Context: an optimization exercise on an open-source flow, tuned for small area, a short achievable clock period and few clock cycles. The choices shown serve that exercise and are no tape-out recipe. In this exercise RTL edits were held to simulation tests only and were not proved equivalent to the original. Some runs may be left out. An edit can pass the tests and still lose a function that they never use. Treat power and IR drop as tool artefacts here; the default activity estimate runs too high for this design.

==> run_1/route_heat.png <==
The die is cut into 32 by 32 equal tiles; dark purple is low, yellow is high, scaled to the fullest tile. Values are wire area over tile area, all layers added.
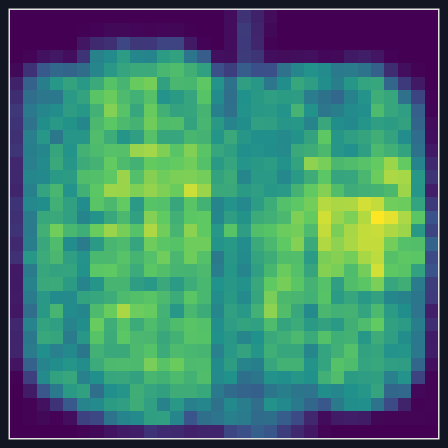
==> run_1/pinout.png <==
The bar under the picture is 200 µm long. Pins as bars across the die edge, other pins in grey.
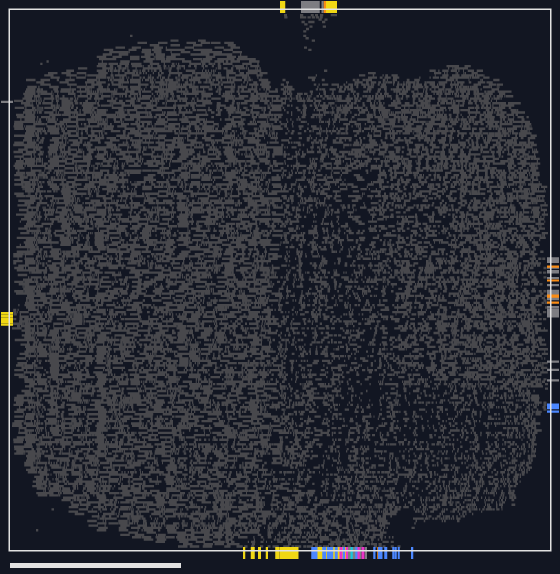
==> run_1/m1.png <==
The bar under the picture is 200 µm long. Supply wires on this layer in grey.
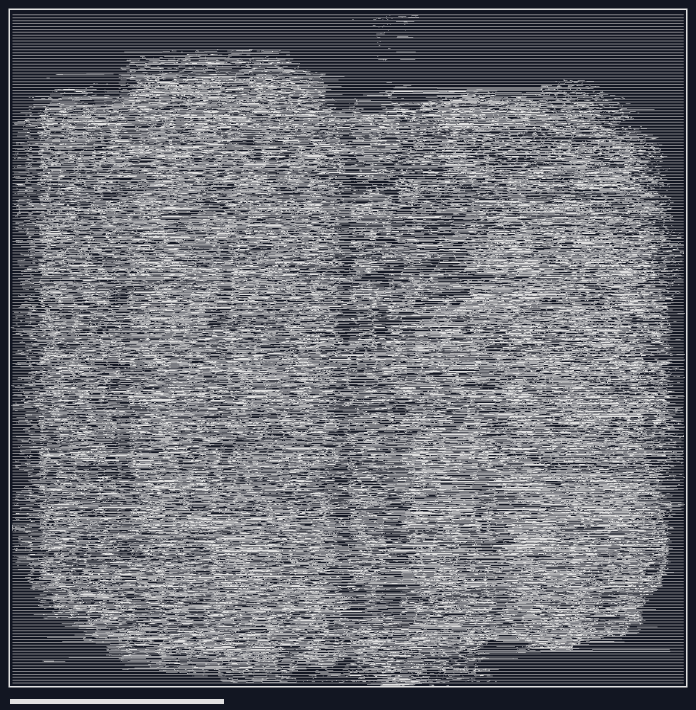
==> run_1/clock_nets.png <==
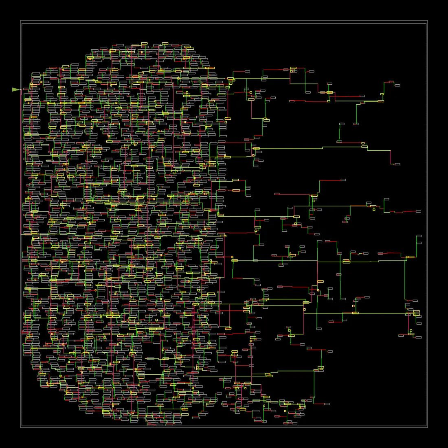
--- flow/design.v: outline only ---
// module mul_csa: 3109 lines
// module cpu: 119 lines
module cpu(clk, reset, imem_addr, imem_data, dmem_addr, dmem_we, dmem_wdata, dmem_rdata);
  // ...
==> flow/run.sh <==
#!/bin/bash
# synth_recipe.tcl (not shown) runs the flow's synth.tcl, then flattens the netlist and writes it again
# the make line also repeats each setting of config.mk as NAME=value (left out here)
make -C /OpenROAD-flow-scripts/flow DESIGN_CONFIG=/design/flow/config.mk WORK_HOME=/design/flow/orfs CLKGATE_MAP_FILE= SYNTH_SCRIPT=/design/flow/synth_recipe.tcl finish
==> flow/config.mk <==
export PLATFORM = sky130hd
export DESIGN_NAME = cpu
export DESIGN_NICKNAME = cpu
export VERILOG_FILES = /design/flow/design.v
export SDC_FILE = /design/flow/constraint.sdc
export NUM_CORES = 4
export LEC_CHECK = 0
export ABC_AREA = 1
export CAP_MARGIN = 20
export CORE_MARGIN = 2
export CORE_UTILIZATION = 40
export PLACE_DENSITY = 0.6
export SLEW_MARGIN = 20
==> flow/constraint.sdc <==
create_clock -name core_clock -period 34.0 [get_ports {clk}]
set_input_delay 6.8000 -clock core_clock [delete_from_list [all_inputs] [get_ports {clk}]]
set_output_delay 6.8000 -clock core_clock [all_outputs]
set_load 0.01 [all_outputs]
==> summary.txt, run 1 <==
Logic synthesis:
- For this run, the number of Yosys warnings is 1.
- After synthesis the netlist holds a flip-flop and latch count of 2172.
- The mux contribution to synthesized area is less than 1%.
- Summing the areas of all compound-gate instances in the mapped netlist gives 13.61% of the synthesized area.
- Counting flops with an async set or reset pin after synthesis yields a share of 0%.
- The post-synth net total is 19840.
- Of the total synthesized cell area, the portion taken by XOR and XNOR cells is roughly 6.3%.
- Summing every instance area after synthesis gives 158200 µm².
- The cell count after synthesis came out at ~19000.
- The simple-gate portion of the synthesized area is 19.07%.
- The synthesized area divided by synthesized cell count is 8.475 µm².
- The most used flip-flop cell after synthesis is sky130_fd_sc_hd__edfxtp_1.
- Summing the areas of all fa, ha and maj instances in the mapped netlist gives 12.73% of the synthesized area.
- Sequential elements use 40.10% of the synthesized area.
- The main combinational cell family by area after synthesis is simple AND/OR/NAND/NOR gates.
- The number of different library cells used by synthesis comes to 65.
- The number of enable-type register cells in the synthesized netlist is roughly 2000.

Setup path:
- The critical path launch point type is a flop.
- For flop-to-flop paths, the worst setup slack is 21140 ps.
- Of all nets on the critical path, the largest fanout is 51.
- Measured in cells, the most critical reg-to-reg path has a length of 34.
- The worst setup path is of the reg -> reg kind.
- The required time of the critical path is 34760 ps.
- For the worst setup path, the data arrival time is 13620 ps.
- For this design, the slowest cell found on the critical path is sky130_fd_sc_hd__a41oi_1.
- Counting stages on the worst path, the most repeated cell is sky130_fd_sc_hd__buf_4.
- The worst stage delay on the critical path is about 870 ps.
- The critical path endpoint category is a flop.

Timing:
- Between clock sinks in the finished design, the worst skew comes to 167.4 ps.
- The summed negative setup slack over all endpoints is 0 ps.
- The minimum period implied by the final worst setup slack is approximately 13000 ps.
- In the finished design, the share of the clock period the worst path needs comes to 37.82%.
- Setup repair after global routing left no endpoint under its margin.
- The least setup slack across all paths after layout is between 20000 and 25000 ps.
- The maximum clock frequency is 0.07777 GHz.
- The count of endpoints failing hold in the final timing report is 0.
- The relative slew slack is under 10%.
- The final setup violation count is 0.
- The number of max-slew violations in the final report was 0.
- At the pin with the least slew margin, the transition time is 1395 ps.

Worst hold path:
- The path class of the tightest hold or removal check is reg -> reg.
- The worst hold path passes through 0 cells.

Cells and area:
- The filler cells instantiated in the layout total about 39000.
- The number of non-filler instances in the completed layout is 24160.
- The multi-input combinational cells in the finished layout cover a total of 83110 µm².
- For this run, the share of the core covered by cells in the final layout is 45.08%.
- Relative to the synthesized area, the layout overhead comes to 12.03%.
- The net total in the final layout is 19790.
- The post-route netlist has a little under 8% of its cells at a drive strength greater than 1.
- The sequential cell area is 63460 µm².
- The register with the most flip-flops in the layout has 1984 of them.

CTS:
- The maximum clock path buffer count is 4.
- The post-cts sizing count is 0.
- The number of hold buffers added after CTS is 0.
- The latest clock arrival within the worst-skew pair is 1100 ps.
- In this run, CTS created clock tree buffers numbering 244.
- The number of post-CTS setup repair buffers is 0.
- The maximum level of the CTS H-tree is 4.
- The root buffer selected by CTS is sky130_fd_sc_hd__clkbuf_16.
- TritonCTS built the clock tree.
- The post-CTS clock slew at the launch and capture registers of the worst setup and hold paths is 70 ps.

Flow run:
- Across the run, the number of max-cap violations was 0.

Route:
- After detailed routing, the number of vias per cell comes to about 6.7.
- In the routed design, unresolved DRC markers number 0.
- The first-pass iteration count of the detailed router is 13.
- In this run, the number of DRC markers left after iteration 0 of detailed routing was around 34000.
- Once detail routing completed, the nets flagged for antenna violations numbered 0.

Global route:
- The initial antenna violation count is 114.
- The wire length of the first global-routing pass is 1304000 µm.
- The largest net degree at the start of global routing is 80.
- For this run the aggregate overflow at the end of global routing stands at 0.
- The number of global-route vias before repair is roughly 150k.

Placement:
- The sum of net half-perimeters after detailed placement is 685000 µm.
- After detailed placement, the design holds a cell count of 23580.
- The final estimated routing congestion in global placement is 1.109.
- Prior to clock tree synthesis, the placed netlist has a worst setup slack of ~22000 ps.

Floorplan:
- For this configuration, the core starts out at a cell density of about two fifths.
- The area of the core is 393100 µm².
- Pin placement for this block handled 178 I/O pins.
- The floorplan step defined a die boundary enclosing approximately 400000 µm².
- The floorplan has 230 rows.

Run status:
- The run finished with no timing, DRC or antenna violations.
Testbench counts for the RTL of run 1, summed over its fixed seeds: cycles 70,079.
-- route_heat.png (at the start) --
emptiest ninth of the die: top right
nearly empty tiles: 11%
mean over tiles: 0.48
fullest tile: 1.0
tiles over half the peak: 57%
wire per inst: 40.94 µm
vias after detailed routing: 162500
total routing resource utilization after global routing: 48.04%
total wire length: 989200 µm

-- pinout.png (at the start) --
| colour | port | pins | direction | edge |
|---|---|---|---|---|
| blue | `imem_data` | 32 | input | 27 bottom, 5 right |
| cyan | `reset` | 1 | input | bottom |
| magenta | `imem_addr` | 8 | output | bottom |
| orange | `dmem_addr` | 7 | output | 5 right, 1 bottom, 1 top |
| yellow | `dmem_rdata` | 64 | input | 41 bottom, 16 top, 7 left |
all pins by edge: 96 bottom, 39 top, 35 right, 8 left
Chip Height: 632.9 µm
count of input and output buffers: 177
Die X-Extent: 632.9 µm

-- m1.png (at the start) --
longest straight run: 176 µm
main direction: horizontal
nets with wire on the layer: 18617
met1 global-route usage: 53.94%

-- clock_nets.png (at the start) --
clock buffer instance count of the final layout: 273
CTS Sinks: 2172

-- run 1: Yosys cell counts (all sizes together), types with 23 or more instances --
library cell  count  area (µm²)
nand2          4437       16670
inv            2145        8051
edfxtp         1994       59880
nor2           1673        6430
o22ai          1186        7420
o21ai          1140        5754
xor2           1083        9485
fa              885       17720
nand3           795        4009
clkbuf          740        2778
a21oi           440        2210
buf             425        1903
nand4           318        1996
a221oi          213        1866
ha              194        2427
dfxtp           178        3563
a31oi            92       575.6
a211oi           80       600.6
nor3             75       380.4
o211ai           71       533.0
a22oi            68       510.5
a22o             55       481.7
o2111ai          51       446.7
xnor2            46       402.9
or2              34       212.7
clkinv           32       120.1
nor4             32       200.2
o2111a           26       292.8
o21a             23       172.7
-- run 1: area by class of cell --
class / count / share of cell area (%)
flip-flops and latches: 2172 / 35.81
inverters: 2177 / 4.619
well taps: 5220 / 3.685
clock inverters: 182 / 1.205
repair buffers: 863 / 4.058
clock buffers: 273 / 3.560
diodes: 121 / 0.1709
multi-input cells: 13150 / 46.89
-- run 1: metrics by stage --
step           cell area, µm²  hold slack [ps]
3_5_place_dp           168300            381.8
6_report               177200            386.6
3_3_place_gp           168300            384.2
4_1_cts                176800            389.7
5_1_grt                176900            401.7
2_1_floorplan          158200            363.8
-- run 1: logic make-up (layout without fill, tap and decap cells) --
group / Yosys count / in the layout
compound gates: 3523 / 3523
xor+xnor: 1129 / 1129
fa+ha+maj: 1079 / 1079
buf+inv: 3342 / 3495
flops: 2172 / 2172
mux: 18 / 18
other cells: 0 / 121
simple gates: 7403 / 7403
-- run 1: layer usage --
metal / vias to the layer above / part of all wire, % / global-route usage, % / routed length [µm]
met5: - / 0.22 / 3.333 / 2201
met4: 66 / 12 / 45.04 / 119200
met3: 5315 / 17 / 23.93 / 168200
met2: 17220 / 39 / 65.38 / 383700
met1: 77080 / 32 / 53.94 / 315900
li1: 62860 / - / - / -
-- run 1: worst max-delay path: cells and delay by family (launching register included) --
family | cells | cell delay, ps
buffers and inverters | 13 | 4830
AND/OR/NAND/NOR | 12 | 2400
adder cells (fa/ha/maj) | 5 | 2740
flip-flops | 1 | 320
AO/OA/AOI/OAI | 3 | 1860
XOR/XNOR | 1 | 180
-- run 1: cell usage in the layout, fill, tap and decap left out, types with 433 or more instances in the layout --
cell type / synthesis / final
sky130_fd_sc_hd__nand2_1: 4429 / 4372
sky130_fd_sc_hd__buf_4: 13 / 663
sky130_fd_sc_hd__nand3_1: 789 / 783
sky130_fd_sc_hd__o22ai_1: 1186 / 1186
sky130_fd_sc_hd__edfxtp_1: 1994 / 1994
sky130_fd_sc_hd__nor2_1: 1637 / 1570
sky130_fd_sc_hd__a21oi_1: 438 / 433
sky130_fd_sc_hd__inv_1: 2085 / 2058
sky130_fd_sc_hd__o21ai_0: 1104 / 1062
sky130_fd_sc_hd__fa_1: 885 / 885
sky130_fd_sc_hd__xor2_1: 1083 / 1083
--- run 2: outline of the changes from run 1 ---
flow/design.v: 3229 -> 3026 lines; modules unchanged: 0
  mul_csa: edited, 3109 -> 2869 lines
  cpu: edited, 119 -> 156 lines
==> module cpu as of run 2 <==
module cpu(clk, reset, imem_addr, imem_data, dmem_addr, dmem_we, dmem_wdata, dmem_rdata);
	input logic clk, reset;
	output logic [7:0] imem_addr;
	input logic [31:0] imem_data;
	output logic [6:0] dmem_addr;
	output logic dmem_we;
	output logic [63:0] dmem_wdata;
	input logic [63:0] dmem_rdata;
	logic [7:0]  pc, pcD;           
	logic [31:0] ir;
	logic [30:0] selA, selB;        
	logic        fwdA, fwdB;        
	logic        haz;               
	logic [63:0] mres, msd;         
	logic [63:0] mx2, mx3;          
	logic [6:0]  maddr;             
	logic [4:0]  mrd;
	logic        mwr, mld, mmul, mrev, mst;
	logic        fn, fv;            
	logic [30:0][63:0] rf;
	assign imem_addr  = pc;
	assign dmem_addr  = maddr;
	assign dmem_we    = mst;
	assign dmem_wdata = msd;
	function automatic logic [10:0] dec(input logic [31:0] x);
		dec[10] = x[31:22] == 10'b1001000100;
		dec[9]  = x[31:21] == 11'b10101011000;
		dec[8]  = x[31:21] == 11'b11101011000 && x[15:10] == 6'b0;
		dec[7]  = x[31:21] == 11'b10011011000 && x[14:10] == 5'h1F;   
		dec[6]  = x[31:21] == 11'b11010011011 && x[20:16] == 5'b0;
		dec[5]  = x[31:21] == 11'b11010011010 && x[20:16] == 5'b0;
		dec[4]  = x[31:21] == 11'b11111000010 && x[11:10] == 2'b0;
		dec[3]  = x[31:21] == 11'b11111000000 && x[11:10] == 2'b0;
		dec[2]  = x[31:26] == 6'b000101;
		dec[1]  = x[31:24] == 8'b01010100 && x[4:0] == 5'b01011;
		dec[0]  = x[31:24] == 8'b10110100;
	endfunction
	logic i_addi, i_adds, i_subs, i_mul, i_lsl, i_lsr, i_ldur, i_stur, i_b, i_blt, i_cbz;
	assign {i_addi, i_adds, i_subs, i_mul, i_lsl, i_lsr, i_ldur, i_stur, i_b, i_blt, i_cbz} = dec(ir);
	logic [4:0] rd;
	assign rd = ir[4:0];
	logic writes, alu_wr, mul_wr;
	assign writes = (i_addi | i_adds | i_subs | i_mul | i_lsl | i_lsr | i_ldur) && rd != 5'd31;
	assign alu_wr = writes & ~i_ldur & ~i_mul & ~i_lsl & ~i_lsr;
	assign mul_wr = writes & (i_mul | i_lsl | i_lsr);
	logic stall;
	assign stall = haz;
	logic [10:0] nd;
	logic [4:0]  n_rn, n_rb;
	logic        n_usesA, n_usesB;
	assign nd = dec(imem_data);
	assign n_rn = imem_data[9:5];
	assign n_rb = imem_data[25] ? imem_data[20:16] : imem_data[4:0];
	assign n_usesA = |{nd[10:3]};
	assign n_usesB = nd[9] | nd[8] | nd[7] | nd[3] | nd[0];
	logic [31:0] n_selA, n_selB;
	assign n_selA = 32'b1 << n_rn;
	assign n_selB = 32'b1 << n_rb;
	logic taken;
	logic [7:0] off, pc_n;
	assign taken = i_b | (i_blt & (fn ^ fv)) | (i_cbz & ~|opB);
	assign off   = i_b ? ir[7:0] : ir[12:5];
	assign pc_n  = taken ? pcD + off : pc + 8'd1;
	always_ff @(posedge clk) begin
		if (reset) begin
			pc <= 8'd0;
			ir <= 32'b0;
		end else if (!stall) begin
			pc <= pc_n;
			ir <= imem_data;
		end
	end
	always_ff @(posedge clk)
		if (!stall) begin
			pcD  <= pc;
			selA <= n_selA[30:0];
			selB <= n_selB[30:0];
		end
	always_ff @(posedge clk) begin
		if (reset || stall) begin
			fwdA <= 1'b0;
			fwdB <= 1'b0;
			haz  <= 1'b0;
		end else begin
			fwdA <= alu_wr && rd == n_rn;
			fwdB <= alu_wr && rd == n_rb;
			haz  <= mul_wr && ((n_usesA && rd == n_rn) || (n_usesB && rd == n_rb));
		end
	end
	logic [63:0] rdA, rdB, opA, opB;
	always_comb begin
		rdA = 64'b0;
		rdB = 64'b0;
		for (int k = 0; k < 31; k++) begin
			rdA = rdA | ({64{selA[k]}} & rf[k]);
			rdB = rdB | ({64{selB[k]}} & rf[k]);
		end
	end
	assign opA = fwdA ? mres : rdA;
	assign opB = fwdB ? mres : rdB;
	logic [63:0] bsel, bx, sum;
	logic [3:0][63:0] mrow;
	logic cout, ovf;
	assign bsel = i_addi ? {52'b0, ir[21:10]} : (i_ldur | i_stur) ? {{55{ir[20]}}, ir[20:12]} : opB;
	assign bx   = i_subs ? ~opB : bsel;
	assign {cout, sum} = {1'b0, opA} + {1'b0, bx} + {64'b0, i_subs};
	assign ovf  = (opA[63] == bx[63]) && (sum[63] != opA[63]);
	logic [63:0] revA, mulA, mulB;
	logic use_mul;
	assign use_mul = i_mul | i_lsl | i_lsr;
	always_comb for (int k = 0; k < 64; k++) revA[k] = opA[63 - k];
	assign mulA = i_lsr ? revA : opA;
	assign mulB = (i_lsl | i_lsr) ? (64'b1 << ir[15:10]) : opB;
	mul_csa mult (.a(mulA), .b(mulB), .r(mrow));
	logic [63:0] res_n, sd_n;
	assign res_n = use_mul ? mrow[0] : sum;
	assign sd_n  = use_mul ? mrow[1] : opB;
	always_ff @(posedge clk)
		if (!stall && (i_adds | i_subs)) begin
			fn <= sum[63];
			fv <= ovf;
		end
	always_ff @(posedge clk) begin
		if (reset || stall) begin
			mwr  <= 1'b0;
			mst  <= 1'b0;
			mmul <= 1'b0;
			mrev <= 1'b0;
		end else begin
			mwr  <= writes;
			mst  <= i_stur;
			mmul <= mul_wr;
			mrev <= i_lsr;
		end
	end
	always_ff @(posedge clk) begin
		mld   <= i_ldur;
		mrd   <= rd;
		mres  <= res_n;
		msd   <= sd_n;
		maddr <= sum[9:3];
		mx2   <= mrow[2];
		mx3   <= mrow[3];
	end
	logic [63:0] prod, revP, wb;
	assign prod = mres + msd + mx2 + mx3;
	always_comb for (int k = 0; k < 64; k++) revP[k] = prod[63 - k];
	assign wb = mld ? dmem_rdata : mmul ? (mrev ? revP : prod) : mres;
	genvar g;
	generate
		for (g = 0; g < 31; g++) begin : regs
			always_ff @(posedge clk)
				if (mwr && mrd == g) rf[g] <= wb;
		end
	endgenerate
endmodule
--- a/flow/config.mk
+++ b/flow/config.mk
@@ -7,7 +7,7 @@
 export LEC_CHECK = 0
 export ABC_AREA = 1
-export CAP_MARGIN = 20
+export CAP_MARGIN = 40
 export CORE_MARGIN = 2
 export CORE_UTILIZATION = 40
 export PLACE_DENSITY = 0.6
-export SLEW_MARGIN = 20
+export SLEW_MARGIN = 60
==> run 2 against run 1 <==
Compared with the run above: sequential share of layout area up 2.0 points; count of clock-buffer cells in the layout is 67 higher; critical endpoint is now dmem_wdata[18]; setup slack better by 3700 ps; wire length down 8.2%; hold slack improved by 23 ps; global-route usage down 4.1 points; die area hardly changed; register-to-register slack gained 3800 ps; critical path depth fell by 33; still clean.
==> summary.txt, run 2 <==
CTS:
- The total CTS buffers came to 271 (+11%).
- The clock tree from TritonCTS is built.
- The post-CTS clock slew at the launch and capture registers of the worst setup and hold paths is 70 ps (about the same).
- The number of post-CTS setup repair buffers is 0 (unchanged).
- The post-cts sizing count was 0 (unchanged).
- The maximum clock path buffer count is 4 (unchanged).
- The maximum level of the CTS H-tree is 5 (+1).
- The latest clock arrival within the worst-skew pair was 970 ps (-130 ps).
- The root buffer cell chosen for the clock tree is sky130_fd_sc_hd__clkbuf_16.
- The number of hold buffers added after CTS is 0 (unchanged).

Logic synthesis:
- By area the synthesized netlist is led by sky130_fd_sc_hd__edfxtp_1 39%, sky130_fd_sc_hd__nand2_1 16%, sky130_fd_sc_hd__fa_1 11%.
- For this run, the leading register cell type out of synthesis is sky130_fd_sc_hd__edfxtp_1.
- The most numerous cell in the Yosys netlist is sky130_fd_sc_hd__nand2_1.
- The number of distinct library cell variants in the gate-level netlist after synthesis was 61 (-6.2%).
- The instance count of the mapped netlist is 18590 (-0.39%).
- The biggest area consumer among synthesized cells is sky130_fd_sc_hd__edfxtp_1.
- The area share of the largest cell type after synthesis is 39.04% (+1.2 points).
- The sequential-to-total area share from yosys stat is 42.93% (+2.8 points).
- By count the netlist is led by 6937 x sky130_fd_sc_hd__nand2_1, 2056 x sky130_fd_sc_hd__edfxtp_1, 1402 x sky130_fd_sc_hd__inv_1, 1204 x sky130_fd_sc_hd__nor2_1, 1061 x sky130_fd_sc_hd__xor2_1.
- The warning count from the yosys run is 1 (unchanged).
- The synthesized flop and latch total is 2364 (+8.8%).
- The fraction of synthesis flops using an asynchronous set or reset pin is 0% (unchanged).
- The synthesized area divided by synthesized cell count is 8.506 µm² (+0.37%).
- The number of enable-type register cells in the synthesized netlist is 2056 (+3.1%).

Timing:
- The least setup slack across all paths after layout is 24810 ps (+3667 ps).
- The share of the clock period used by the worst path after layout is 27.04% (-11 points).
- The count of endpoints failing hold in the final timing report is 0 (unchanged).
- The final setup skew is 66.75 ps (-100.6 ps).
- The summed negative setup slack over all endpoints is 0 ps (unchanged).
- The number of max-slew violations in the final report is 0 (unchanged).
- The maximum clock frequency is 0.1088 GHz (+40%).
- Setup repair after global routing left no endpoint under its margin.
- The final setup violation count is 0 (unchanged).
- The relative slew slack is 49.55% (+43 points).
- The worst-margin pin slew is 756.8 ps (-638.3 ps).

Run status:
- The run finished with no timing, DRC or antenna violations.

Setup path:
- The critical path endpoint category is a primary output.
- The arrival time at the worst endpoint was 2390 ps (-11230 ps).
- The slowest stage of the critical path belongs to the cell sky130_fd_sc_hd__dfxtp_1.
- The worst stage delay on the critical path was 740 ps (-130 ps).
- The biggest fanout along the worst timing path came to 2 (-96%).
- The cell depth of the worst setup path is 1 (-97%).
- The depth of the worst register-to-register path is 38 (+12%).
- The buffers plus inverters on the worst setup path came to 1 (-12).
- The kind of cell with the highest combined delay along the critical path is flip-flops.
- The register-to-register setup slack was 24930 ps (+3790 ps).

Route:
- The vias per cell is 6.537 (-2.8%).
- The number of antenna-violating nets in the routed design came to 0 (unchanged).
- The first-pass iteration count of the detailed router was 14 (+1).
- The violation count after the first detailed-route iteration is 33300 (-0.76%).

Placement:
- The sum of net half-perimeters after detailed placement is 591800 µm (-14%).
- The post-placement worst setup slack is 24580 ps (+2575 ps).
- The final estimated routing congestion in global placement came to 1.114 (+0.50%).
- The total instance count after detailed placement is 23530 (-0.21%).
- The number of port buffers came to 177 (unchanged).

Worst hold path:
- The worst hold path cell count is 0 (unchanged).
- The worst hold-check path type is reg -> reg.

Global route:
- The number of global-route vias before repair was 143500 (-3.2%).
- The initial antenna violation count is 55 (-52%).
- The total track usage is 43.91% (-4.1 points).
- The wire length of the first global-routing pass is 1205000 µm (-7.6%).
- The largest net degree at the start of global routing is 65 (-19%).

Cells and area:
- The count of filler cells inserted in the layout was 38300 (-1.6%).
- The top cell types in the final layout, fill and taps aside, are 6874 x sky130_fd_sc_hd__nand2_1, 2056 x sky130_fd_sc_hd__edfxtp_1, 1376 x sky130_fd_sc_hd__inv_1, 1147 x sky130_fd_sc_hd__nor2_1, 1054 x sky130_fd_sc_hd__xor2_1.
- The number of non-filler instances in the completed layout is 24080 (-0.34%).
- The fraction of layout cells with a size suffix above 1 was 7.955% (+0.17 points).
- The utilization after layout came to 45.67% (+0.59 points).
- The commonest non-fill, non-tap cell in the layout is sky130_fd_sc_hd__nand2_1.
- The number of flip-flops under the largest register name is 1984 (unchanged).
- The net total in the final layout is 19790 (+0.035%).

Flow run:
- The number of max-cap violations is 0 (unchanged).

Floorplan:
- The area of the core is 393100 µm² (unchanged).
- The initial core utilization is 40.23% (about the same).
- The total I/O pin count is 178 (unchanged).
Testbench counts for the RTL of run 2, summed over its fixed seeds: cycles 70,492.
## run 2: cell count changes after synthesis, moves of 176 or more
cell | before | now
sky130_fd_sc_hd__nand2_1 | 4429 | 6937
sky130_fd_sc_hd__o21ai_0 | 1104 | 413
sky130_fd_sc_hd__inv_1 | 2085 | 1402
sky130_fd_sc_hd__nor2_1 | 1637 | 1204
sky130_fd_sc_hd__nand3_1 | 789 | 543
sky130_fd_sc_hd__clkbuf_1 | 740 | 510
sky130_fd_sc_hd__a221oi_1 | 213 | 4
sky130_fd_sc_hd__o22ai_1 | 1186 | 1010
## run 2: cells by family (layout without fill, tap and decap cells)
kind of cell    Yosys count  in the layout  share of synthesized area, %
compound gates         2149           2149                         8.025
xor+xnor               1134           1134                         6.280
fa+ha+maj              1083           1083                         12.78
buf+inv                2542           2767                         6.444
flops                  2364           2364                         42.93
mux                       4              4                       0.02611
other cells               0             39                             0
simple gates           9317           9317                         23.51
## run 2: layout make-up
class | instances | area [µm²] | share of cell area [%]
inverter | 1463 | 5530 | 3.080
sequential | 2364 | 67930 | 37.84
timing repair buffer | 826 | 8894 | 4.953
clock buffer | 340 | 7315 | 4.074
tap | 5220 | 6531 | 3.638
clock inverter | 138 | 1530 | 0.8523
multi-input combinational | 13690 | 81710 | 45.51
antenna | 39 | 97.59 | 0.05436
## run 2: through the flow
step,hold WS (ps),area (µm²)
global placement,402.1,166600
global route,417.3,179500
finish,410.1,179500
detailed placement,410.3,169700
floorplan,351.0,158200
CTS,404.3,178500
## run 2: routing by layer
metal,track usage (%),up-vias,part of all wire (%)
met5,0.9179,-,0.12
met4,32.60,77,9.7
met3,21.68,4134,19
met2,56.44,17080,37
met1,55.77,75100,34
li1,-,61000,-
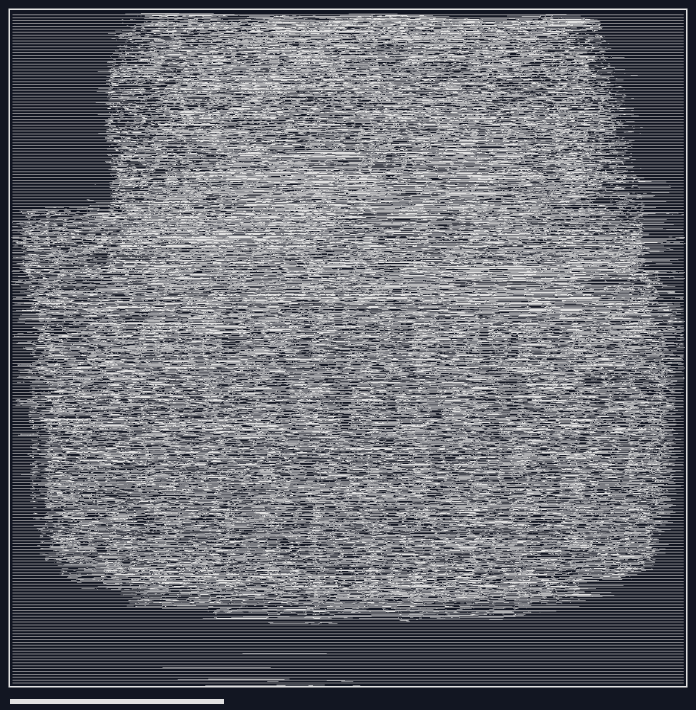
(run_2/m1.png)
The bar under the picture is 200 µm long. Supply wires on this layer in grey.
nets with wire on the layer: 18446
longest straight run: 151 µm
met1 global-route usage: 55.77%
vias after detailed routing: 157400
total wire length: 907600 µm

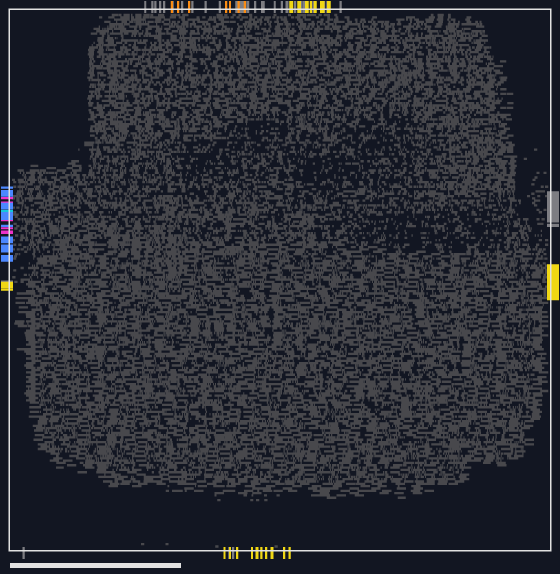
(run_2/pinout.png)
The bar under the picture is 200 µm long. Pins as bars across the die edge, other pins in grey.
| colour | port | pins | direction | edge |
|---|---|---|---|---|
| magenta | `imem_addr` | 8 | output | left |
| orange | `dmem_addr` | 7 | output | top |
| cyan | `reset` | 1 | input | left |
| yellow | `dmem_rdata` | 64 | input | 30 right, 17 top, 12 bottom, 5 left |
| blue | `imem_data` | 32 | input | left |
all pins by edge: 58 right, 57 top, 48 left, 15 bottom
Die X-Extent: 632.8 µm
Chip Height: 632.8 µm

==> run_2/clock_nets.png <==
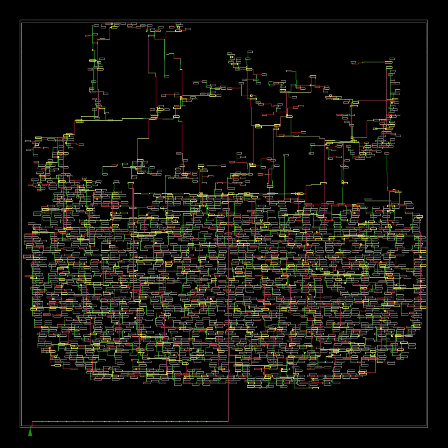

==> run 3, diff against run 2 <==
--- a/flow/design.v
+++ b/flow/design.v
@@ -1,2 +1,28 @@
+module bk_add64(input logic [63:0] a, input logic [63:0] b, input logic ci, output logic [63:0] s, output logic co);
+	logic [63:0] p, g;
+	logic [63:0] G, P;      
+	logic [64:0] c;
+	always_comb begin
+		p = a ^ b;
+		g = a & b;
+		g[0] = g[0] | (p[0] & ci);
+		G = g;
+		P = p;
+		for (int l = 1; l < 64; l = l * 2)
+			for (int i = 2 * l - 1; i < 64; i = i + 2 * l) begin
+				G[i] = G[i] | (P[i] & G[i - l]);
+				P[i] = P[i] & P[i - l];
+			end
+		for (int l = 16; l >= 1; l = l / 2)
+			for (int i = 3 * l - 1; i < 64; i = i + 2 * l) begin
+				G[i] = G[i] | (P[i] & G[i - l]);
+				P[i] = P[i] & P[i - l];
+			end
+		c[0] = ci;
+		for (int i = 0; i < 64; i++) c[i + 1] = G[i];
+		s = p ^ c[63:0];
+		co = c[64];
+	end
+endmodule
 module mul_csa(input logic [63:0] a, input logic [63:0] b, output logic [3:0][63:0] r);
   wire one0 = b[0] ^ 1'b0;
@@ -2974,5 +3000,5 @@
 	assign bsel = i_addi ? {52'b0, ir[21:10]} : (i_ldur | i_stur) ? {{55{ir[20]}}, ir[20:12]} : opB;
 	assign bx   = i_subs ? ~opB : bsel;
-	assign {cout, sum} = {1'b0, opA} + {1'b0, bx} + {64'b0, i_subs};
+	bk_add64 alu_add (.a(opA), .b(bx), .ci(i_subs), .s(sum), .co(cout));
 	assign ovf  = (opA[63] == bx[63]) && (sum[63] != opA[63]);
 	logic [63:0] revA, mulA, mulB;
@@ -3014,5 +3040,11 @@
 	end
 	logic [63:0] prod, revP, wb;
-	assign prod = mres + msd + mx2 + mx3;
+	logic [63:0] t1s, t1c, t2s, t2c;
+	logic pco;
+	assign t1s = mres ^ msd ^ mx2;
+	assign t1c = {(mres[62:0] & msd[62:0]) | (mres[62:0] & mx2[62:0]) | (msd[62:0] & mx2[62:0]), 1'b0};
+	assign t2s = t1s ^ t1c ^ mx3;
+	assign t2c = {(t1s[62:0] & t1c[62:0]) | (t1s[62:0] & mx3[62:0]) | (t1c[62:0] & mx3[62:0]), 1'b0};
+	bk_add64 mul_add (.a(t2s), .b(t2c), .ci(1'b0), .s(prod), .co(pco));
 	always_comb for (int k = 0; k < 64; k++) revP[k] = prod[63 - k];
 	assign wb = mld ? dmem_rdata : mmul ? (mrev ? revP : prod) : mres;
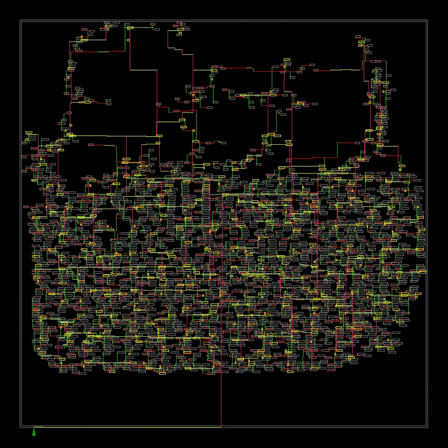
(run_3/clock_nets.png)
total clock buffers created by CTS: 268
clock buffer instance count of the final layout: 318
CTS Sinks: 2364

==> run 3 against run 2 <==
Compared with the run above: still clean; final cell count is 4.9% lower; critical path depth stayed put; die area is 2.4% lower; via count is 6.1% lower; count of clock-buffer cells in the layout is 22 lower; register-to-register slack better by 90 ps; utilization is 0.21 points lower; wire length is 8.2% lower; sequential share of layout area is 0.98 points higher; highest routed layer unchanged.
==> summary.txt, run 3 <==
CTS:
- The latest clock arrival within the worst-skew pair came to 1000 ps (+30 ps).
- The number of post-CTS setup repair buffers is 0 (unchanged).
- The tree is rooted in a sky130_fd_sc_hd__clkbuf_16.
- The post-cts sizing count is 0 (unchanged).
- The maximum level of the CTS H-tree was 5 (unchanged).
- TritonCTS built the clock tree.
- The number of hold buffers added after CTS is 0 (unchanged).
- The post-CTS clock slew at the launch and capture registers of the worst setup and hold paths is 60 ps (about the same).
- The maximum clock path buffer count came to 4 (unchanged).

Cells and area:
- The sequential cell area was 67920 µm² (about the same).
- The multi-input combinational cell area was 78400 µm² (-4.1%).
- The number of flip-flops under the largest register name is 1984 (unchanged).
- Leaving out fill and tap cells, the most frequent cells in the layout are 6392 x sky130_fd_sc_hd__nand2_1, 2056 x sky130_fd_sc_hd__edfxtp_1, 1195 x sky130_fd_sc_hd__inv_1, 1087 x sky130_fd_sc_hd__nor2_1, 1063 x sky130_fd_sc_hd__xor2_1.
- The fraction of layout cells with a size suffix above 1 is 7.689% (-0.27 points).
- The commonest non-fill, non-tap cell in the layout is sky130_fd_sc_hd__nand2_1.
- The utilization after layout is 45.47% (-0.21 points).
- The net total in the final layout was 18830 (-4.9%).
- The layout-stage area growth over the synthesis result is 13.34%.
- The count of filler cells inserted in the layout came to 37090 (-3.2%).

Route:
- The first-pass iteration count of the detailed router is 11 (-3).
- The vias per cell is 6.453 (-1.3%).
- The number of antenna-violating nets in the routed design came to 0 (unchanged).
- The DRC violation count after routing is 0.
- The violation count after the first detailed-route iteration came to 29170 (-12%).
- The aggregate routed wire length was 833300 µm (-8.2%).
- The average routed wire per standard cell is ~36 µm.
- The number of vias in the routed layout is 147700 (-6.1%).

Global route:
- The total track usage is 41.37% (-2.5 points).
- The wire length of the first global-routing pass is 1115000 µm (-7.4%).
- The initial antenna violation count came to 37 (-33%).
- The number of global-route vias before repair is 136900 (-4.6%).
- Summed over all layers, the global routing overflow is 0.
- The largest net degree at the start of global routing is 74 (+14%).

Setup path:
- The buffers plus inverters on the worst setup path is 1 (unchanged).
- The critical path launch point type is a flop.
- The cell class contributing the biggest share of worst-path delay is buffers and inverters.
- Data on the critical path is required at its endpoint by 27200 ps.
- The arrival time at the worst endpoint is 2410 ps (+20 ps).
- The critical path endpoint category is a primary output.
- The depth of the worst register-to-register path was 34 (-11%).
- The worst stage delay on the critical path is 770 ps (+30 ps).
- The slowest stage of the critical path belongs to the cell sky130_fd_sc_hd__clkdlybuf4s50_1.
- Traced cell by cell, the critical path runs through clkdlybuf4s50_1.
- The register-to-register setup slack is 25020 ps (+90 ps).
- The cell depth of the worst setup path is 1 (unchanged).
- The biggest fanout along the worst timing path is 2 (unchanged).
- The type of the worst setup path is reg -> out.

Floorplan:
- The total I/O pin count is 178 (unchanged).
- The initial core utilization is 40.12% (-0.12 points).
- The die covers 390900 µm².
- The die height was 625.3 µm (-1.2%).
- The die span in x is 625.3 µm (-1.2%).
- The area of the core is 384800 µm² (-2.1%).
- In this run the core area contains 228 standard-cell rows.

Timing:
- The minimum period implied by the final worst setup slack is roughly 9200 ps.
- The final setup violation count is 0 (unchanged).
- The final setup skew is 75.13 ps (+8.372 ps).
- The maximum clock frequency was 0.1086 GHz (-0.18%).
- The summed negative setup slack over all endpoints came to 0 ps (unchanged).
- Setup repair after global routing left no endpoint under its margin.
- The share of the clock period used by the worst path after layout is 27.08% (+0.048 points).
- The count of endpoints failing hold in the final timing report is 0 (unchanged).
- The relative slew slack is 49.00% (-0.55 points).
- The worst-margin pin slew was 765.0 ps (+8.269 ps).
- The number of max-slew violations in the final report was 0 (unchanged).

Logic synthesis:
- The total standard cell area after synthesis is 154400 µm².
- The post-synth net total is 18810.
- Yosys attributes the largest share of cell area to sky130_fd_sc_hd__edfxtp_1 40%, sky130_fd_sc_hd__nand2_1 16%, sky130_fd_sc_hd__fa_1 12%.
- The sequential-to-total area share from yosys stat is 43.98% (+1.1 points).
- The area share of the largest cell type after synthesis is 39.99% (+0.96 points).
- Sorting the synthesized cells by how often they occur yields 6450 x sky130_fd_sc_hd__nand2_1, 2056 x sky130_fd_sc_hd__edfxtp_1, 1226 x sky130_fd_sc_hd__inv_1, 1126 x sky130_fd_sc_hd__nor2_1, 1070 x sky130_fd_sc_hd__xor2_1.
- The dominant synthesized flop cell is sky130_fd_sc_hd__edfxtp_1.
- The warning count from the yosys run is 2 (+1).
- The number of distinct library cell variants in the gate-level netlist after synthesis is 64 (+4.9%).
- The fraction of synthesis flops using an asynchronous set or reset pin is 0% (unchanged).
- The number of enable-type register cells in the synthesized netlist is 2056 (unchanged).
- The most numerous cell in the Yosys netlist is sky130_fd_sc_hd__nand2_1.
- The synthesized flop and latch total came to 2364 (unchanged).
- The synthesized area divided by synthesized cell count is 8.788 µm² (+3.3%).
- The instance count of the mapped netlist came to 17570 (-5.5%).
- The biggest area consumer among synthesized cells is sky130_fd_sc_hd__edfxtp_1.

Worst hold path:
- The worst hold-check path type is reg -> reg.
- The worst hold path cell count is 0 (unchanged).

Placement:
- The final estimated routing congestion in global placement is 1.075 (-3.6%).
- The number of port buffers was 177 (unchanged).
- The sum of net half-perimeters after detailed placement is 536100 µm (-9.4%).

Flow run:
- The number of max-cap violations is 0 (unchanged).

Run status:
- The run finished with no timing, DRC or antenna violations.
Testbench counts for the RTL of run 3, summed over its fixed seeds: cycles 70,492.
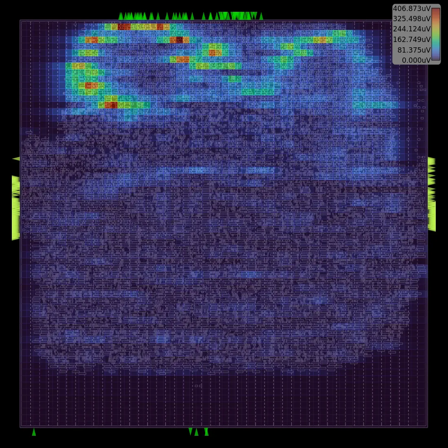
(run_3/ir_map.png)

## run 3: logic make-up after synthesis
logic type      share of synthesized area, %
mux                                  0.05187
compound gates                         7.679
fa+ha+maj                              13.85
simple gates                           22.09
flops                                  43.98
xor+xnor                               6.320
buf+inv                                6.020
## run 3: cell type report
class / instances / share of cell area, %
Multi-Input combinational cell: 12840 / 44.80
Clock inverter: 157 / 0.9088
Timing Repair Buffer: 812 / 4.925
Antenna cell: 40 / 0.05720
Sequential cell: 2364 / 38.82
Clock buffer: 318 / 4.042
Inverter: 1297 / 2.828
Tap cell: 5060 / 3.618
## run 3: layer usage
layer	GRT usage (%)	wire [µm]	share of wire [%]
met3	19.90	155500	19
met5	2.383	1243	0.15
met1	52.02	284900	34
met4	30.83	79390	9.5
met2	54.05	312300	37
## run 3: metrics by stage
step                hold WS [ps]  setup WS (ps)  instances  cell area, µm²
floorplan                  363.9          25710      17570          154400
global placement           445.1          24580      22230          162700
detailed placement         445.1          24980      22360          165700
CTS                        436.8          24870      22840          174400
global route               451.1          24850      22870          174900
finish                     446.2          24790      22890          175000
==> run 4, diff against run 3 <==
==> flow/flow/run.sh (new file) <==
#!/bin/bash
# Layout flow: the standard ORFS flow (standard.sh: same synthesis, floorplan, power
# grid, placement, CTS and routing, same clock period and SDC), with two changes to how
# the layout is optimised:
#  - SETUP_SLACK_MARGIN asks ORFS's timing repair to leave 25.5 ns of slack on the 34 ns
#    clock, so it sizes and buffers the design for a period of about 8.5 ns;
#  - the port buffers that buffer_ports inserts are plain buffers (buf_2, which repair may
#    resize) rather than its default delay-buffer cell.
# make's full output goes to standard_flow.log here; ORFS's per-step logs stay under orfs/logs.
set -euo pipefail
bash standard.sh SETUP_SLACK_MARGIN=25.5 TNS_END_PERCENT=20 \
  "BUFFER_PORTS_ARGS=-buffer_cell sky130_fd_sc_hd__buf_2" finish > standard_flow.log 2>&1
==> flow/standard.sh (new file) <==
#!/bin/bash
# synth_recipe.tcl (not shown) runs the flow's synth.tcl, then flattens the netlist and writes it again
# the make line also repeats each setting of config.mk as NAME=value (left out here)
make -C /OpenROAD-flow-scripts/flow DESIGN_CONFIG=/design/flow/config.mk WORK_HOME=/design/flow/orfs CLKGATE_MAP_FILE= SYNTH_SCRIPT=/design/flow/synth_recipe.tcl "${@:-finish}"
removed: flow/run.sh
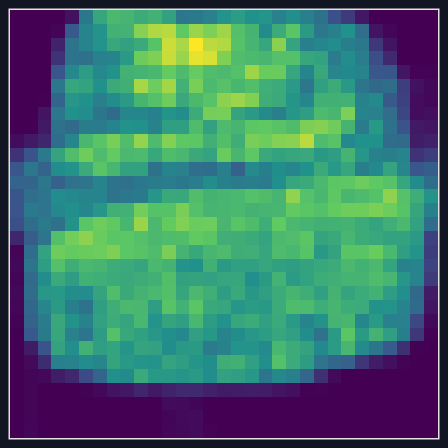
(run_4/route_heat.png)
The die is cut into 31 by 31 equal tiles; dark purple is low, yellow is high, scaled to the fullest tile. Values are wire area over tile area, all layers added.
densest ninth of the die: top middle
emptiest ninth of the die: bottom right
fullest tile: 0.95
wire per inst: 36.99 µm
total wire length: 845500 µm
total routing resource utilization after global routing: 41.98%
vias after detailed routing: 146800

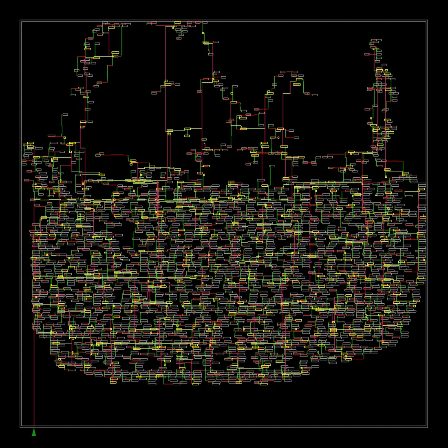
(run_4/clock_nets.png)
total clock buffers created by CTS: 275
clk latency of the worst-skew pair: 970 ps

==> run 4 against run 3 <==
Compared with the run above: critical path type unchanged; sequential cell count did not move; global-route usage rose by 0.61 points; cell area decreased by 0.63%; final cell count decreased by 0.15%; wire length grew 1.5%; hold slack about the same; non-clock buffer count decreased by 34; sequential share of layout area up 0.25 points.
==> summary.txt, run 4 <==
Run status:
- The flow ran to the end and the layout has no timing, DRC or antenna violations.

Timing:
- The final setup skew is 57.07 ps (-18.06 ps).
- The share of the clock period used by the worst path after layout is 25.55% (-1.5 points).
- The summed negative setup slack over all endpoints is 0 ps (unchanged).
- The relative slew slack was 50.79% (+1.8 points).
- The count of endpoints failing hold in the final timing report is 0 (unchanged).
- Setup repair after global routing could not meet its margin everywhere.
- The maximum clock frequency was 0.1151 GHz (+6.0%).
- The minimum period implied by the final worst setup slack was 8685 ps (-523.1 ps).
- The worst-margin pin slew is 738.1 ps (-26.89 ps).
- The final setup violation count is 0 (unchanged).
- The number of max-slew violations in the final report was 0 (unchanged).

Route:
- The total routed wire length on the met1 layer was 291300 µm (+2.2%).
- The DRC violation count after routing came to 0 (unchanged).
- The highest metal layer carrying signal wires in the routed design is met5.
- The number of antenna-violating nets in the routed design is 0 (unchanged).
- The first-pass iteration count of the detailed router was 8 (-3).
- The sum of met2 wire segment lengths after detailed routing was 317600 µm (+1.7%).
- The violation count after the first detailed-route iteration is 31290 (+7.3%).
- The vias per cell is 6.421 (-0.50%).
- The sum of met3 wire segment lengths after detailed routing came to 157400 µm (+1.2%).

Logic synthesis:
- For this run, the leading register cell type out of synthesis is sky130_fd_sc_hd__edfxtp_1.
- The synthesized design spends more area on one cell type than any other, namely sky130_fd_sc_hd__edfxtp_1.
- The most numerous cell in the Yosys netlist is sky130_fd_sc_hd__nand2_1.
- The sequential-to-total area share from yosys stat came to 43.98% (unchanged).
- Sorting the synthesized cells by area gives the leading types as sky130_fd_sc_hd__edfxtp_1 40%, sky130_fd_sc_hd__nand2_1 16%, sky130_fd_sc_hd__fa_1 12%.
- The instance count of the mapped netlist came to 17570 (unchanged).
- The total standard cell area after synthesis is 154400 µm² (unchanged).
- After synthesis, the most frequently instantiated cells are 6450 x sky130_fd_sc_hd__nand2_1, 2056 x sky130_fd_sc_hd__edfxtp_1, 1226 x sky130_fd_sc_hd__inv_1, 1126 x sky130_fd_sc_hd__nor2_1, 1070 x sky130_fd_sc_hd__xor2_1.
- The area share of the largest cell type after synthesis came to 39.99% (unchanged).
- The number of distinct library cell variants in the gate-level netlist after synthesis was 64 (unchanged).
- The warning count from the yosys run is 2 (unchanged).
- The post-synth net total is 18810 (unchanged).
- The fraction of synthesis flops using an asynchronous set or reset pin came to 0% (unchanged).
- The number of enable-type register cells in the synthesized netlist is 2056 (unchanged).
- The synthesized area divided by synthesized cell count is 8.788 µm² (unchanged).
- The synthesized flop and latch total is 2364 (unchanged).

Cells and area:
- The net total in the final layout is 18800 (-0.14%).
- The fraction of layout cells with a size suffix above 1 was 8.669% (+0.98 points).
- The count of filler cells inserted in the layout is 36900 (-0.51%).
- The library cell used most frequently in the layout, excluding fill and tap cells, is sky130_fd_sc_hd__nand2_1.
- The number of flip-flops under the largest register name is 1984 (unchanged).
- The multi-input combinational cell area is 78490 µm² (+0.12%).
- The layout-stage area growth over the synthesis result is 12.62%.
- The sequential cell area came to 67930 µm² (about the same).
- Leaving out fill and tap cells, the most frequent cells in the layout are 6383 x sky130_fd_sc_hd__nand2_1, 2056 x sky130_fd_sc_hd__edfxtp_1, 1196 x sky130_fd_sc_hd__inv_1, 1082 x sky130_fd_sc_hd__nor2_1, 1062 x sky130_fd_sc_hd__xor2_1.

Global route:
- The residual overflow from global routing came to 0 (unchanged).
- The number of global-route vias before repair came to 135900 (-0.71%).
- The initial antenna violation count came to 52 (+41%).
- The largest net degree at the start of global routing was 73 (-1.4%).
- The wire length of the first global-routing pass is 1127000 µm (+1.1%).

CTS:
- The post-CTS clock slew at the launch and capture registers of the worst setup and hold paths came to 60 ps (about the same).
- The tree is rooted in a sky130_fd_sc_hd__clkbuf_16.
- The CTS sink count is 2364 (unchanged).
- The maximum clock path buffer count is 4 (unchanged).
- The maximum level of the CTS H-tree is 5 (unchanged).
- The clock tree from TritonCTS is built.

Placement:
- The sum of net half-perimeters after detailed placement is 539000 µm (+0.55%).
- The number of port buffers was 177 (unchanged).
- The final estimated routing congestion in global placement is 1.085 (+0.92%).

Setup path:
- The critical path endpoint category is a primary output.
- The cell depth of the worst setup path came to 1 (unchanged).
- The kind of cell with the highest combined delay along the critical path is flip-flops.
- The slowest cell on the critical path is sky130_fd_sc_hd__dfxtp_1.
- The setup path with the least slack is of type reg -> out.
- The critical path launch point type is a flop.
- The arrival time at the worst endpoint is 1890 ps (-520 ps).
- The depth of the worst register-to-register path was 28 (-18%).
- The buffers plus inverters on the worst setup path is 1 (unchanged).
- The signal on the critical path passes through buf_2.
- The required time of the critical path is 27200 ps (about the same).
- The biggest fanout along the worst timing path came to 3 (+1).
- The register-to-register setup slack was 25330 ps (+310 ps).
- The worst stage delay on the critical path is 700 ps (-70 ps).

Floorplan:
- The initial core utilization is 40.12% (unchanged).
- The number of cell rows is 228 (unchanged).
- The die span in x was 625.3 µm (unchanged).
- The die area is 390900 µm² (unchanged).
- The die height is 625.3 µm (unchanged).
- The total I/O pin count is 178 (unchanged).
- The area of the core came to 384800 µm² (unchanged).

Worst hold path:
- The worst hold path cell count is 0 (unchanged).
- The worst hold-check path type is reg -> reg.

Flow run:
- The number of max-cap violations is 0 (unchanged).
run 4: area by class of cell:
type	count	share of cell area, %
multi-input combinational	12840	45.14
sequential	2364	39.07
timing repair buffer	778	4.260
clock buffer	339	4.181
tap	5060	3.641
inverter	1297	2.826
clock inverter	143	0.8319
antenna	33	0.04750
run 4: logic make-up (layout without fill, tap and decap cells):
group / Yosys count / count (layout) / synth area share, %
AOI/OAI and AO/OA: 2009 / 2009 / 7.679
muxes: 8 / 8 / 0.05187
and+or+nand+nor: 8573 / 8573 / 22.09
DFF: 2364 / 2364 / 43.98
other: 0 / 33 / 0
xor gates and xnor gates: 1114 / 1114 / 6.320
adders and majority gates: 1140 / 1140 / 13.85
buffers and inverters: 2359 / 2557 / 6.020
run 4: what timing repair did:
action,in CTS,in global routing
hold buffers,0,0
resized for setup,3,4
buffers inserted,0,0
endpoints found under the setup margin,18,76
run 4: per-stage QoR:
| step | hold slack, ps | instance area, µm² | util, % | std cells | setup slack (ps) |
|---|---|---|---|---|---|
| 6_report | 446.4 | 173900 | 45.18 | 22860 | 25310 |
| 4_1_cts | 439.7 | 173300 | 45.04 | 22810 | 25400 |
| 2_1_floorplan | 363.9 | 154400 | - | 17570 | 25710 |
| 3_3_place_gp | 423.5 | 161900 | 42.08 | 22240 | 24680 |
| 3_5_place_dp | 429.5 | 164600 | 42.77 | 22330 | 25350 |
| 5_1_grt | 449.1 | 173800 | 45.16 | 22830 | 25400 |
run 4: per-layer routing:
layer	track usage [%]	up-vias
met5	0.8396	-
met1	54.01	70090
li1	-	57730
met2	55.05	15350
met4	30.75	39
met3	18.58	3570
run 4: worst register-to-register path, delay by kind of cell (launching register included):
| family | cells | cell delay, ps |
|---|---|---|
| simple gates | 11 | 1850 |
| compound gates | 2 | 270 |
| buf+inv | 8 | 2940 |
| fa+ha+maj | 6 | 2970 |
| flops | 1 | 340 |
| xor+xnor | 1 | 190 |
==> run_4/ir_map.png <==
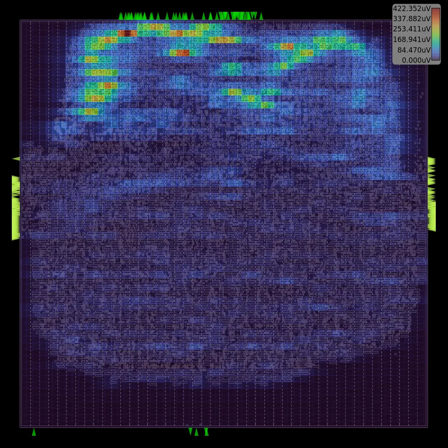

==> run 5, diff against run 4 <==
--- a/flow/design.v
+++ b/flow/design.v
@@ -2907,7 +2907,6 @@
 	logic [30:0] selA, selB;        
 	logic        fwdA, fwdB;        
-	logic        haz;               
 	logic [63:0] mres, msd;         
-	logic [63:0] mx2, mx3;          
+	logic [63:0] mx1, mx2, mx3;     
 	logic [6:0]  maddr;             
 	logic [4:0]  mrd;
@@ -2940,6 +2939,4 @@
 	assign alu_wr = writes & ~i_ldur & ~i_mul & ~i_lsl & ~i_lsr;
 	assign mul_wr = writes & (i_mul | i_lsl | i_lsr);
-	logic stall;
-	assign stall = haz;
 	logic [10:0] nd;
 	logic [4:0]  n_rn, n_rb;
@@ -2958,29 +2955,21 @@
 	assign off   = i_b ? ir[7:0] : ir[12:5];
 	assign pc_n  = taken ? pcD + off : pc + 8'd1;
+	logic bubble;
+	assign bubble = mul_wr && ((n_usesA && rd == n_rn) || (n_usesB && rd == n_rb));
 	always_ff @(posedge clk) begin
 		if (reset) begin
 			pc <= 8'd0;
 			ir <= 32'b0;
-		end else if (!stall) begin
-			pc <= pc_n;
-			ir <= imem_data;
+		end else begin
+			if (!bubble) pc <= pc_n;
+			ir <= bubble ? 32'b0 : imem_data;
 		end
 	end
-	always_ff @(posedge clk)
-		if (!stall) begin
-			pcD  <= pc;
-			selA <= n_selA[30:0];
-			selB <= n_selB[30:0];
-		end
 	always_ff @(posedge clk) begin
-		if (reset || stall) begin
-			fwdA <= 1'b0;
-			fwdB <= 1'b0;
-			haz  <= 1'b0;
-		end else begin
-			fwdA <= alu_wr && rd == n_rn;
-			fwdB <= alu_wr && rd == n_rb;
-			haz  <= mul_wr && ((n_usesA && rd == n_rn) || (n_usesB && rd == n_rb));
-		end
+		pcD  <= pc;
+		selA <= n_selA[30:0];
+		selB <= n_selB[30:0];
+		fwdA <= alu_wr && rd == n_rn;
+		fwdB <= alu_wr && rd == n_rb;
 	end
 	logic [63:0] rdA, rdB, opA, opB;
@@ -3009,14 +2998,13 @@
 	assign mulB = (i_lsl | i_lsr) ? (64'b1 << ir[15:10]) : opB;
 	mul_csa mult (.a(mulA), .b(mulB), .r(mrow));
-	logic [63:0] res_n, sd_n;
+	logic [63:0] res_n;
 	assign res_n = use_mul ? mrow[0] : sum;
-	assign sd_n  = use_mul ? mrow[1] : opB;
 	always_ff @(posedge clk)
-		if (!stall && (i_adds | i_subs)) begin
+		if (i_adds | i_subs) begin
 			fn <= sum[63];
 			fv <= ovf;
 		end
 	always_ff @(posedge clk) begin
-		if (reset || stall) begin
+		if (reset) begin
 			mwr  <= 1'b0;
 			mst  <= 1'b0;
@@ -3034,6 +3022,7 @@
 		mrd   <= rd;
 		mres  <= res_n;
-		msd   <= sd_n;
+		msd   <= opB;
 		maddr <= sum[9:3];
+		mx1   <= mrow[1];
 		mx2   <= mrow[2];
 		mx3   <= mrow[3];
@@ -3042,6 +3031,6 @@
 	logic [63:0] t1s, t1c, t2s, t2c;
 	logic pco;
-	assign t1s = mres ^ msd ^ mx2;
-	assign t1c = {(mres[62:0] & msd[62:0]) | (mres[62:0] & mx2[62:0]) | (msd[62:0] & mx2[62:0]), 1'b0};
+	assign t1s = mres ^ mx1 ^ mx2;
+	assign t1c = {(mres[62:0] & mx1[62:0]) | (mres[62:0] & mx2[62:0]) | (mx1[62:0] & mx2[62:0]), 1'b0};
 	assign t2s = t1s ^ t1c ^ mx3;
 	assign t2c = {(t1s[62:0] & t1c[62:0]) | (t1s[62:0] & mx3[62:0]) | (t1c[62:0] & mx3[62:0]), 1'b0};
==> flow/flow/run.sh (replaced) <==
#!/bin/bash
# Layout flow: the standard ORFS flow (standard.sh: same synthesis, floorplan, power
# grid, placement, CTS and routing, same clock period and SDC), with two changes to how
# the layout is optimised:
#  - SETUP_SLACK_MARGIN asks ORFS's timing repair to leave 25.8 ns of slack on the 34 ns
#    clock, so it sizes and buffers the design for a period of about 8.2 ns, on every
#    violating endpoint (TNS_END_PERCENT=100);
#  - the port buffers that buffer_ports inserts are plain buffers (buf_2, which repair may
#    resize) rather than its default delay-buffer cell.
# make's full output goes to standard_flow.log here; ORFS's per-step logs stay under orfs/logs.
set -euo pipefail
bash standard.sh SETUP_SLACK_MARGIN=25.8 TNS_END_PERCENT=100 \
  "BUFFER_PORTS_ARGS=-buffer_cell sky130_fd_sc_hd__buf_2" finish > standard_flow.log 2>&1
--- a/flow/config.mk
+++ b/flow/config.mk
@@ -7,7 +7,7 @@
 export LEC_CHECK = 0
 export ABC_AREA = 1
-export CAP_MARGIN = 40
+export CAP_MARGIN = 20
 export CORE_MARGIN = 2
-export CORE_UTILIZATION = 40
+export CORE_UTILIZATION = 45
 export PLACE_DENSITY = 0.6
-export SLEW_MARGIN = 60
+export SLEW_MARGIN = 20
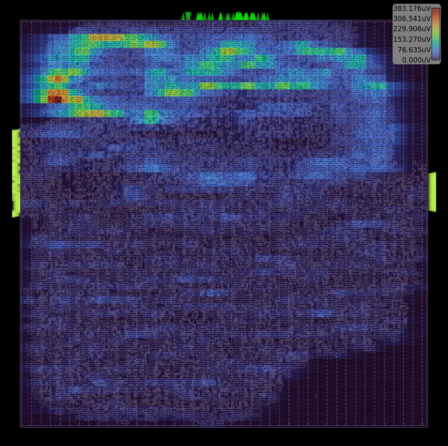
(run_5/ir_map.png)

==> run 5 against run 4 <==
Compared with the run above: synthesized cell count up 0.11%; clock skew up 42 ps; register-to-register slack better by 220 ps; cell area down 1.4%; critical endpoint is now mres[63]; highest routed layer unchanged.
==> summary.txt, run 5 <==
Logic synthesis:
- The fraction of synthesis flops using an asynchronous set or reset pin was 0% (unchanged).
- By count the netlist is led by 6673 x sky130_fd_sc_hd__nand2_1, 1986 x sky130_fd_sc_hd__edfxtp_1, 1149 x sky130_fd_sc_hd__inv_1, 1118 x sky130_fd_sc_hd__nor2_1, 1079 x sky130_fd_sc_hd__xor2_1.
- The instance count of the mapped netlist is 17590 (+0.11%).
- The most numerous cell in the Yosys netlist is sky130_fd_sc_hd__nand2_1.
- The post-synth net total was 18820 (+0.090%).
- Of all cell types, the one taking the most synthesized area is sky130_fd_sc_hd__edfxtp_1.
- The warning count from the yosys run was 2 (unchanged).
- The dominant synthesized flop cell is sky130_fd_sc_hd__edfxtp_1.
- The total standard cell area after synthesis is 154500 µm² (about the same).
- The area share of the largest cell type after synthesis is 38.60% (-1.4 points).
- The synthesized area divided by synthesized cell count is 8.785 µm² (about the same).
- The sequential-to-total area share from yosys stat was 44.30% (+0.32 points).
- The number of enable-type register cells in the synthesized netlist is 1986 (-3.4%).
- In the post-synthesis netlist, the biggest area contributors are sky130_fd_sc_hd__edfxtp_1 39%, sky130_fd_sc_hd__nand2_1 16%, sky130_fd_sc_hd__fa_1 12%.
- The synthesized flop and latch total is 2426 (+2.6%).
- The number of distinct library cell variants in the gate-level netlist after synthesis is 59 (-7.8%).

Setup path:
- The buffers plus inverters on the worst setup path came to 7 (+6).
- The cell depth of the worst setup path was 30 (+29).
- The worst setup path is captured at a flop.
- The depth of the worst register-to-register path is 30 (+7.1%).
- The worst stage delay on the critical path is 620 ps (-80 ps).
- In this design, the largest share of critical-path delay is due to adder cells.
- The slowest cell on the critical path is sky130_fd_sc_hd__fa_1.
- The arrival time at the worst endpoint is 9290 ps (+7400 ps).
- The setup path with the least slack is of type reg -> reg.
- STA classifies the critical path startpoint as a flop.
- The biggest fanout along the worst timing path is 24 (+21).
- The dominant cell type by count on the critical path is sky130_fd_sc_hd__nand2_1.
- The required time of the critical path is 34840 ps (+7640 ps).
- The register-to-register setup slack was 25550 ps (+220 ps).

Cells and area:
- The library cell used most frequently in the layout, excluding fill and tap cells, is sky130_fd_sc_hd__nand2_1.
- From synthesis to final layout, the design area changed by 10.97%.
- The net total in the final layout came to 18720 (-0.41%).
- The library cells used most frequently in the layout, excluding fill and tap cells, are 6637 x sky130_fd_sc_hd__nand2_1, 1986 x sky130_fd_sc_hd__edfxtp_1, 1129 x sky130_fd_sc_hd__inv_1, 1079 x sky130_fd_sc_hd__nor2_1, 1079 x sky130_fd_sc_hd__xor2_1.
- The sequential cell area was 68790 µm² (+1.3%).
- The final standard cell area without fillers was 171400 µm² (-1.4%).
- The number of flip-flops under the largest register name came to 1984 (unchanged).
- The count of filler cells inserted in the layout is 32260 (-13%).
- The fraction of layout cells with a size suffix above 1 is 8.175% (-0.49 points).
- The multi-input combinational cell area is 77930 µm² (-0.72%).

Floorplan:
- The die span in x is 589.9 µm (-5.6%).
- The number of cell rows was 215 (-5.7%).
- The total I/O pin count was 178 (unchanged).
- The initial core utilization is 45.12% (+5.0 points).
- The area of the core is 342400 µm² (-11%).
- The die height is 589.9 µm (-5.6%).
- The die area is 348000 µm² (-11%).

Global route:
- The wire length of the first global-routing pass was 1112000 µm (-1.4%).
- The number of global-route vias before repair came to 136200 (+0.19%).
- The initial antenna violation count came to 50 (-3.8%).
- The residual overflow from global routing came to 0 (unchanged).
- The largest net degree at the start of global routing is 77 (+5.5%).
- The total track usage is 46.54% (+4.6 points).

Timing:
- The count of endpoints failing hold in the final timing report is 0 (unchanged).
- The worst-margin pin slew is 1417 ps (+679.3 ps).
- The share of the clock period used by the worst path after layout is 24.86% (-0.69 points).
- The minimum period implied by the final worst setup slack is 8451 ps (-234.2 ps).
- The final setup violation count is 0 (unchanged).
- The maximum clock frequency is 0.1183 GHz (+2.8%).
- The summed negative setup slack over all endpoints is 0 ps (unchanged).
- The number of max-slew violations in the final report is 0 (unchanged).
- The worst hold slack is 430.6 ps (-15.81 ps).
- The relative slew slack is 5.156% (-46 points).
- Setup repair after global routing could not meet its margin everywhere.

Placement:
- The final estimated routing congestion in global placement was 1.103 (+1.7%).
- The number of port buffers came to 177 (unchanged).
- The post-placement cell area was 161200 µm² (-2.0%).
- The sum of net half-perimeters after detailed placement came to 511800 µm (-5.1%).

CTS:
- The maximum level of the CTS H-tree is 5 (unchanged).
- The post-CTS clock slew at the launch and capture registers of the worst setup and hold paths is 70 ps (about the same).
- TritonCTS built the clock tree.
- The maximum clock path buffer count is 4 (unchanged).
- The root buffer selected by CTS is sky130_fd_sc_hd__clkbuf_16.

Flow run:
- The number of max-cap violations was 0 (unchanged).

Route:
- The average routed wire per standard cell is 37.33 µm (+0.93%).
- The DRC violation count after routing came to 0 (unchanged).
- The first-pass iteration count of the detailed router is 10 (+2).
- The number of antenna-violating nets in the routed design is 0 (unchanged).
- The number of vias in the routed layout is 147400 (+0.44%).
- The vias per cell is 6.610 (+2.9%).
- The violation count after the first detailed-route iteration was 32150 (+2.8%).
- The aggregate routed wire length was 832600 µm (-1.5%).

Run status:
- The run finished with no timing, DRC or antenna violations.

Worst hold path:
- The worst hold-check path type is reg -> reg.
- The worst hold path cell count is 0 (unchanged).
Testbench counts for the RTL of run 5, summed over its fixed seeds: cycles 70,492.
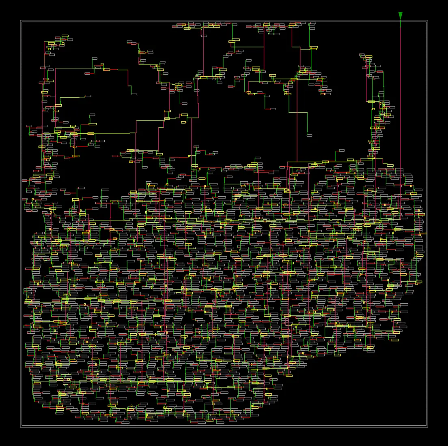
(run_5/clock_nets.png)
clk latency of the worst-skew pair: 1000 ps
total clock buffers created by CTS: 283
CTS Sinks: 2426
Worst Clk Skew: 99.20 ps

[run 5: cells by family (layout without fill, tap and decap cells)]
logic type | count (synthesis) | in the layout | share of synthesized area [%]
flip-flops | 2426 | 2426 | 44.30
multiplexers | 6 | 6 | 0.03887
AO/OA/AOI/OAI | 1804 | 1804 | 6.871
XOR/XNOR | 1129 | 1129 | 6.400
other | 0 | 56 | 0
AND/OR/NAND/NOR | 8815 | 8816 | 22.72
buffers and inverters | 2268 | 2370 | 5.844
adder cells (fa/ha/maj) | 1138 | 1138 | 13.82
[run 5: through the flow]
stage                     instances  worst slack [ps]  utilization (%)
after floorplan               17590             25640                -
after global placement        21720             24150            47.07
after detailed placement      21720             24200            47.09
after CTS                     22220             25720            49.87
after global routing          22250             25730            50.03
final                         22300             25550            50.06
[run 5: layer usage]
metal  vias to the layer above  track usage (%)  wire length (µm)
met4                        49            33.47             77300
met5                         -            1.204               731
li1                      57350                -                 -
met1                     70190            59.73            284900
met2                     16050            60.07            307600
met3                      3781            22.69            162100
[run 5: cell type report]
type,count,area share (%)
Multi-Input combinational cell,12890,45.45
Sequential cell,2426,40.13
Clock buffer,354,4.456
Tap cell,4557,3.326
Timing Repair Buffer,663,3.106
Inverter,1218,2.698
Clock inverter,135,0.7503
Antenna cell,56,0.08174
[run 5: repair_timing]
action,4_1_cts,5_1_grt
setup endpoints to repair,184,170
hold buffers,0,0
buffers inserted,9,23
resized for setup,155,79
pin swaps,1,2
cloned,1,0
==> run 6, diff against run 5 <==
--- a/flow/config.mk
+++ b/flow/config.mk
@@ -9,5 +9,7 @@
 export CAP_MARGIN = 20
 export CORE_MARGIN = 2
-export CORE_UTILIZATION = 45
-export PLACE_DENSITY = 0.6
+export CORE_UTILIZATION = 55
+export CTS_CLUSTER_DIAMETER = 70
+export CTS_CLUSTER_SIZE = 14
+export PLACE_DENSITY = 0.65
 export SLEW_MARGIN = 20
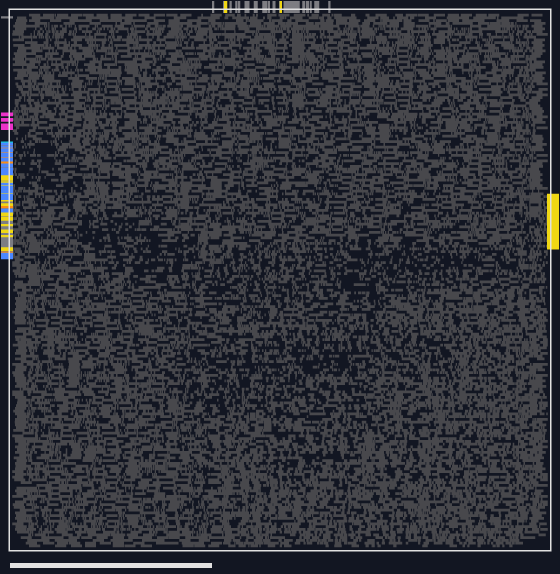
(run_6/pinout.png)
The bar under the picture is 200 µm long. Pins as bars across the die edge, other pins in grey.
| colour | port | pins | direction | edge |
|---|---|---|---|---|
| yellow | `dmem_rdata` | 64 | input | 40 right, 21 left, 3 top |
| cyan | `reset` | 1 | input | left |
| orange | `dmem_addr` | 7 | output | left |
| magenta | `imem_addr` | 8 | output | left |
| blue | `imem_data` | 32 | input | left |
all pins by edge: 94 left, 44 top, 40 right
Die X-Extent: 534 µm
Chip Height: 534 µm

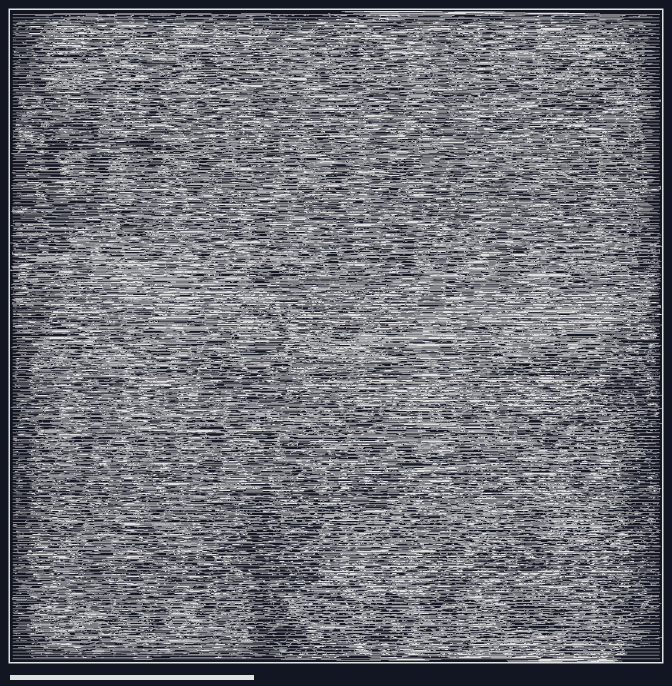
(run_6/m1.png)
The bar under the picture is 200 µm long. Supply wires on this layer in grey.
nets with wire on the layer: 17324
wire length on this layer: 266 mm
main direction: horizontal
longest straight run: 131 µm
total wire length: 821600 µm
vias after detailed routing: 146500

==> run 6 against run 5 <==
Compared with the run above: wire length decreased by 1.3%; clock skew increased by 3.1 ps; hold slack improved by 12 ps; final cell count decreased by 4.3%; sequential cell count unchanged; sequential share of layout area increased by 0.89 points; via count decreased by 0.59%.
==> summary.txt, run 6 <==
Route:
- The total routed wire length on the met1 layer is 266100 µm (-6.6%).
- The DRC violation count after routing is 0 (unchanged).
- The number of antenna-violating nets in the routed design came to 0 (unchanged).
- The vias per cell is 6.863 (+3.8%).
- The sum of met2 wire segment lengths after detailed routing is 311400 µm (+1.2%).
- The violation count after the first detailed-route iteration is 30900 (-3.9%).
- The top layer used by detailed routing is met5.
- The average routed wire per standard cell was 38.48 µm (+3.1%).
- The sum of met3 wire segment lengths after detailed routing is 159400 µm (-1.7%).
- The first-pass iteration count of the detailed router is 10 (unchanged).

Timing:
- The count of endpoints failing hold in the final timing report is 0 (unchanged).
- The number of max-slew violations in the final report was 0 (unchanged).
- The summed negative setup slack over all endpoints is 0 ps (unchanged).
- The final setup violation count came to 0 (unchanged).
- The maximum clock frequency was 0.1165 GHz (-1.6%).
- The least setup slack across all paths after layout is 25410 ps (-135.1 ps).
- The share of the clock period used by the worst path after layout is 25.25% (+0.40 points).
- The relative slew slack is 4.966% (-0.19 points).
- The worst-margin pin slew came to 1411 ps (-6.824 ps).
- The final setup skew is 102.3 ps (+3.070 ps).
- Setup repair after global routing could not meet its margin everywhere.
- The minimum period implied by the final worst setup slack was 8586 ps (+135.1 ps).

Logic synthesis:
- By count the netlist is led by 6673 x sky130_fd_sc_hd__nand2_1, 1986 x sky130_fd_sc_hd__edfxtp_1, 1149 x sky130_fd_sc_hd__inv_1, 1118 x sky130_fd_sc_hd__nor2_1, 1079 x sky130_fd_sc_hd__xor2_1.
- The warning count from the yosys run is 2 (unchanged).
- The synthesized area divided by synthesized cell count came to 8.785 µm² (unchanged).
- The post-synth net total came to 18820 (unchanged).
- The total standard cell area after synthesis came to 154500 µm² (unchanged).
- The fraction of synthesis flops using an asynchronous set or reset pin is 0% (unchanged).
- The dominant synthesized flop cell is sky130_fd_sc_hd__edfxtp_1.
- The biggest area consumer among synthesized cells is sky130_fd_sc_hd__edfxtp_1.
- The instance count of the mapped netlist came to 17590 (unchanged).
- The area share of the largest cell type after synthesis is 38.60% (unchanged).
- By area the synthesized netlist is led by sky130_fd_sc_hd__edfxtp_1 39%, sky130_fd_sc_hd__nand2_1 16%, sky130_fd_sc_hd__fa_1 12%.
- The number of enable-type register cells in the synthesized netlist is 1986 (unchanged).
- The synthesized flop and latch total is 2426 (unchanged).
- The sequential-to-total area share from yosys stat is 44.30% (unchanged).
- The number of distinct library cell variants in the gate-level netlist after synthesis came to 59 (unchanged).
- sky130_fd_sc_hd__nand2_1 is the most common cell in the netlist.

Setup path:
- The required time of the critical path came to 34790 ps (-50 ps).
- The critical path endpoint category is a flop.
- The biggest fanout along the worst timing path came to 26 (+8.3%).
- The register-to-register setup slack is 25410 ps (-140 ps).
- The arrival time at the worst endpoint was 9380 ps (+90 ps).
- The critical path launch point type is a flop.
- The depth of the worst register-to-register path was 19 (-37%).
- The type of the worst setup path is reg -> reg.

CTS:
- The CTS sink count is 2426 (unchanged).
- The latest clock arrival within the worst-skew pair is 1000 ps (about the same).
- The number of hold buffers added after CTS is 0 (unchanged).
- The maximum level of the CTS H-tree is 4 (-1).
- The total CTS buffers is 214 (-24%).
- The maximum clock path buffer count came to 4 (unchanged).
- CTS placed an instance of sky130_fd_sc_hd__clkbuf_16 at the clock tree root.
- The post-CTS clock slew at the launch and capture registers of the worst setup and hold paths is 70 ps (about the same).
- TritonCTS built the clock tree.

Placement:
- The post-placement worst setup slack is 24260 ps (+59.20 ps).
- The final estimated routing congestion in global placement was 1.052 (-4.6%).
- The sum of net half-perimeters after detailed placement is 520100 µm (+1.6%).
- The number of port buffers is 177 (unchanged).

Cells and area:
- The multi-input combinational cell area is 78020 µm² (+0.12%).
- Leaving out fill and tap cells, the most frequent cells in the layout are 6643 x sky130_fd_sc_hd__nand2_1, 1986 x sky130_fd_sc_hd__edfxtp_1, 1131 x sky130_fd_sc_hd__inv_1, 1083 x sky130_fd_sc_hd__nor2_1, 1077 x sky130_fd_sc_hd__xor2_1.
- The number of flip-flops under the largest register name is 1984 (unchanged).
- The sequential cell area is 68830 µm² (about the same).
- The commonest non-fill, non-tap cell in the layout is sky130_fd_sc_hd__nand2_1.
- Relative to the synthesized area, the layout overhead comes to 8.613%.
- The fraction of layout cells with a size suffix above 1 is 7.446% (-0.73 points).
- The count of filler cells inserted in the layout is 24800 (-23%).
- The net total in the final layout came to 18660 (-0.35%).

Floorplan:
- The area of the core is 279400 µm² (-18%).
- The total I/O pin count is 178 (unchanged).
- The initial core utilization is 55.30% (+10 points).
- The number of cell rows is 194 (-9.8%).
- The die area is 285200 µm² (-18%).

Worst hold path:
- The worst hold path cell count is 0 (unchanged).
- The path class of the tightest hold or removal check is reg -> reg.

Global route:
- The initial antenna violation count came to 70 (+40%).
- The wire length of the first global-routing pass was 1092000 µm (-1.8%).
- The largest net degree at the start of global routing is 70 (-9.1%).
- The residual overflow from global routing came to 0 (unchanged).
- The number of global-route vias before repair came to 134300 (-1.4%).
- The total track usage is 55.97% (+9.4 points).

Run status:
- The flow ran to the end and the layout has no timing, DRC or antenna violations.

Flow run:
- The number of max-cap violations is 0 (unchanged).
[run 6: changes by cell type in the layout (fill, tap and decap cells not counted), sizes merged, moves of 2 or more]
cell | before | now
o21a | 3 | 5
buf | 661 | 656
clkinv | 125 | 41
bufinv | 19 | 2
diode | 56 | 62
a21oi | 350 | 353
inv | 1198 | 1208
clkbuf | 356 | 322
[run 6: per-stage QoR]
stage / hold WS, ps / std cells / util [%] / cell area (µm²)
after floorplan: 363.2 / 17590 / - / 154600
after global placement: 389.8 / 20890 / 57.26 / 160000
after detailed placement: 388.0 / 20890 / 57.31 / 160100
after CTS: 436.6 / 21260 / 59.80 / 167100
after global routing: 436.2 / 21300 / 60.01 / 167700
final: 442.3 / 21350 / 60.06 / 167800
[run 6: routing by layer]
metal,vias to the layer above,global-route usage [%]
met3,4340,27.08
li1,57160,-
met1,69040,69.43
met2,15960,73.76
met4,42,44.29
met5,-,0.2665
[run 6: final cells by class]
class                      count  share of cell area (%)
timing repair buffer         658                   3.091
sequential                  2426                   41.02
tap                         3724                   2.777
clock buffer                 320                   3.491
antenna                       62                 0.09246
timing repair inverter         1                0.002983
multi-input combinational  12900                   46.50
clock inverter                43                  0.2751
inverter                    1218                   2.757
[run 6: kinds of logic after synthesis]
family	synth area share, %
AOI/OAI and AO/OA	6.871
xor gates and xnor gates	6.400
muxes	0.03887
and+or+nand+nor	22.72
buffers and inverters	5.844
DFF	44.30
adders and majority gates	13.82
[run 6: what timing repair did]
item                                    CTS  global route
pin swaps                                 3             7
buffers inserted                         11            18
endpoints found under the setup margin  170           469
gates cloned                              1             8
gates resized for setup                 160            74
[run 6: worst max-delay path: stages, from the launching register on]
cell and delay, ps:
sky130_fd_sc_hd__dfxtp_4 720, sky130_fd_sc_hd__buf_4 630, sky130_fd_sc_hd__buf_4 750, sky130_fd_sc_hd__nand2_1 120, sky130_fd_sc_hd__nand4_1 110, sky130_fd_sc_hd__nor2_1 50
sky130_fd_sc_hd__nand4_1 580, sky130_fd_sc_hd__nand2_1 120, sky130_fd_sc_hd__inv_1 170, sky130_fd_sc_hd__nand2_1 60, sky130_fd_sc_hd__o21ai_1 550, sky130_fd_sc_hd__clkinvlp_2 1010
sky130_fd_sc_hd__o22ai_1 410, sky130_fd_sc_hd__xor2_1 210, sky130_fd_sc_hd__fa_1 490, sky130_fd_sc_hd__fa_1 520, sky130_fd_sc_hd__fa_1 590, sky130_fd_sc_hd__fa_1 460
sky130_fd_sc_hd__fa_1 660, sky130_fd_sc_hd__o21ai_0 120
==> run_6/route_heat.png <==
The die is cut into 27 by 27 equal tiles; dark purple is low, yellow is high, scaled to the fullest tile. Values are wire area over tile area, all layers added.
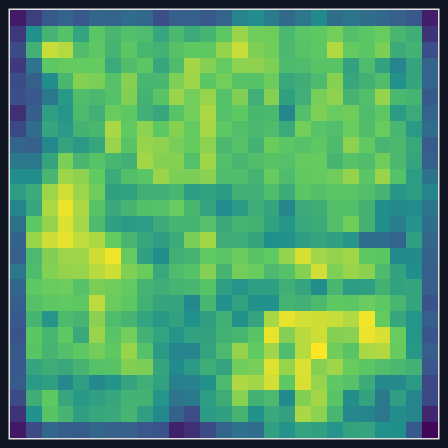

==> run 7, diff against run 6 <==
==> flow/flow/run.sh (replaced) <==
#!/bin/bash
# Layout flow: the standard ORFS flow (standard.sh: same synthesis, floorplan, power
# grid, placement, CTS and routing, same clock period and SDC), with two changes to how
# the layout is optimised:
#  - SETUP_SLACK_MARGIN asks ORFS's timing repair to leave 26.1 ns of slack on the 34 ns
#    clock, so it sizes and buffers the design for a period of about 7.9 ns, on every
#    violating endpoint (TNS_END_PERCENT=100);
#  - the port buffers that buffer_ports inserts are plain buffers (buf_2, which repair may
#    resize) rather than its default delay-buffer cell.
# make's full output goes to standard_flow.log here; ORFS's per-step logs stay under orfs/logs.
set -euo pipefail
bash standard.sh SETUP_SLACK_MARGIN=26.1 TNS_END_PERCENT=100 \
  "BUFFER_PORTS_ARGS=-buffer_cell sky130_fd_sc_hd__buf_2" finish > standard_flow.log 2>&1
--- a/flow/config.mk
+++ b/flow/config.mk
@@ -10,6 +10,6 @@
 export CORE_MARGIN = 2
 export CORE_UTILIZATION = 55
-export CTS_CLUSTER_DIAMETER = 70
-export CTS_CLUSTER_SIZE = 14
+export CTS_CLUSTER_DIAMETER = 90
+export CTS_CLUSTER_SIZE = 20
 export PLACE_DENSITY = 0.65
 export SLEW_MARGIN = 20
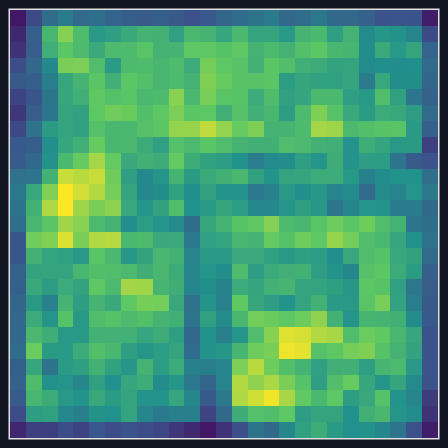
(run_7/route_heat.png)
The die is cut into 27 by 27 equal tiles; dark purple is low, yellow is high, scaled to the fullest tile. Values are wire area over tile area, all layers added.
fullest tile: 1.0
mean over tiles: 0.58
tiles over half the peak: 72%
wire per inst: 39.36 µm
vias after detailed routing: 148400
total wire length: 839000 µm
total routing resource utilization after global routing: 57.02%

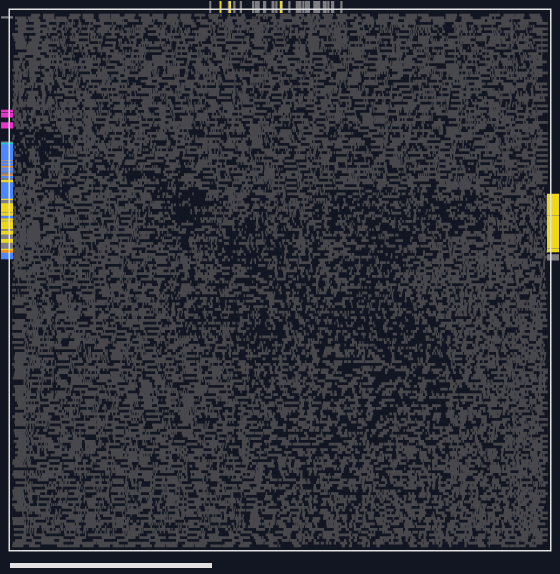
(run_7/pinout.png)
The bar under the picture is 200 µm long. Pins as bars across the die edge, other pins in grey.
| colour | port | pins | direction | edge |
|---|---|---|---|---|
| yellow | `dmem_rdata` | 64 | input | 40 right, 21 left, 3 top |
| magenta | `imem_addr` | 8 | output | left |
| blue | `imem_data` | 32 | input | left |
| cyan | `reset` | 1 | input | left |
| orange | `dmem_addr` | 7 | output | left |
all pins by edge: 94 left, 46 right, 38 top

==> run 7 against run 6 <==
Compared with the run above: still clean; clock skew decreased by 8.7 ps; cell area down 0.53%; die area unchanged; via count rose by 1.3%; sequential cell count did not move; first-iteration DRC count down 1.9%.
==> summary.txt, run 7 <==
Logic synthesis:
- The area share of the largest cell type after synthesis was 38.60% (unchanged).
- The most common cell in the synthesized netlist is sky130_fd_sc_hd__nand2_1.
- The synthesized flop and latch total was 2426 (unchanged).
- For this run, the leading register cell type out of synthesis is sky130_fd_sc_hd__edfxtp_1.
- The number of distinct library cell variants in the gate-level netlist after synthesis is 59 (unchanged).
- The total standard cell area after synthesis was 154500 µm² (unchanged).
- The biggest area consumer among synthesized cells is sky130_fd_sc_hd__edfxtp_1.
- In the post-synthesis netlist, the biggest area contributors are sky130_fd_sc_hd__edfxtp_1 39%, sky130_fd_sc_hd__nand2_1 16%, sky130_fd_sc_hd__fa_1 12%.
- The commonest cells after synthesis are 6673 x sky130_fd_sc_hd__nand2_1, 1986 x sky130_fd_sc_hd__edfxtp_1, 1149 x sky130_fd_sc_hd__inv_1, 1118 x sky130_fd_sc_hd__nor2_1, 1079 x sky130_fd_sc_hd__xor2_1.
- The synthesized area divided by synthesized cell count came to 8.785 µm² (unchanged).
- The number of enable-type register cells in the synthesized netlist is 1986 (unchanged).
- The sequential-to-total area share from yosys stat is 44.30% (unchanged).
- The post-synth net total was 18820 (unchanged).
- The fraction of synthesis flops using an asynchronous set or reset pin came to 0% (unchanged).

CTS:
- The CTS sink count is 2426 (unchanged).
- The maximum level of the CTS H-tree came to 4 (unchanged).
- The total CTS buffers is 159 (-26%).
- The latest clock arrival within the worst-skew pair was 960 ps (-40 ps).
- The post-CTS clock slew at the launch and capture registers of the worst setup and hold paths came to 90 ps (+20 ps).
- TritonCTS built the clock tree.
- The root buffer selected by CTS is sky130_fd_sc_hd__clkbuf_16.
- The maximum clock path buffer count was 4 (unchanged).

Setup path:
- The cell class contributing the biggest share of worst-path delay is flip-flops.
- The biggest fanout along the worst timing path is 1 (-96%).
- The buffers plus inverters on the worst setup path is 1 (-3).
- The cell depth of the worst setup path was 1 (-18).
- The critical path goes through buf_6.
- The critical path endpoint category is a primary output.
- The required time of the critical path is 27200 ps (-7590 ps).
- The register-to-register setup slack came to 25840 ps (+430 ps).
- The worst stage delay on the critical path is 440 ps (-570 ps).
- The depth of the worst register-to-register path came to 30 (+11).
- STA classifies the critical path startpoint as a flop.

Flow run:
- The number of max-cap violations is 0 (unchanged).

Timing:
- Setup repair after global routing could not meet its margin everywhere.
- The final setup violation count is 0 (unchanged).
- The number of max-slew violations in the final report is 0 (unchanged).
- The count of endpoints failing hold in the final timing report came to 0 (unchanged).
- The share of the clock period used by the worst path after layout is 24.40% (-0.86 points).
- The final setup skew is 93.53 ps (-8.740 ps).
- The relative slew slack was 11.04% (+6.1 points).
- The minimum period implied by the final worst setup slack came to 8295 ps (-291.8 ps).
- The worst-margin pin slew is 1334 ps (-76.19 ps).

Floorplan:
- The die span in x was 534 µm (unchanged).
- The die height is 534 µm (unchanged).
- The die area is 285200 µm² (unchanged).
- The total I/O pin count is 178 (unchanged).
- The initial core utilization is 55.30% (unchanged).
- The number of cell rows is 194 (unchanged).

Cells and area:
- Leaving out fill and tap cells, the most frequent cells in the layout are 6640 x sky130_fd_sc_hd__nand2_1, 1986 x sky130_fd_sc_hd__edfxtp_1, 1125 x sky130_fd_sc_hd__inv_1, 1082 x sky130_fd_sc_hd__nor2_1, 1074 x sky130_fd_sc_hd__xor2_1.
- The area growth from synthesis to layout is 8.039%.
- The utilization after layout is 59.74% (-0.32 points).
- The net total in the final layout is 18630 (-0.14%).
- Leaving out fill and tap cells, the most frequent cell in the layout is sky130_fd_sc_hd__nand2_1.
- The fraction of layout cells with a size suffix above 1 came to 7.542% (+0.095 points).

Global route:
- The largest net degree at the start of global routing is 65 (-7.1%).
- The number of global-route vias before repair was 135100 (+0.61%).
- The initial antenna violation count is 56 (-20%).
- The residual overflow from global routing was 0 (unchanged).
- The wire length of the first global-routing pass came to 1110000 µm (+1.7%).

Placement:
- The final estimated routing congestion in global placement is 1.074 (+2.1%).
- The sum of net half-perimeters after detailed placement is 524000 µm (+0.77%).
- The number of port buffers is 177 (unchanged).

Route:
- The violation count after the first detailed-route iteration is 30320 (-1.9%).
- The DRC violation count after routing is 0 (unchanged).
- The vias per cell is 6.964 (+1.5%).
- The number of antenna-violating nets in the routed design was 0 (unchanged).

Run status:
- The run finished with no timing, DRC or antenna violations.

Worst hold path:
- The worst hold-check path type is reg -> reg.
- The worst hold path cell count is 0 (unchanged).

Power and ir drop:
run 7: cell count changes in the layout (fill, tap and decap cells not counted), sizes merged:
cell      previous run  this run
inv               1208      1203
a21oi              353       352
clkbuf             322       239
nor2              1130      1129
diode               62        87
buf                656       686
clkinvlp            11         9
nand2             6700      6699
run 7: per-stage QoR:
step	setup slack [ps]	cell area, µm²	std cells	hold slack [ps]
floorplan	25640	154800	17590	363.2
global placement	24250	160100	20910	390.8
detailed placement	24240	160100	20910	389.8
CTS	25730	165900	21190	444.1
global route	25730	166700	21230	445.5
finish	25710	166900	21310	451.5
run 7: what timing repair did:
item / 4_1_cts / 5_1_grt
cloned: 1 / 4
endpoints found under the setup margin: 323 / 577
resized for setup: 227 / 104
setup buffers: 14 / 26
pin swaps: 4 / 6
run 7: per-layer routing:
metal	global-route usage [%]	routed length (µm)
met3	29.26	162400
met2	75.16	314700
met4	44.88	89890
met1	69.60	271000
met5	1.116	988
run 7: cell families (layout without fill, tap and decap cells):
family                     count (synthesis)  after routing  synth area share (%)
adders and majority gates               1138           1138                 13.82
buffers and inverters                   2268           2180                 5.844
xor gates and xnor gates                1129           1129                 6.400
other                                      0             87                     0
and+or+nand+nor                         8815           8816                 22.72
DFF                                     2426           2426                 44.30
muxes                                      6              6               0.03887
AOI/OAI and AO/OA                       1804           1808                 6.871
run 7: cell type report:
cell class / instances / area (µm²)
Multi-Input combinational cell: 12900 / 78030
Timing Repair Buffer: 690 / 5632
Sequential cell: 2426 / 68840
Tap cell: 3724 / 4659
Inverter: 1218 / 4659
Fill cell: 24870 / 112500
Antenna cell: 87 / 217.7
Clock buffer: 235 / 4423
Clock inverter: 37 / 456.7
==> run_7/m1.png <==
The bar under the picture is 200 µm long. Supply wires on this layer in grey.
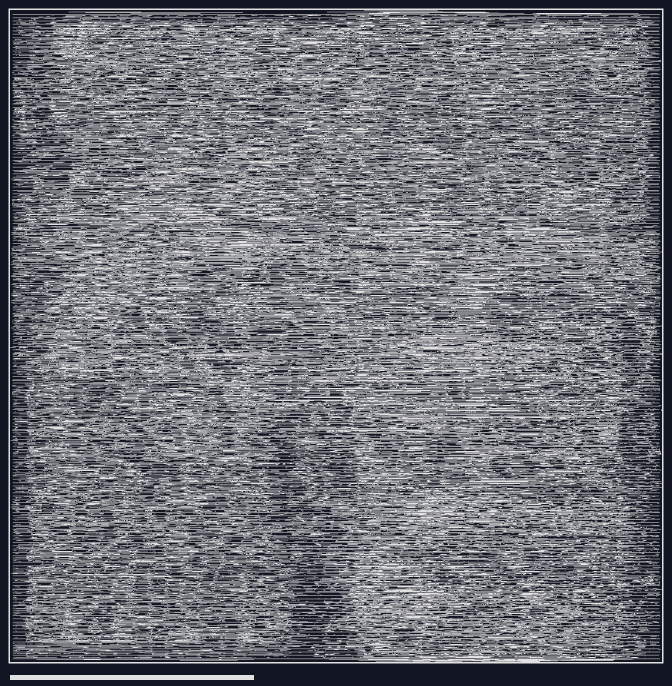

## Run 8: large edit since run 7, in outline
flow/design.v: 3047 -> 2819 lines; modules unchanged: 1
  mul_csa: edited, 2869 -> 2645 lines
  cpu: edited, 151 -> 147 lines
==> module cpu as of run 8 <==
module cpu(clk, reset, imem_addr, imem_data, dmem_addr, dmem_we, dmem_wdata, dmem_rdata);
	input logic clk, reset;
	output logic [7:0] imem_addr;
	input logic [31:0] imem_data;
	output logic [6:0] dmem_addr;
	output logic dmem_we;
	output logic [63:0] dmem_wdata;
	input logic [63:0] dmem_rdata;
	logic [7:0]  pc, pcD;           
	logic [31:0] ir;
	logic [30:0] selA, selB;        
	logic        fwdA, fwdB;        
	logic [63:0] mres, msd;         
	logic [63:0] mx1, mx2, mx3, mx4, mx5;   
	logic [6:0]  maddr;             
	logic [4:0]  mrd;
	logic        mwr, mld, mmul, mrev, mst;
	logic        fn, fv;            
	logic [30:0][63:0] rf;
	assign imem_addr  = pc;
	assign dmem_addr  = maddr;
	assign dmem_we    = mst;
	assign dmem_wdata = msd;
	function automatic logic [10:0] dec(input logic [31:0] x);
		dec[10] = x[31:22] == 10'b1001000100;
		dec[9]  = x[31:21] == 11'b10101011000;
		dec[8]  = x[31:21] == 11'b11101011000 && x[15:10] == 6'b0;
		dec[7]  = x[31:21] == 11'b10011011000 && x[14:10] == 5'h1F;   
		dec[6]  = x[31:21] == 11'b11010011011 && x[20:16] == 5'b0;
		dec[5]  = x[31:21] == 11'b11010011010 && x[20:16] == 5'b0;
		dec[4]  = x[31:21] == 11'b11111000010 && x[11:10] == 2'b0;
		dec[3]  = x[31:21] == 11'b11111000000 && x[11:10] == 2'b0;
		dec[2]  = x[31:26] == 6'b000101;
		dec[1]  = x[31:24] == 8'b01010100 && x[4:0] == 5'b01011;
		dec[0]  = x[31:24] == 8'b10110100;
	endfunction
	logic i_addi, i_adds, i_subs, i_mul, i_lsl, i_lsr, i_ldur, i_stur, i_b, i_blt, i_cbz;
	assign {i_addi, i_adds, i_subs, i_mul, i_lsl, i_lsr, i_ldur, i_stur, i_b, i_blt, i_cbz} = dec(ir);
	logic [4:0] rd;
	assign rd = ir[4:0];
	logic writes, alu_wr, mul_wr;
	assign writes = (i_addi | i_adds | i_subs | i_mul | i_lsl | i_lsr | i_ldur) && rd != 5'd31;
	assign alu_wr = writes & ~i_ldur & ~i_mul & ~i_lsl & ~i_lsr;
	assign mul_wr = writes & (i_mul | i_lsl | i_lsr);
	logic [10:0] nd;
	logic [4:0]  n_rn, n_rb;
	logic        n_usesA, n_usesB;
	assign nd = dec(imem_data);
	assign n_rn = imem_data[9:5];
	assign n_rb = imem_data[25] ? imem_data[20:16] : imem_data[4:0];
	assign n_usesA = |{nd[10:3]};
	assign n_usesB = nd[9] | nd[8] | nd[7] | nd[3] | nd[0];
	logic [31:0] n_selA, n_selB;
	assign n_selA = 32'b1 << n_rn;
	assign n_selB = 32'b1 << n_rb;
	logic taken;
	logic [7:0] off, pc_n;
	assign taken = i_b | (i_blt & (fn ^ fv)) | (i_cbz & ~|opB);
	assign off   = i_b ? ir[7:0] : ir[12:5];
	assign pc_n  = taken ? pcD + off : pc + 8'd1;
	logic bubble;
	assign bubble = mul_wr && ((n_usesA && rd == n_rn) || (n_usesB && rd == n_rb));
	always_ff @(posedge clk) begin
		if (reset) begin
			pc <= 8'd0;
			ir <= 32'b0;
		end else begin
			if (!bubble) pc <= pc_n;
			ir <= bubble ? 32'b0 : imem_data;
		end
	end
	always_ff @(posedge clk) begin
		pcD  <= pc;
		selA <= n_selA[30:0];
		selB <= n_selB[30:0];
		fwdA <= alu_wr && rd == n_rn;
		fwdB <= alu_wr && rd == n_rb;
	end
	logic [63:0] rdA, rdB, opA, opB;
	always_comb begin
		rdA = 64'b0;
		rdB = 64'b0;
		for (int k = 0; k < 31; k++) begin
			rdA = rdA | ({64{selA[k]}} & rf[k]);
			rdB = rdB | ({64{selB[k]}} & rf[k]);
		end
	end
	assign opA = fwdA ? mres : rdA;
	assign opB = fwdB ? mres : rdB;
	logic [63:0] bsel, bx, sum;
	logic [5:0][63:0] mrow;
	logic cout, ovf;
	assign bsel = i_addi ? {52'b0, ir[21:10]} : (i_ldur | i_stur) ? {{55{ir[20]}}, ir[20:12]} : opB;
	assign bx   = i_subs ? ~opB : bsel;
	bk_add64 alu_add (.a(opA), .b(bx), .ci(i_subs), .s(sum), .co(cout));
	assign ovf  = (opA[63] == bx[63]) && (sum[63] != opA[63]);
	logic [63:0] revA, mulA, mulB;
	logic use_mul;
	assign use_mul = i_mul | i_lsl | i_lsr;
	always_comb for (int k = 0; k < 64; k++) revA[k] = opA[63 - k];
	assign mulA = i_lsr ? revA : opA;
	assign mulB = (i_lsl | i_lsr) ? (64'b1 << ir[15:10]) : opB;
	mul_csa mult (.a(mulA), .b(mulB), .r(mrow));
	logic [63:0] res_n;
	assign res_n = use_mul ? mrow[0] : sum;
	always_ff @(posedge clk)
		if (i_adds | i_subs) begin
			fn <= sum[63];
			fv <= ovf;
		end
	always_ff @(posedge clk) begin
		if (reset) begin
			mwr  <= 1'b0;
			mst  <= 1'b0;
			mmul <= 1'b0;
			mrev <= 1'b0;
		end else begin
			mwr  <= writes;
			mst  <= i_stur;
			mmul <= mul_wr;
			mrev <= i_lsr;
		end
	end
	always_ff @(posedge clk) begin
		mld   <= i_ldur;
		mrd   <= rd;
		mres  <= res_n;
		msd   <= opB;
		maddr <= sum[9:3];
		mx1   <= mrow[1];
		mx2   <= mrow[2];
		mx3   <= mrow[3];
		mx4   <= mrow[4];
		mx5   <= mrow[5];
	end
	logic [63:0] prod, revP, wb;
	assign prod = mres + mx1 + mx2 + mx3 + mx4 + mx5;
	always_comb for (int k = 0; k < 64; k++) revP[k] = prod[63 - k];
	assign wb = mld ? dmem_rdata : mmul ? (mrev ? revP : prod) : mres;
	genvar g;
	generate
		for (g = 0; g < 31; g++) begin : regs
			always_ff @(posedge clk)
				if (mwr && mrd == g) rf[g] <= wb;
		end
	endgenerate
endmodule
==> flow/flow/run.sh (replaced) <==
#!/bin/bash
# Layout flow: the standard ORFS flow (standard.sh: same synthesis, floorplan, power
# grid, placement, CTS and routing, same clock period and SDC), with two changes to how
# the layout is optimised:
#  - SETUP_SLACK_MARGIN asks ORFS's timing repair to leave 25.8 ns of slack on the 34 ns
#    clock, so it sizes and buffers the design for a period of about 8.2 ns, on every
#    violating endpoint (TNS_END_PERCENT=100);
#  - the port buffers that buffer_ports inserts are plain buffers (buf_2, which repair may
#    resize) rather than its default delay-buffer cell.
# make's full output goes to standard_flow.log here; ORFS's per-step logs stay under orfs/logs.
set -euo pipefail
bash standard.sh SETUP_SLACK_MARGIN=25.8 TNS_END_PERCENT=100 \
  "BUFFER_PORTS_ARGS=-buffer_cell sky130_fd_sc_hd__buf_2" finish > standard_flow.log 2>&1
--- a/flow/config.mk
+++ b/flow/config.mk
@@ -10,6 +10,6 @@
 export CORE_MARGIN = 2
 export CORE_UTILIZATION = 55
-export CTS_CLUSTER_DIAMETER = 90
-export CTS_CLUSTER_SIZE = 20
+export CTS_CLUSTER_DIAMETER = 70
+export CTS_CLUSTER_SIZE = 14
 export PLACE_DENSITY = 0.65
 export SLEW_MARGIN = 20
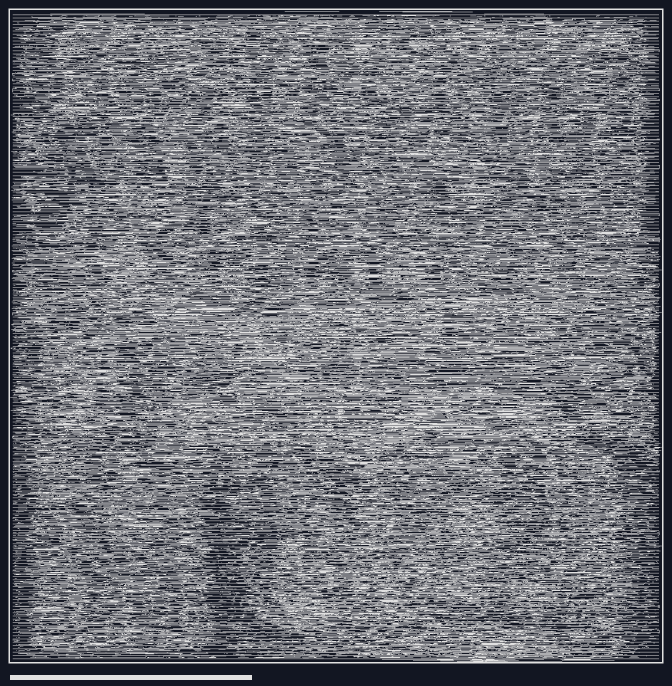
(run_8/m1.png)
The bar under the picture is 200 µm long. Supply wires on this layer in grey.
longest straight run: 140 µm
main direction: horizontal
met1 global-route usage: 70.35%
total wire length: 849600 µm
vias after detailed routing: 149900

==> run 8 against run 7 <==
Compared with the run above: critical path depth rose by 22; cell area rose by 2.6%; first-iteration DRC count grew 5.6%; register-to-register slack worse by 300 ps.
==> summary.txt, run 8 <==
Run status:
- The run finished with no timing, DRC or antenna violations.

CTS:
- The maximum level of the CTS H-tree is 4 (unchanged).
- The maximum clock path buffer count is 4 (unchanged).
- Clock tree synthesis selected as its root buffer the cell sky130_fd_sc_hd__clkbuf_16.
- The post-CTS clock slew at the launch and capture registers of the worst setup and hold paths is 80 ps (about the same).
- The total CTS buffers was 221 (+39%).
- The latest clock arrival within the worst-skew pair is 990 ps (+30 ps).
- The clock tree from TritonCTS is built.

Route:
- The vias per cell was 6.941 (-0.32%).
- The average routed wire per standard cell is 39.35 µm (about the same).
- The violation count after the first detailed-route iteration is 32020 (+5.6%).
- The number of antenna-violating nets in the routed design is 0 (unchanged).

Logic synthesis:
- The biggest area consumer among synthesized cells is sky130_fd_sc_hd__edfxtp_1.
- The area share of the largest cell type after synthesis was 37.79% (-0.81 points).
- For this run, the leading register cell type out of synthesis is sky130_fd_sc_hd__edfxtp_1.
- In the post-synthesis netlist, the biggest area contributors are sky130_fd_sc_hd__edfxtp_1 38%, sky130_fd_sc_hd__nand2_1 15%, sky130_fd_sc_hd__fa_1 12%.
- The most common cell in the synthesized netlist is sky130_fd_sc_hd__nand2_1.
- The sequential-to-total area share from yosys stat is 44.79% (+0.49 points).
- The synthesized area divided by synthesized cell count came to 8.860 µm² (+0.85%).
- The fraction of synthesis flops using an asynchronous set or reset pin is 0% (unchanged).
- The commonest cells after synthesis are 6410 x sky130_fd_sc_hd__nand2_1, 1986 x sky130_fd_sc_hd__edfxtp_1, 1219 x sky130_fd_sc_hd__inv_1, 1160 x sky130_fd_sc_hd__nor2_1, 1065 x sky130_fd_sc_hd__xor2_1.
- The number of distinct library cell variants in the gate-level netlist after synthesis is 69 (+17%).
- The synthesized flop and latch total is 2538 (+4.6%).
- The number of enable-type register cells in the synthesized netlist was 1986 (unchanged).

Placement:
- The sum of net half-perimeters after detailed placement was 532200 µm (+1.6%).
- The number of port buffers is 177 (unchanged).
- The total instance count after detailed placement is 21130 (+1.1%).

Timing:
- The relative slew slack came to 11.21% (+0.17 points).
- The share of the clock period used by the worst path after layout is 24.90% (+0.50 points).
- The number of max-slew violations in the final report is 0 (unchanged).
- The count of endpoints failing hold in the final timing report is 0 (unchanged).
- The least setup slack across all paths after layout was 25540 ps (-170.3 ps).
- Setup repair after global routing could not meet its margin everywhere.
- The final setup violation count is 0 (unchanged).
- The worst hold slack is 488.1 ps (+36.64 ps).

Cells and area:
- The area growth from synthesis to layout is 8.465%.
- The utilization after layout is 60.02% (+0.27 points).
- The fraction of layout cells with a size suffix above 1 is 7.413% (-0.13 points).
- The number of non-filler instances in the completed layout came to 21590 (+1.3%).
- The net total in the final layout was 18810 (+1.0%).
- The top cell types in the final layout, fill and taps aside, are 6373 x sky130_fd_sc_hd__nand2_1, 1986 x sky130_fd_sc_hd__edfxtp_1, 1200 x sky130_fd_sc_hd__inv_1, 1127 x sky130_fd_sc_hd__nor2_1, 1065 x sky130_fd_sc_hd__xor2_1.
- Leaving out fill and tap cells, the most frequent cell in the layout is sky130_fd_sc_hd__nand2_1.

Global route:
- The number of global-route vias before repair is 137900 (+2.1%).
- The largest net degree at the start of global routing is 69 (+6.2%).
- The total track usage is 56.93% (-0.094 points).
- The initial antenna violation count is 53 (-5.4%).

Floorplan:
- The total I/O pin count is 178 (unchanged).
- The number of cell rows is 196 (+1.0%).
- The die area is 291200 µm² (+2.1%).

Setup path:
- The buffers plus inverters on the worst setup path is 5 (+4).
- Walking the worst path, the cells encountered are buf_4 -> nand2_1 -> nand2_1 -> nor2_1 -> nand2_1 -> nor2_1 -> nand2_1 -> nand3_1 -> nand2_2 -> buf_4 -> inv_2 -> nand3_1 -> nand2_2 -> o22ai_1 -> xor2_1 -> fa_1 -> fa_1 -> inv_1 -> fa_1 -> inv_1 -> fa_1 -> fa_1 -> a21oi_1.
- The critical path launch point type is a flop.
- STA classifies the critical path endpoint as a flop.
- The required time of the critical path is 34800 ps (+7600 ps).
- The cell depth of the worst setup path is 23 (+22).
- The worst stage delay on the critical path is 810 ps (+370 ps).

Worst hold path:
- The worst hold path cell count is 1 (+1).
- The worst hold-check path type is reg -> reg.

Flow run:
- The number of max-cap violations is 0 (unchanged).
Testbench counts for the RTL of run 8, summed over its fixed seeds: cycles 70,492.
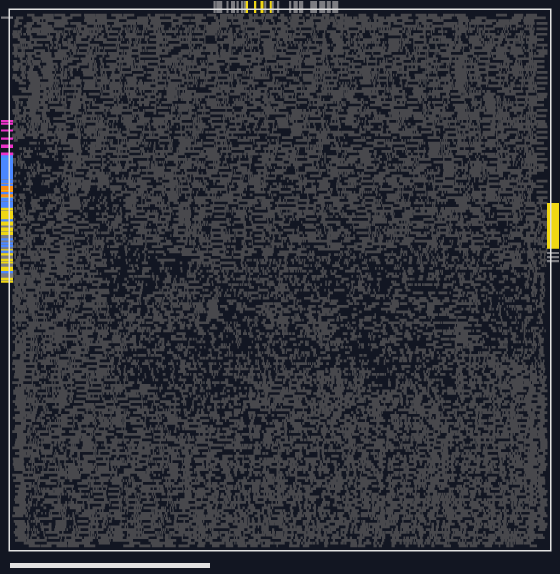
(run_8/pinout.png)
The bar under the picture is 200 µm long. Pins as bars across the die edge, other pins in grey.
| colour | port | pins | direction | edge |
|---|---|---|---|---|
| cyan | `reset` | 1 | input | left |
| blue | `imem_data` | 32 | input | left |
| yellow | `dmem_rdata` | 64 | input | 33 right, 26 left, 5 top |
| orange | `dmem_addr` | 7 | output | left |
| magenta | `imem_addr` | 8 | output | left |
Chip Height: 539.7 µm
Die X-Extent: 539.7 µm

==> run 8: cell types whose count changed in the layout (fill, tap and decap cells not counted), moves of 35 or more <==
cell / previous run / this run
sky130_fd_sc_hd__a21oi_1: 286 / 345
sky130_fd_sc_hd__nor2_1: 1082 / 1127
sky130_fd_sc_hd__clkbuf_16: 166 / 225
sky130_fd_sc_hd__dfxtp_1: 307 / 429
sky130_fd_sc_hd__nand2_1: 6640 / 6373
sky130_fd_sc_hd__o21ai_0: 330 / 276
sky130_fd_sc_hd__buf_6: 118 / 59
sky130_fd_sc_hd__nand3_1: 461 / 525
sky130_fd_sc_hd__a221oi_1: 2 / 50
sky130_fd_sc_hd__inv_1: 1125 / 1200
sky130_fd_sc_hd__buf_4: 432 / 381
sky130_fd_sc_hd__clkbuf_1: 68 / 111
sky130_fd_sc_hd__o211ai_1: 13 / 48
==> run 8: per-layer routing <==
layer | global-route usage, % | vias up | wire length [µm]
met5 | 0.8220 | - | 787
met4 | 45.78 | 45 | 89380
met3 | 29.08 | 4693 | 166600
met2 | 73.64 | 16760 | 316900
met1 | 70.35 | 70210 | 275900
li1 | - | 58170 | -
==> run 8: final cells by class <==
| class | instances | area [µm²] |
|---|---|---|
| multi-input combinational | 12940 | 78520 |
| timing repair buffer | 604 | 4966 |
| tap | 3762 | 4707 |
| fill | 25410 | 114000 |
| clock inverter | 45 | 738.2 |
| antenna | 62 | 155.1 |
| clock buffer | 342 | 6130 |
| sequential | 2538 | 71070 |
| inverter | 1294 | 4895 |
==> run 8: through the flow <==
step | instance area (µm²)
4_1_cts | 170700
5_1_grt | 171000
2_1_floorplan | 157900
3_3_place_gp | 163300
3_5_place_dp | 163400
6_report | 171200
==> run 8: worst register-to-register path: cells and delay by family, from the launching register on <==
kind | cells | cell delay [ps]
DFF | 1 | 810
AOI/OAI and AO/OA | 2 | 480
adders and majority gates | 5 | 2680
buffers and inverters | 5 | 2180
xor gates and xnor gates | 1 | 130
and+or+nand+nor | 10 | 2040
==> run 8: cells by family (layout without fill, tap and decap cells) <==
kind of cell / Yosys count / in the layout / synth area share [%]
simple gates: 8724 / 8725 / 22.19
other cells: 0 / 62 / 0
compound gates: 1981 / 1981 / 7.580
xor+xnor: 1118 / 1118 / 6.209
fa+ha+maj: 1114 / 1114 / 13.21
mux: 5 / 5 / 0.03171
flops: 2538 / 2538 / 44.79
buf+inv: 2333 / 2285 / 5.990
==> run 8: timing repair <==
| action | CTS | global route |
|---|---|---|
| endpoints found under the setup margin | 105 | 100 |
| endpoints found under the hold margin | 0 | 0 |
| gates cloned | 0 | 1 |
| pin swaps | 0 | 2 |
| setup buffers | 8 | 1 |
| gates resized for setup | 152 | 34 |

==> layout pictures side by side <==
Signal wires on met1.
The bar under the picture is 200 µm long. Supply wires on this layer in grey.
Plate I
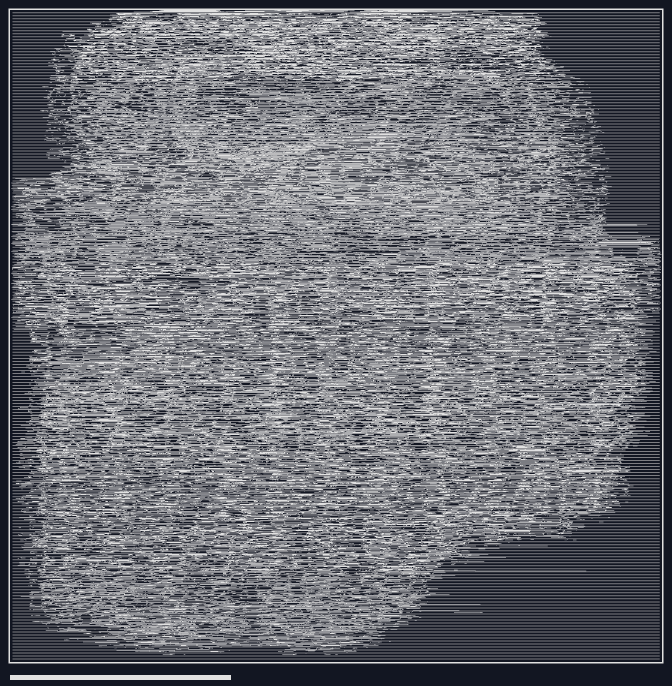
Plate II
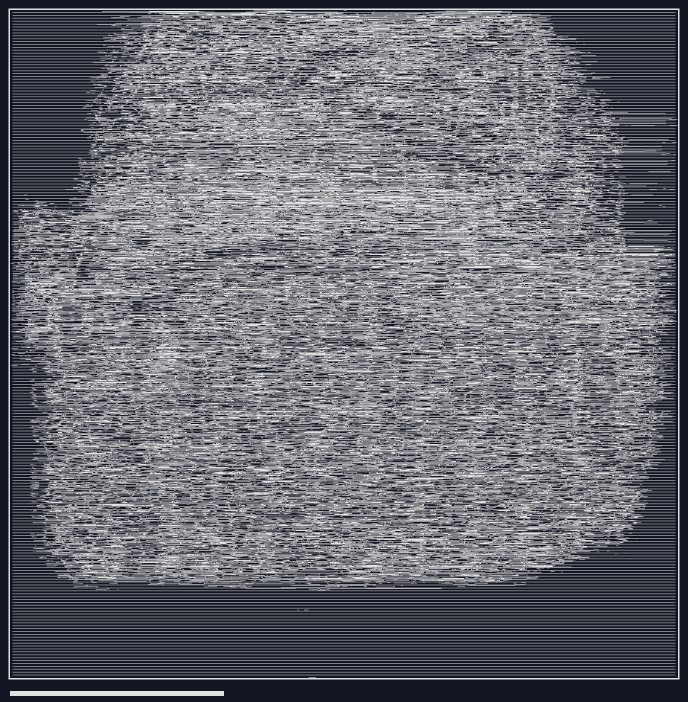
run 3: Plate II
run 5: Plate I

Key to Plate I:
nets with wire on the layer: 17357
main direction: horizontal
wire length on this layer: 285 mm
longest straight run: 105 µm
share of all routed wire: 34%

## afterwards: timing with drivers on the ports
The flow's constraints put no driver on any port. The routed layouts listed below were extracted and timed again, unchanged, in two steps.
Step 1, drivers: a clkbuf_16 drives clk and a buf_2 each remaining input, both assumed.
Step 2 times the ports against the registers' clock, not the clock port: input delays grow and output delays shrink by t, the midpoint of the rising clock arrivals with the driver on.
Three values: no drivers, after step 1, after step 2; two values: the first two.
run | shift t [ns] | slack for setup (ns) | worst setup path after step 2 | worst data-port slew with drivers (ns)
run 1 | 1.127 | 21.141 / 21.141 / 21.141 | register to register | 0.10
run 2 | 1.063 | 24.808 / 24.686 / 24.568 | input to register | 0.11
run 3 | 1.075 | 24.792 / 24.679 / 24.792 | input to register | 0.15
run 4 | 1.078 | 25.315 / 25.173 / 25.254 | input to register | 0.12
run 5 | 1.062 | 25.549 / 25.549 / 25.061 | input to register | 0.11
run 6 | 1.065 | 25.414 / 25.414 / 24.973 | input to register | 0.10
run 7 | 1.026 | 25.705 / 25.590 / 25.329 | input to register | 0.11
run 8 | 1.067 | 25.535 / 25.535 / 24.986 | input to register | 0.13
After both steps setup and hold are still met in every run listed. For run 8, which loses most, drivers alone change the setup slack by 0.000 ns; drivers and shift together by -0.549 ns.
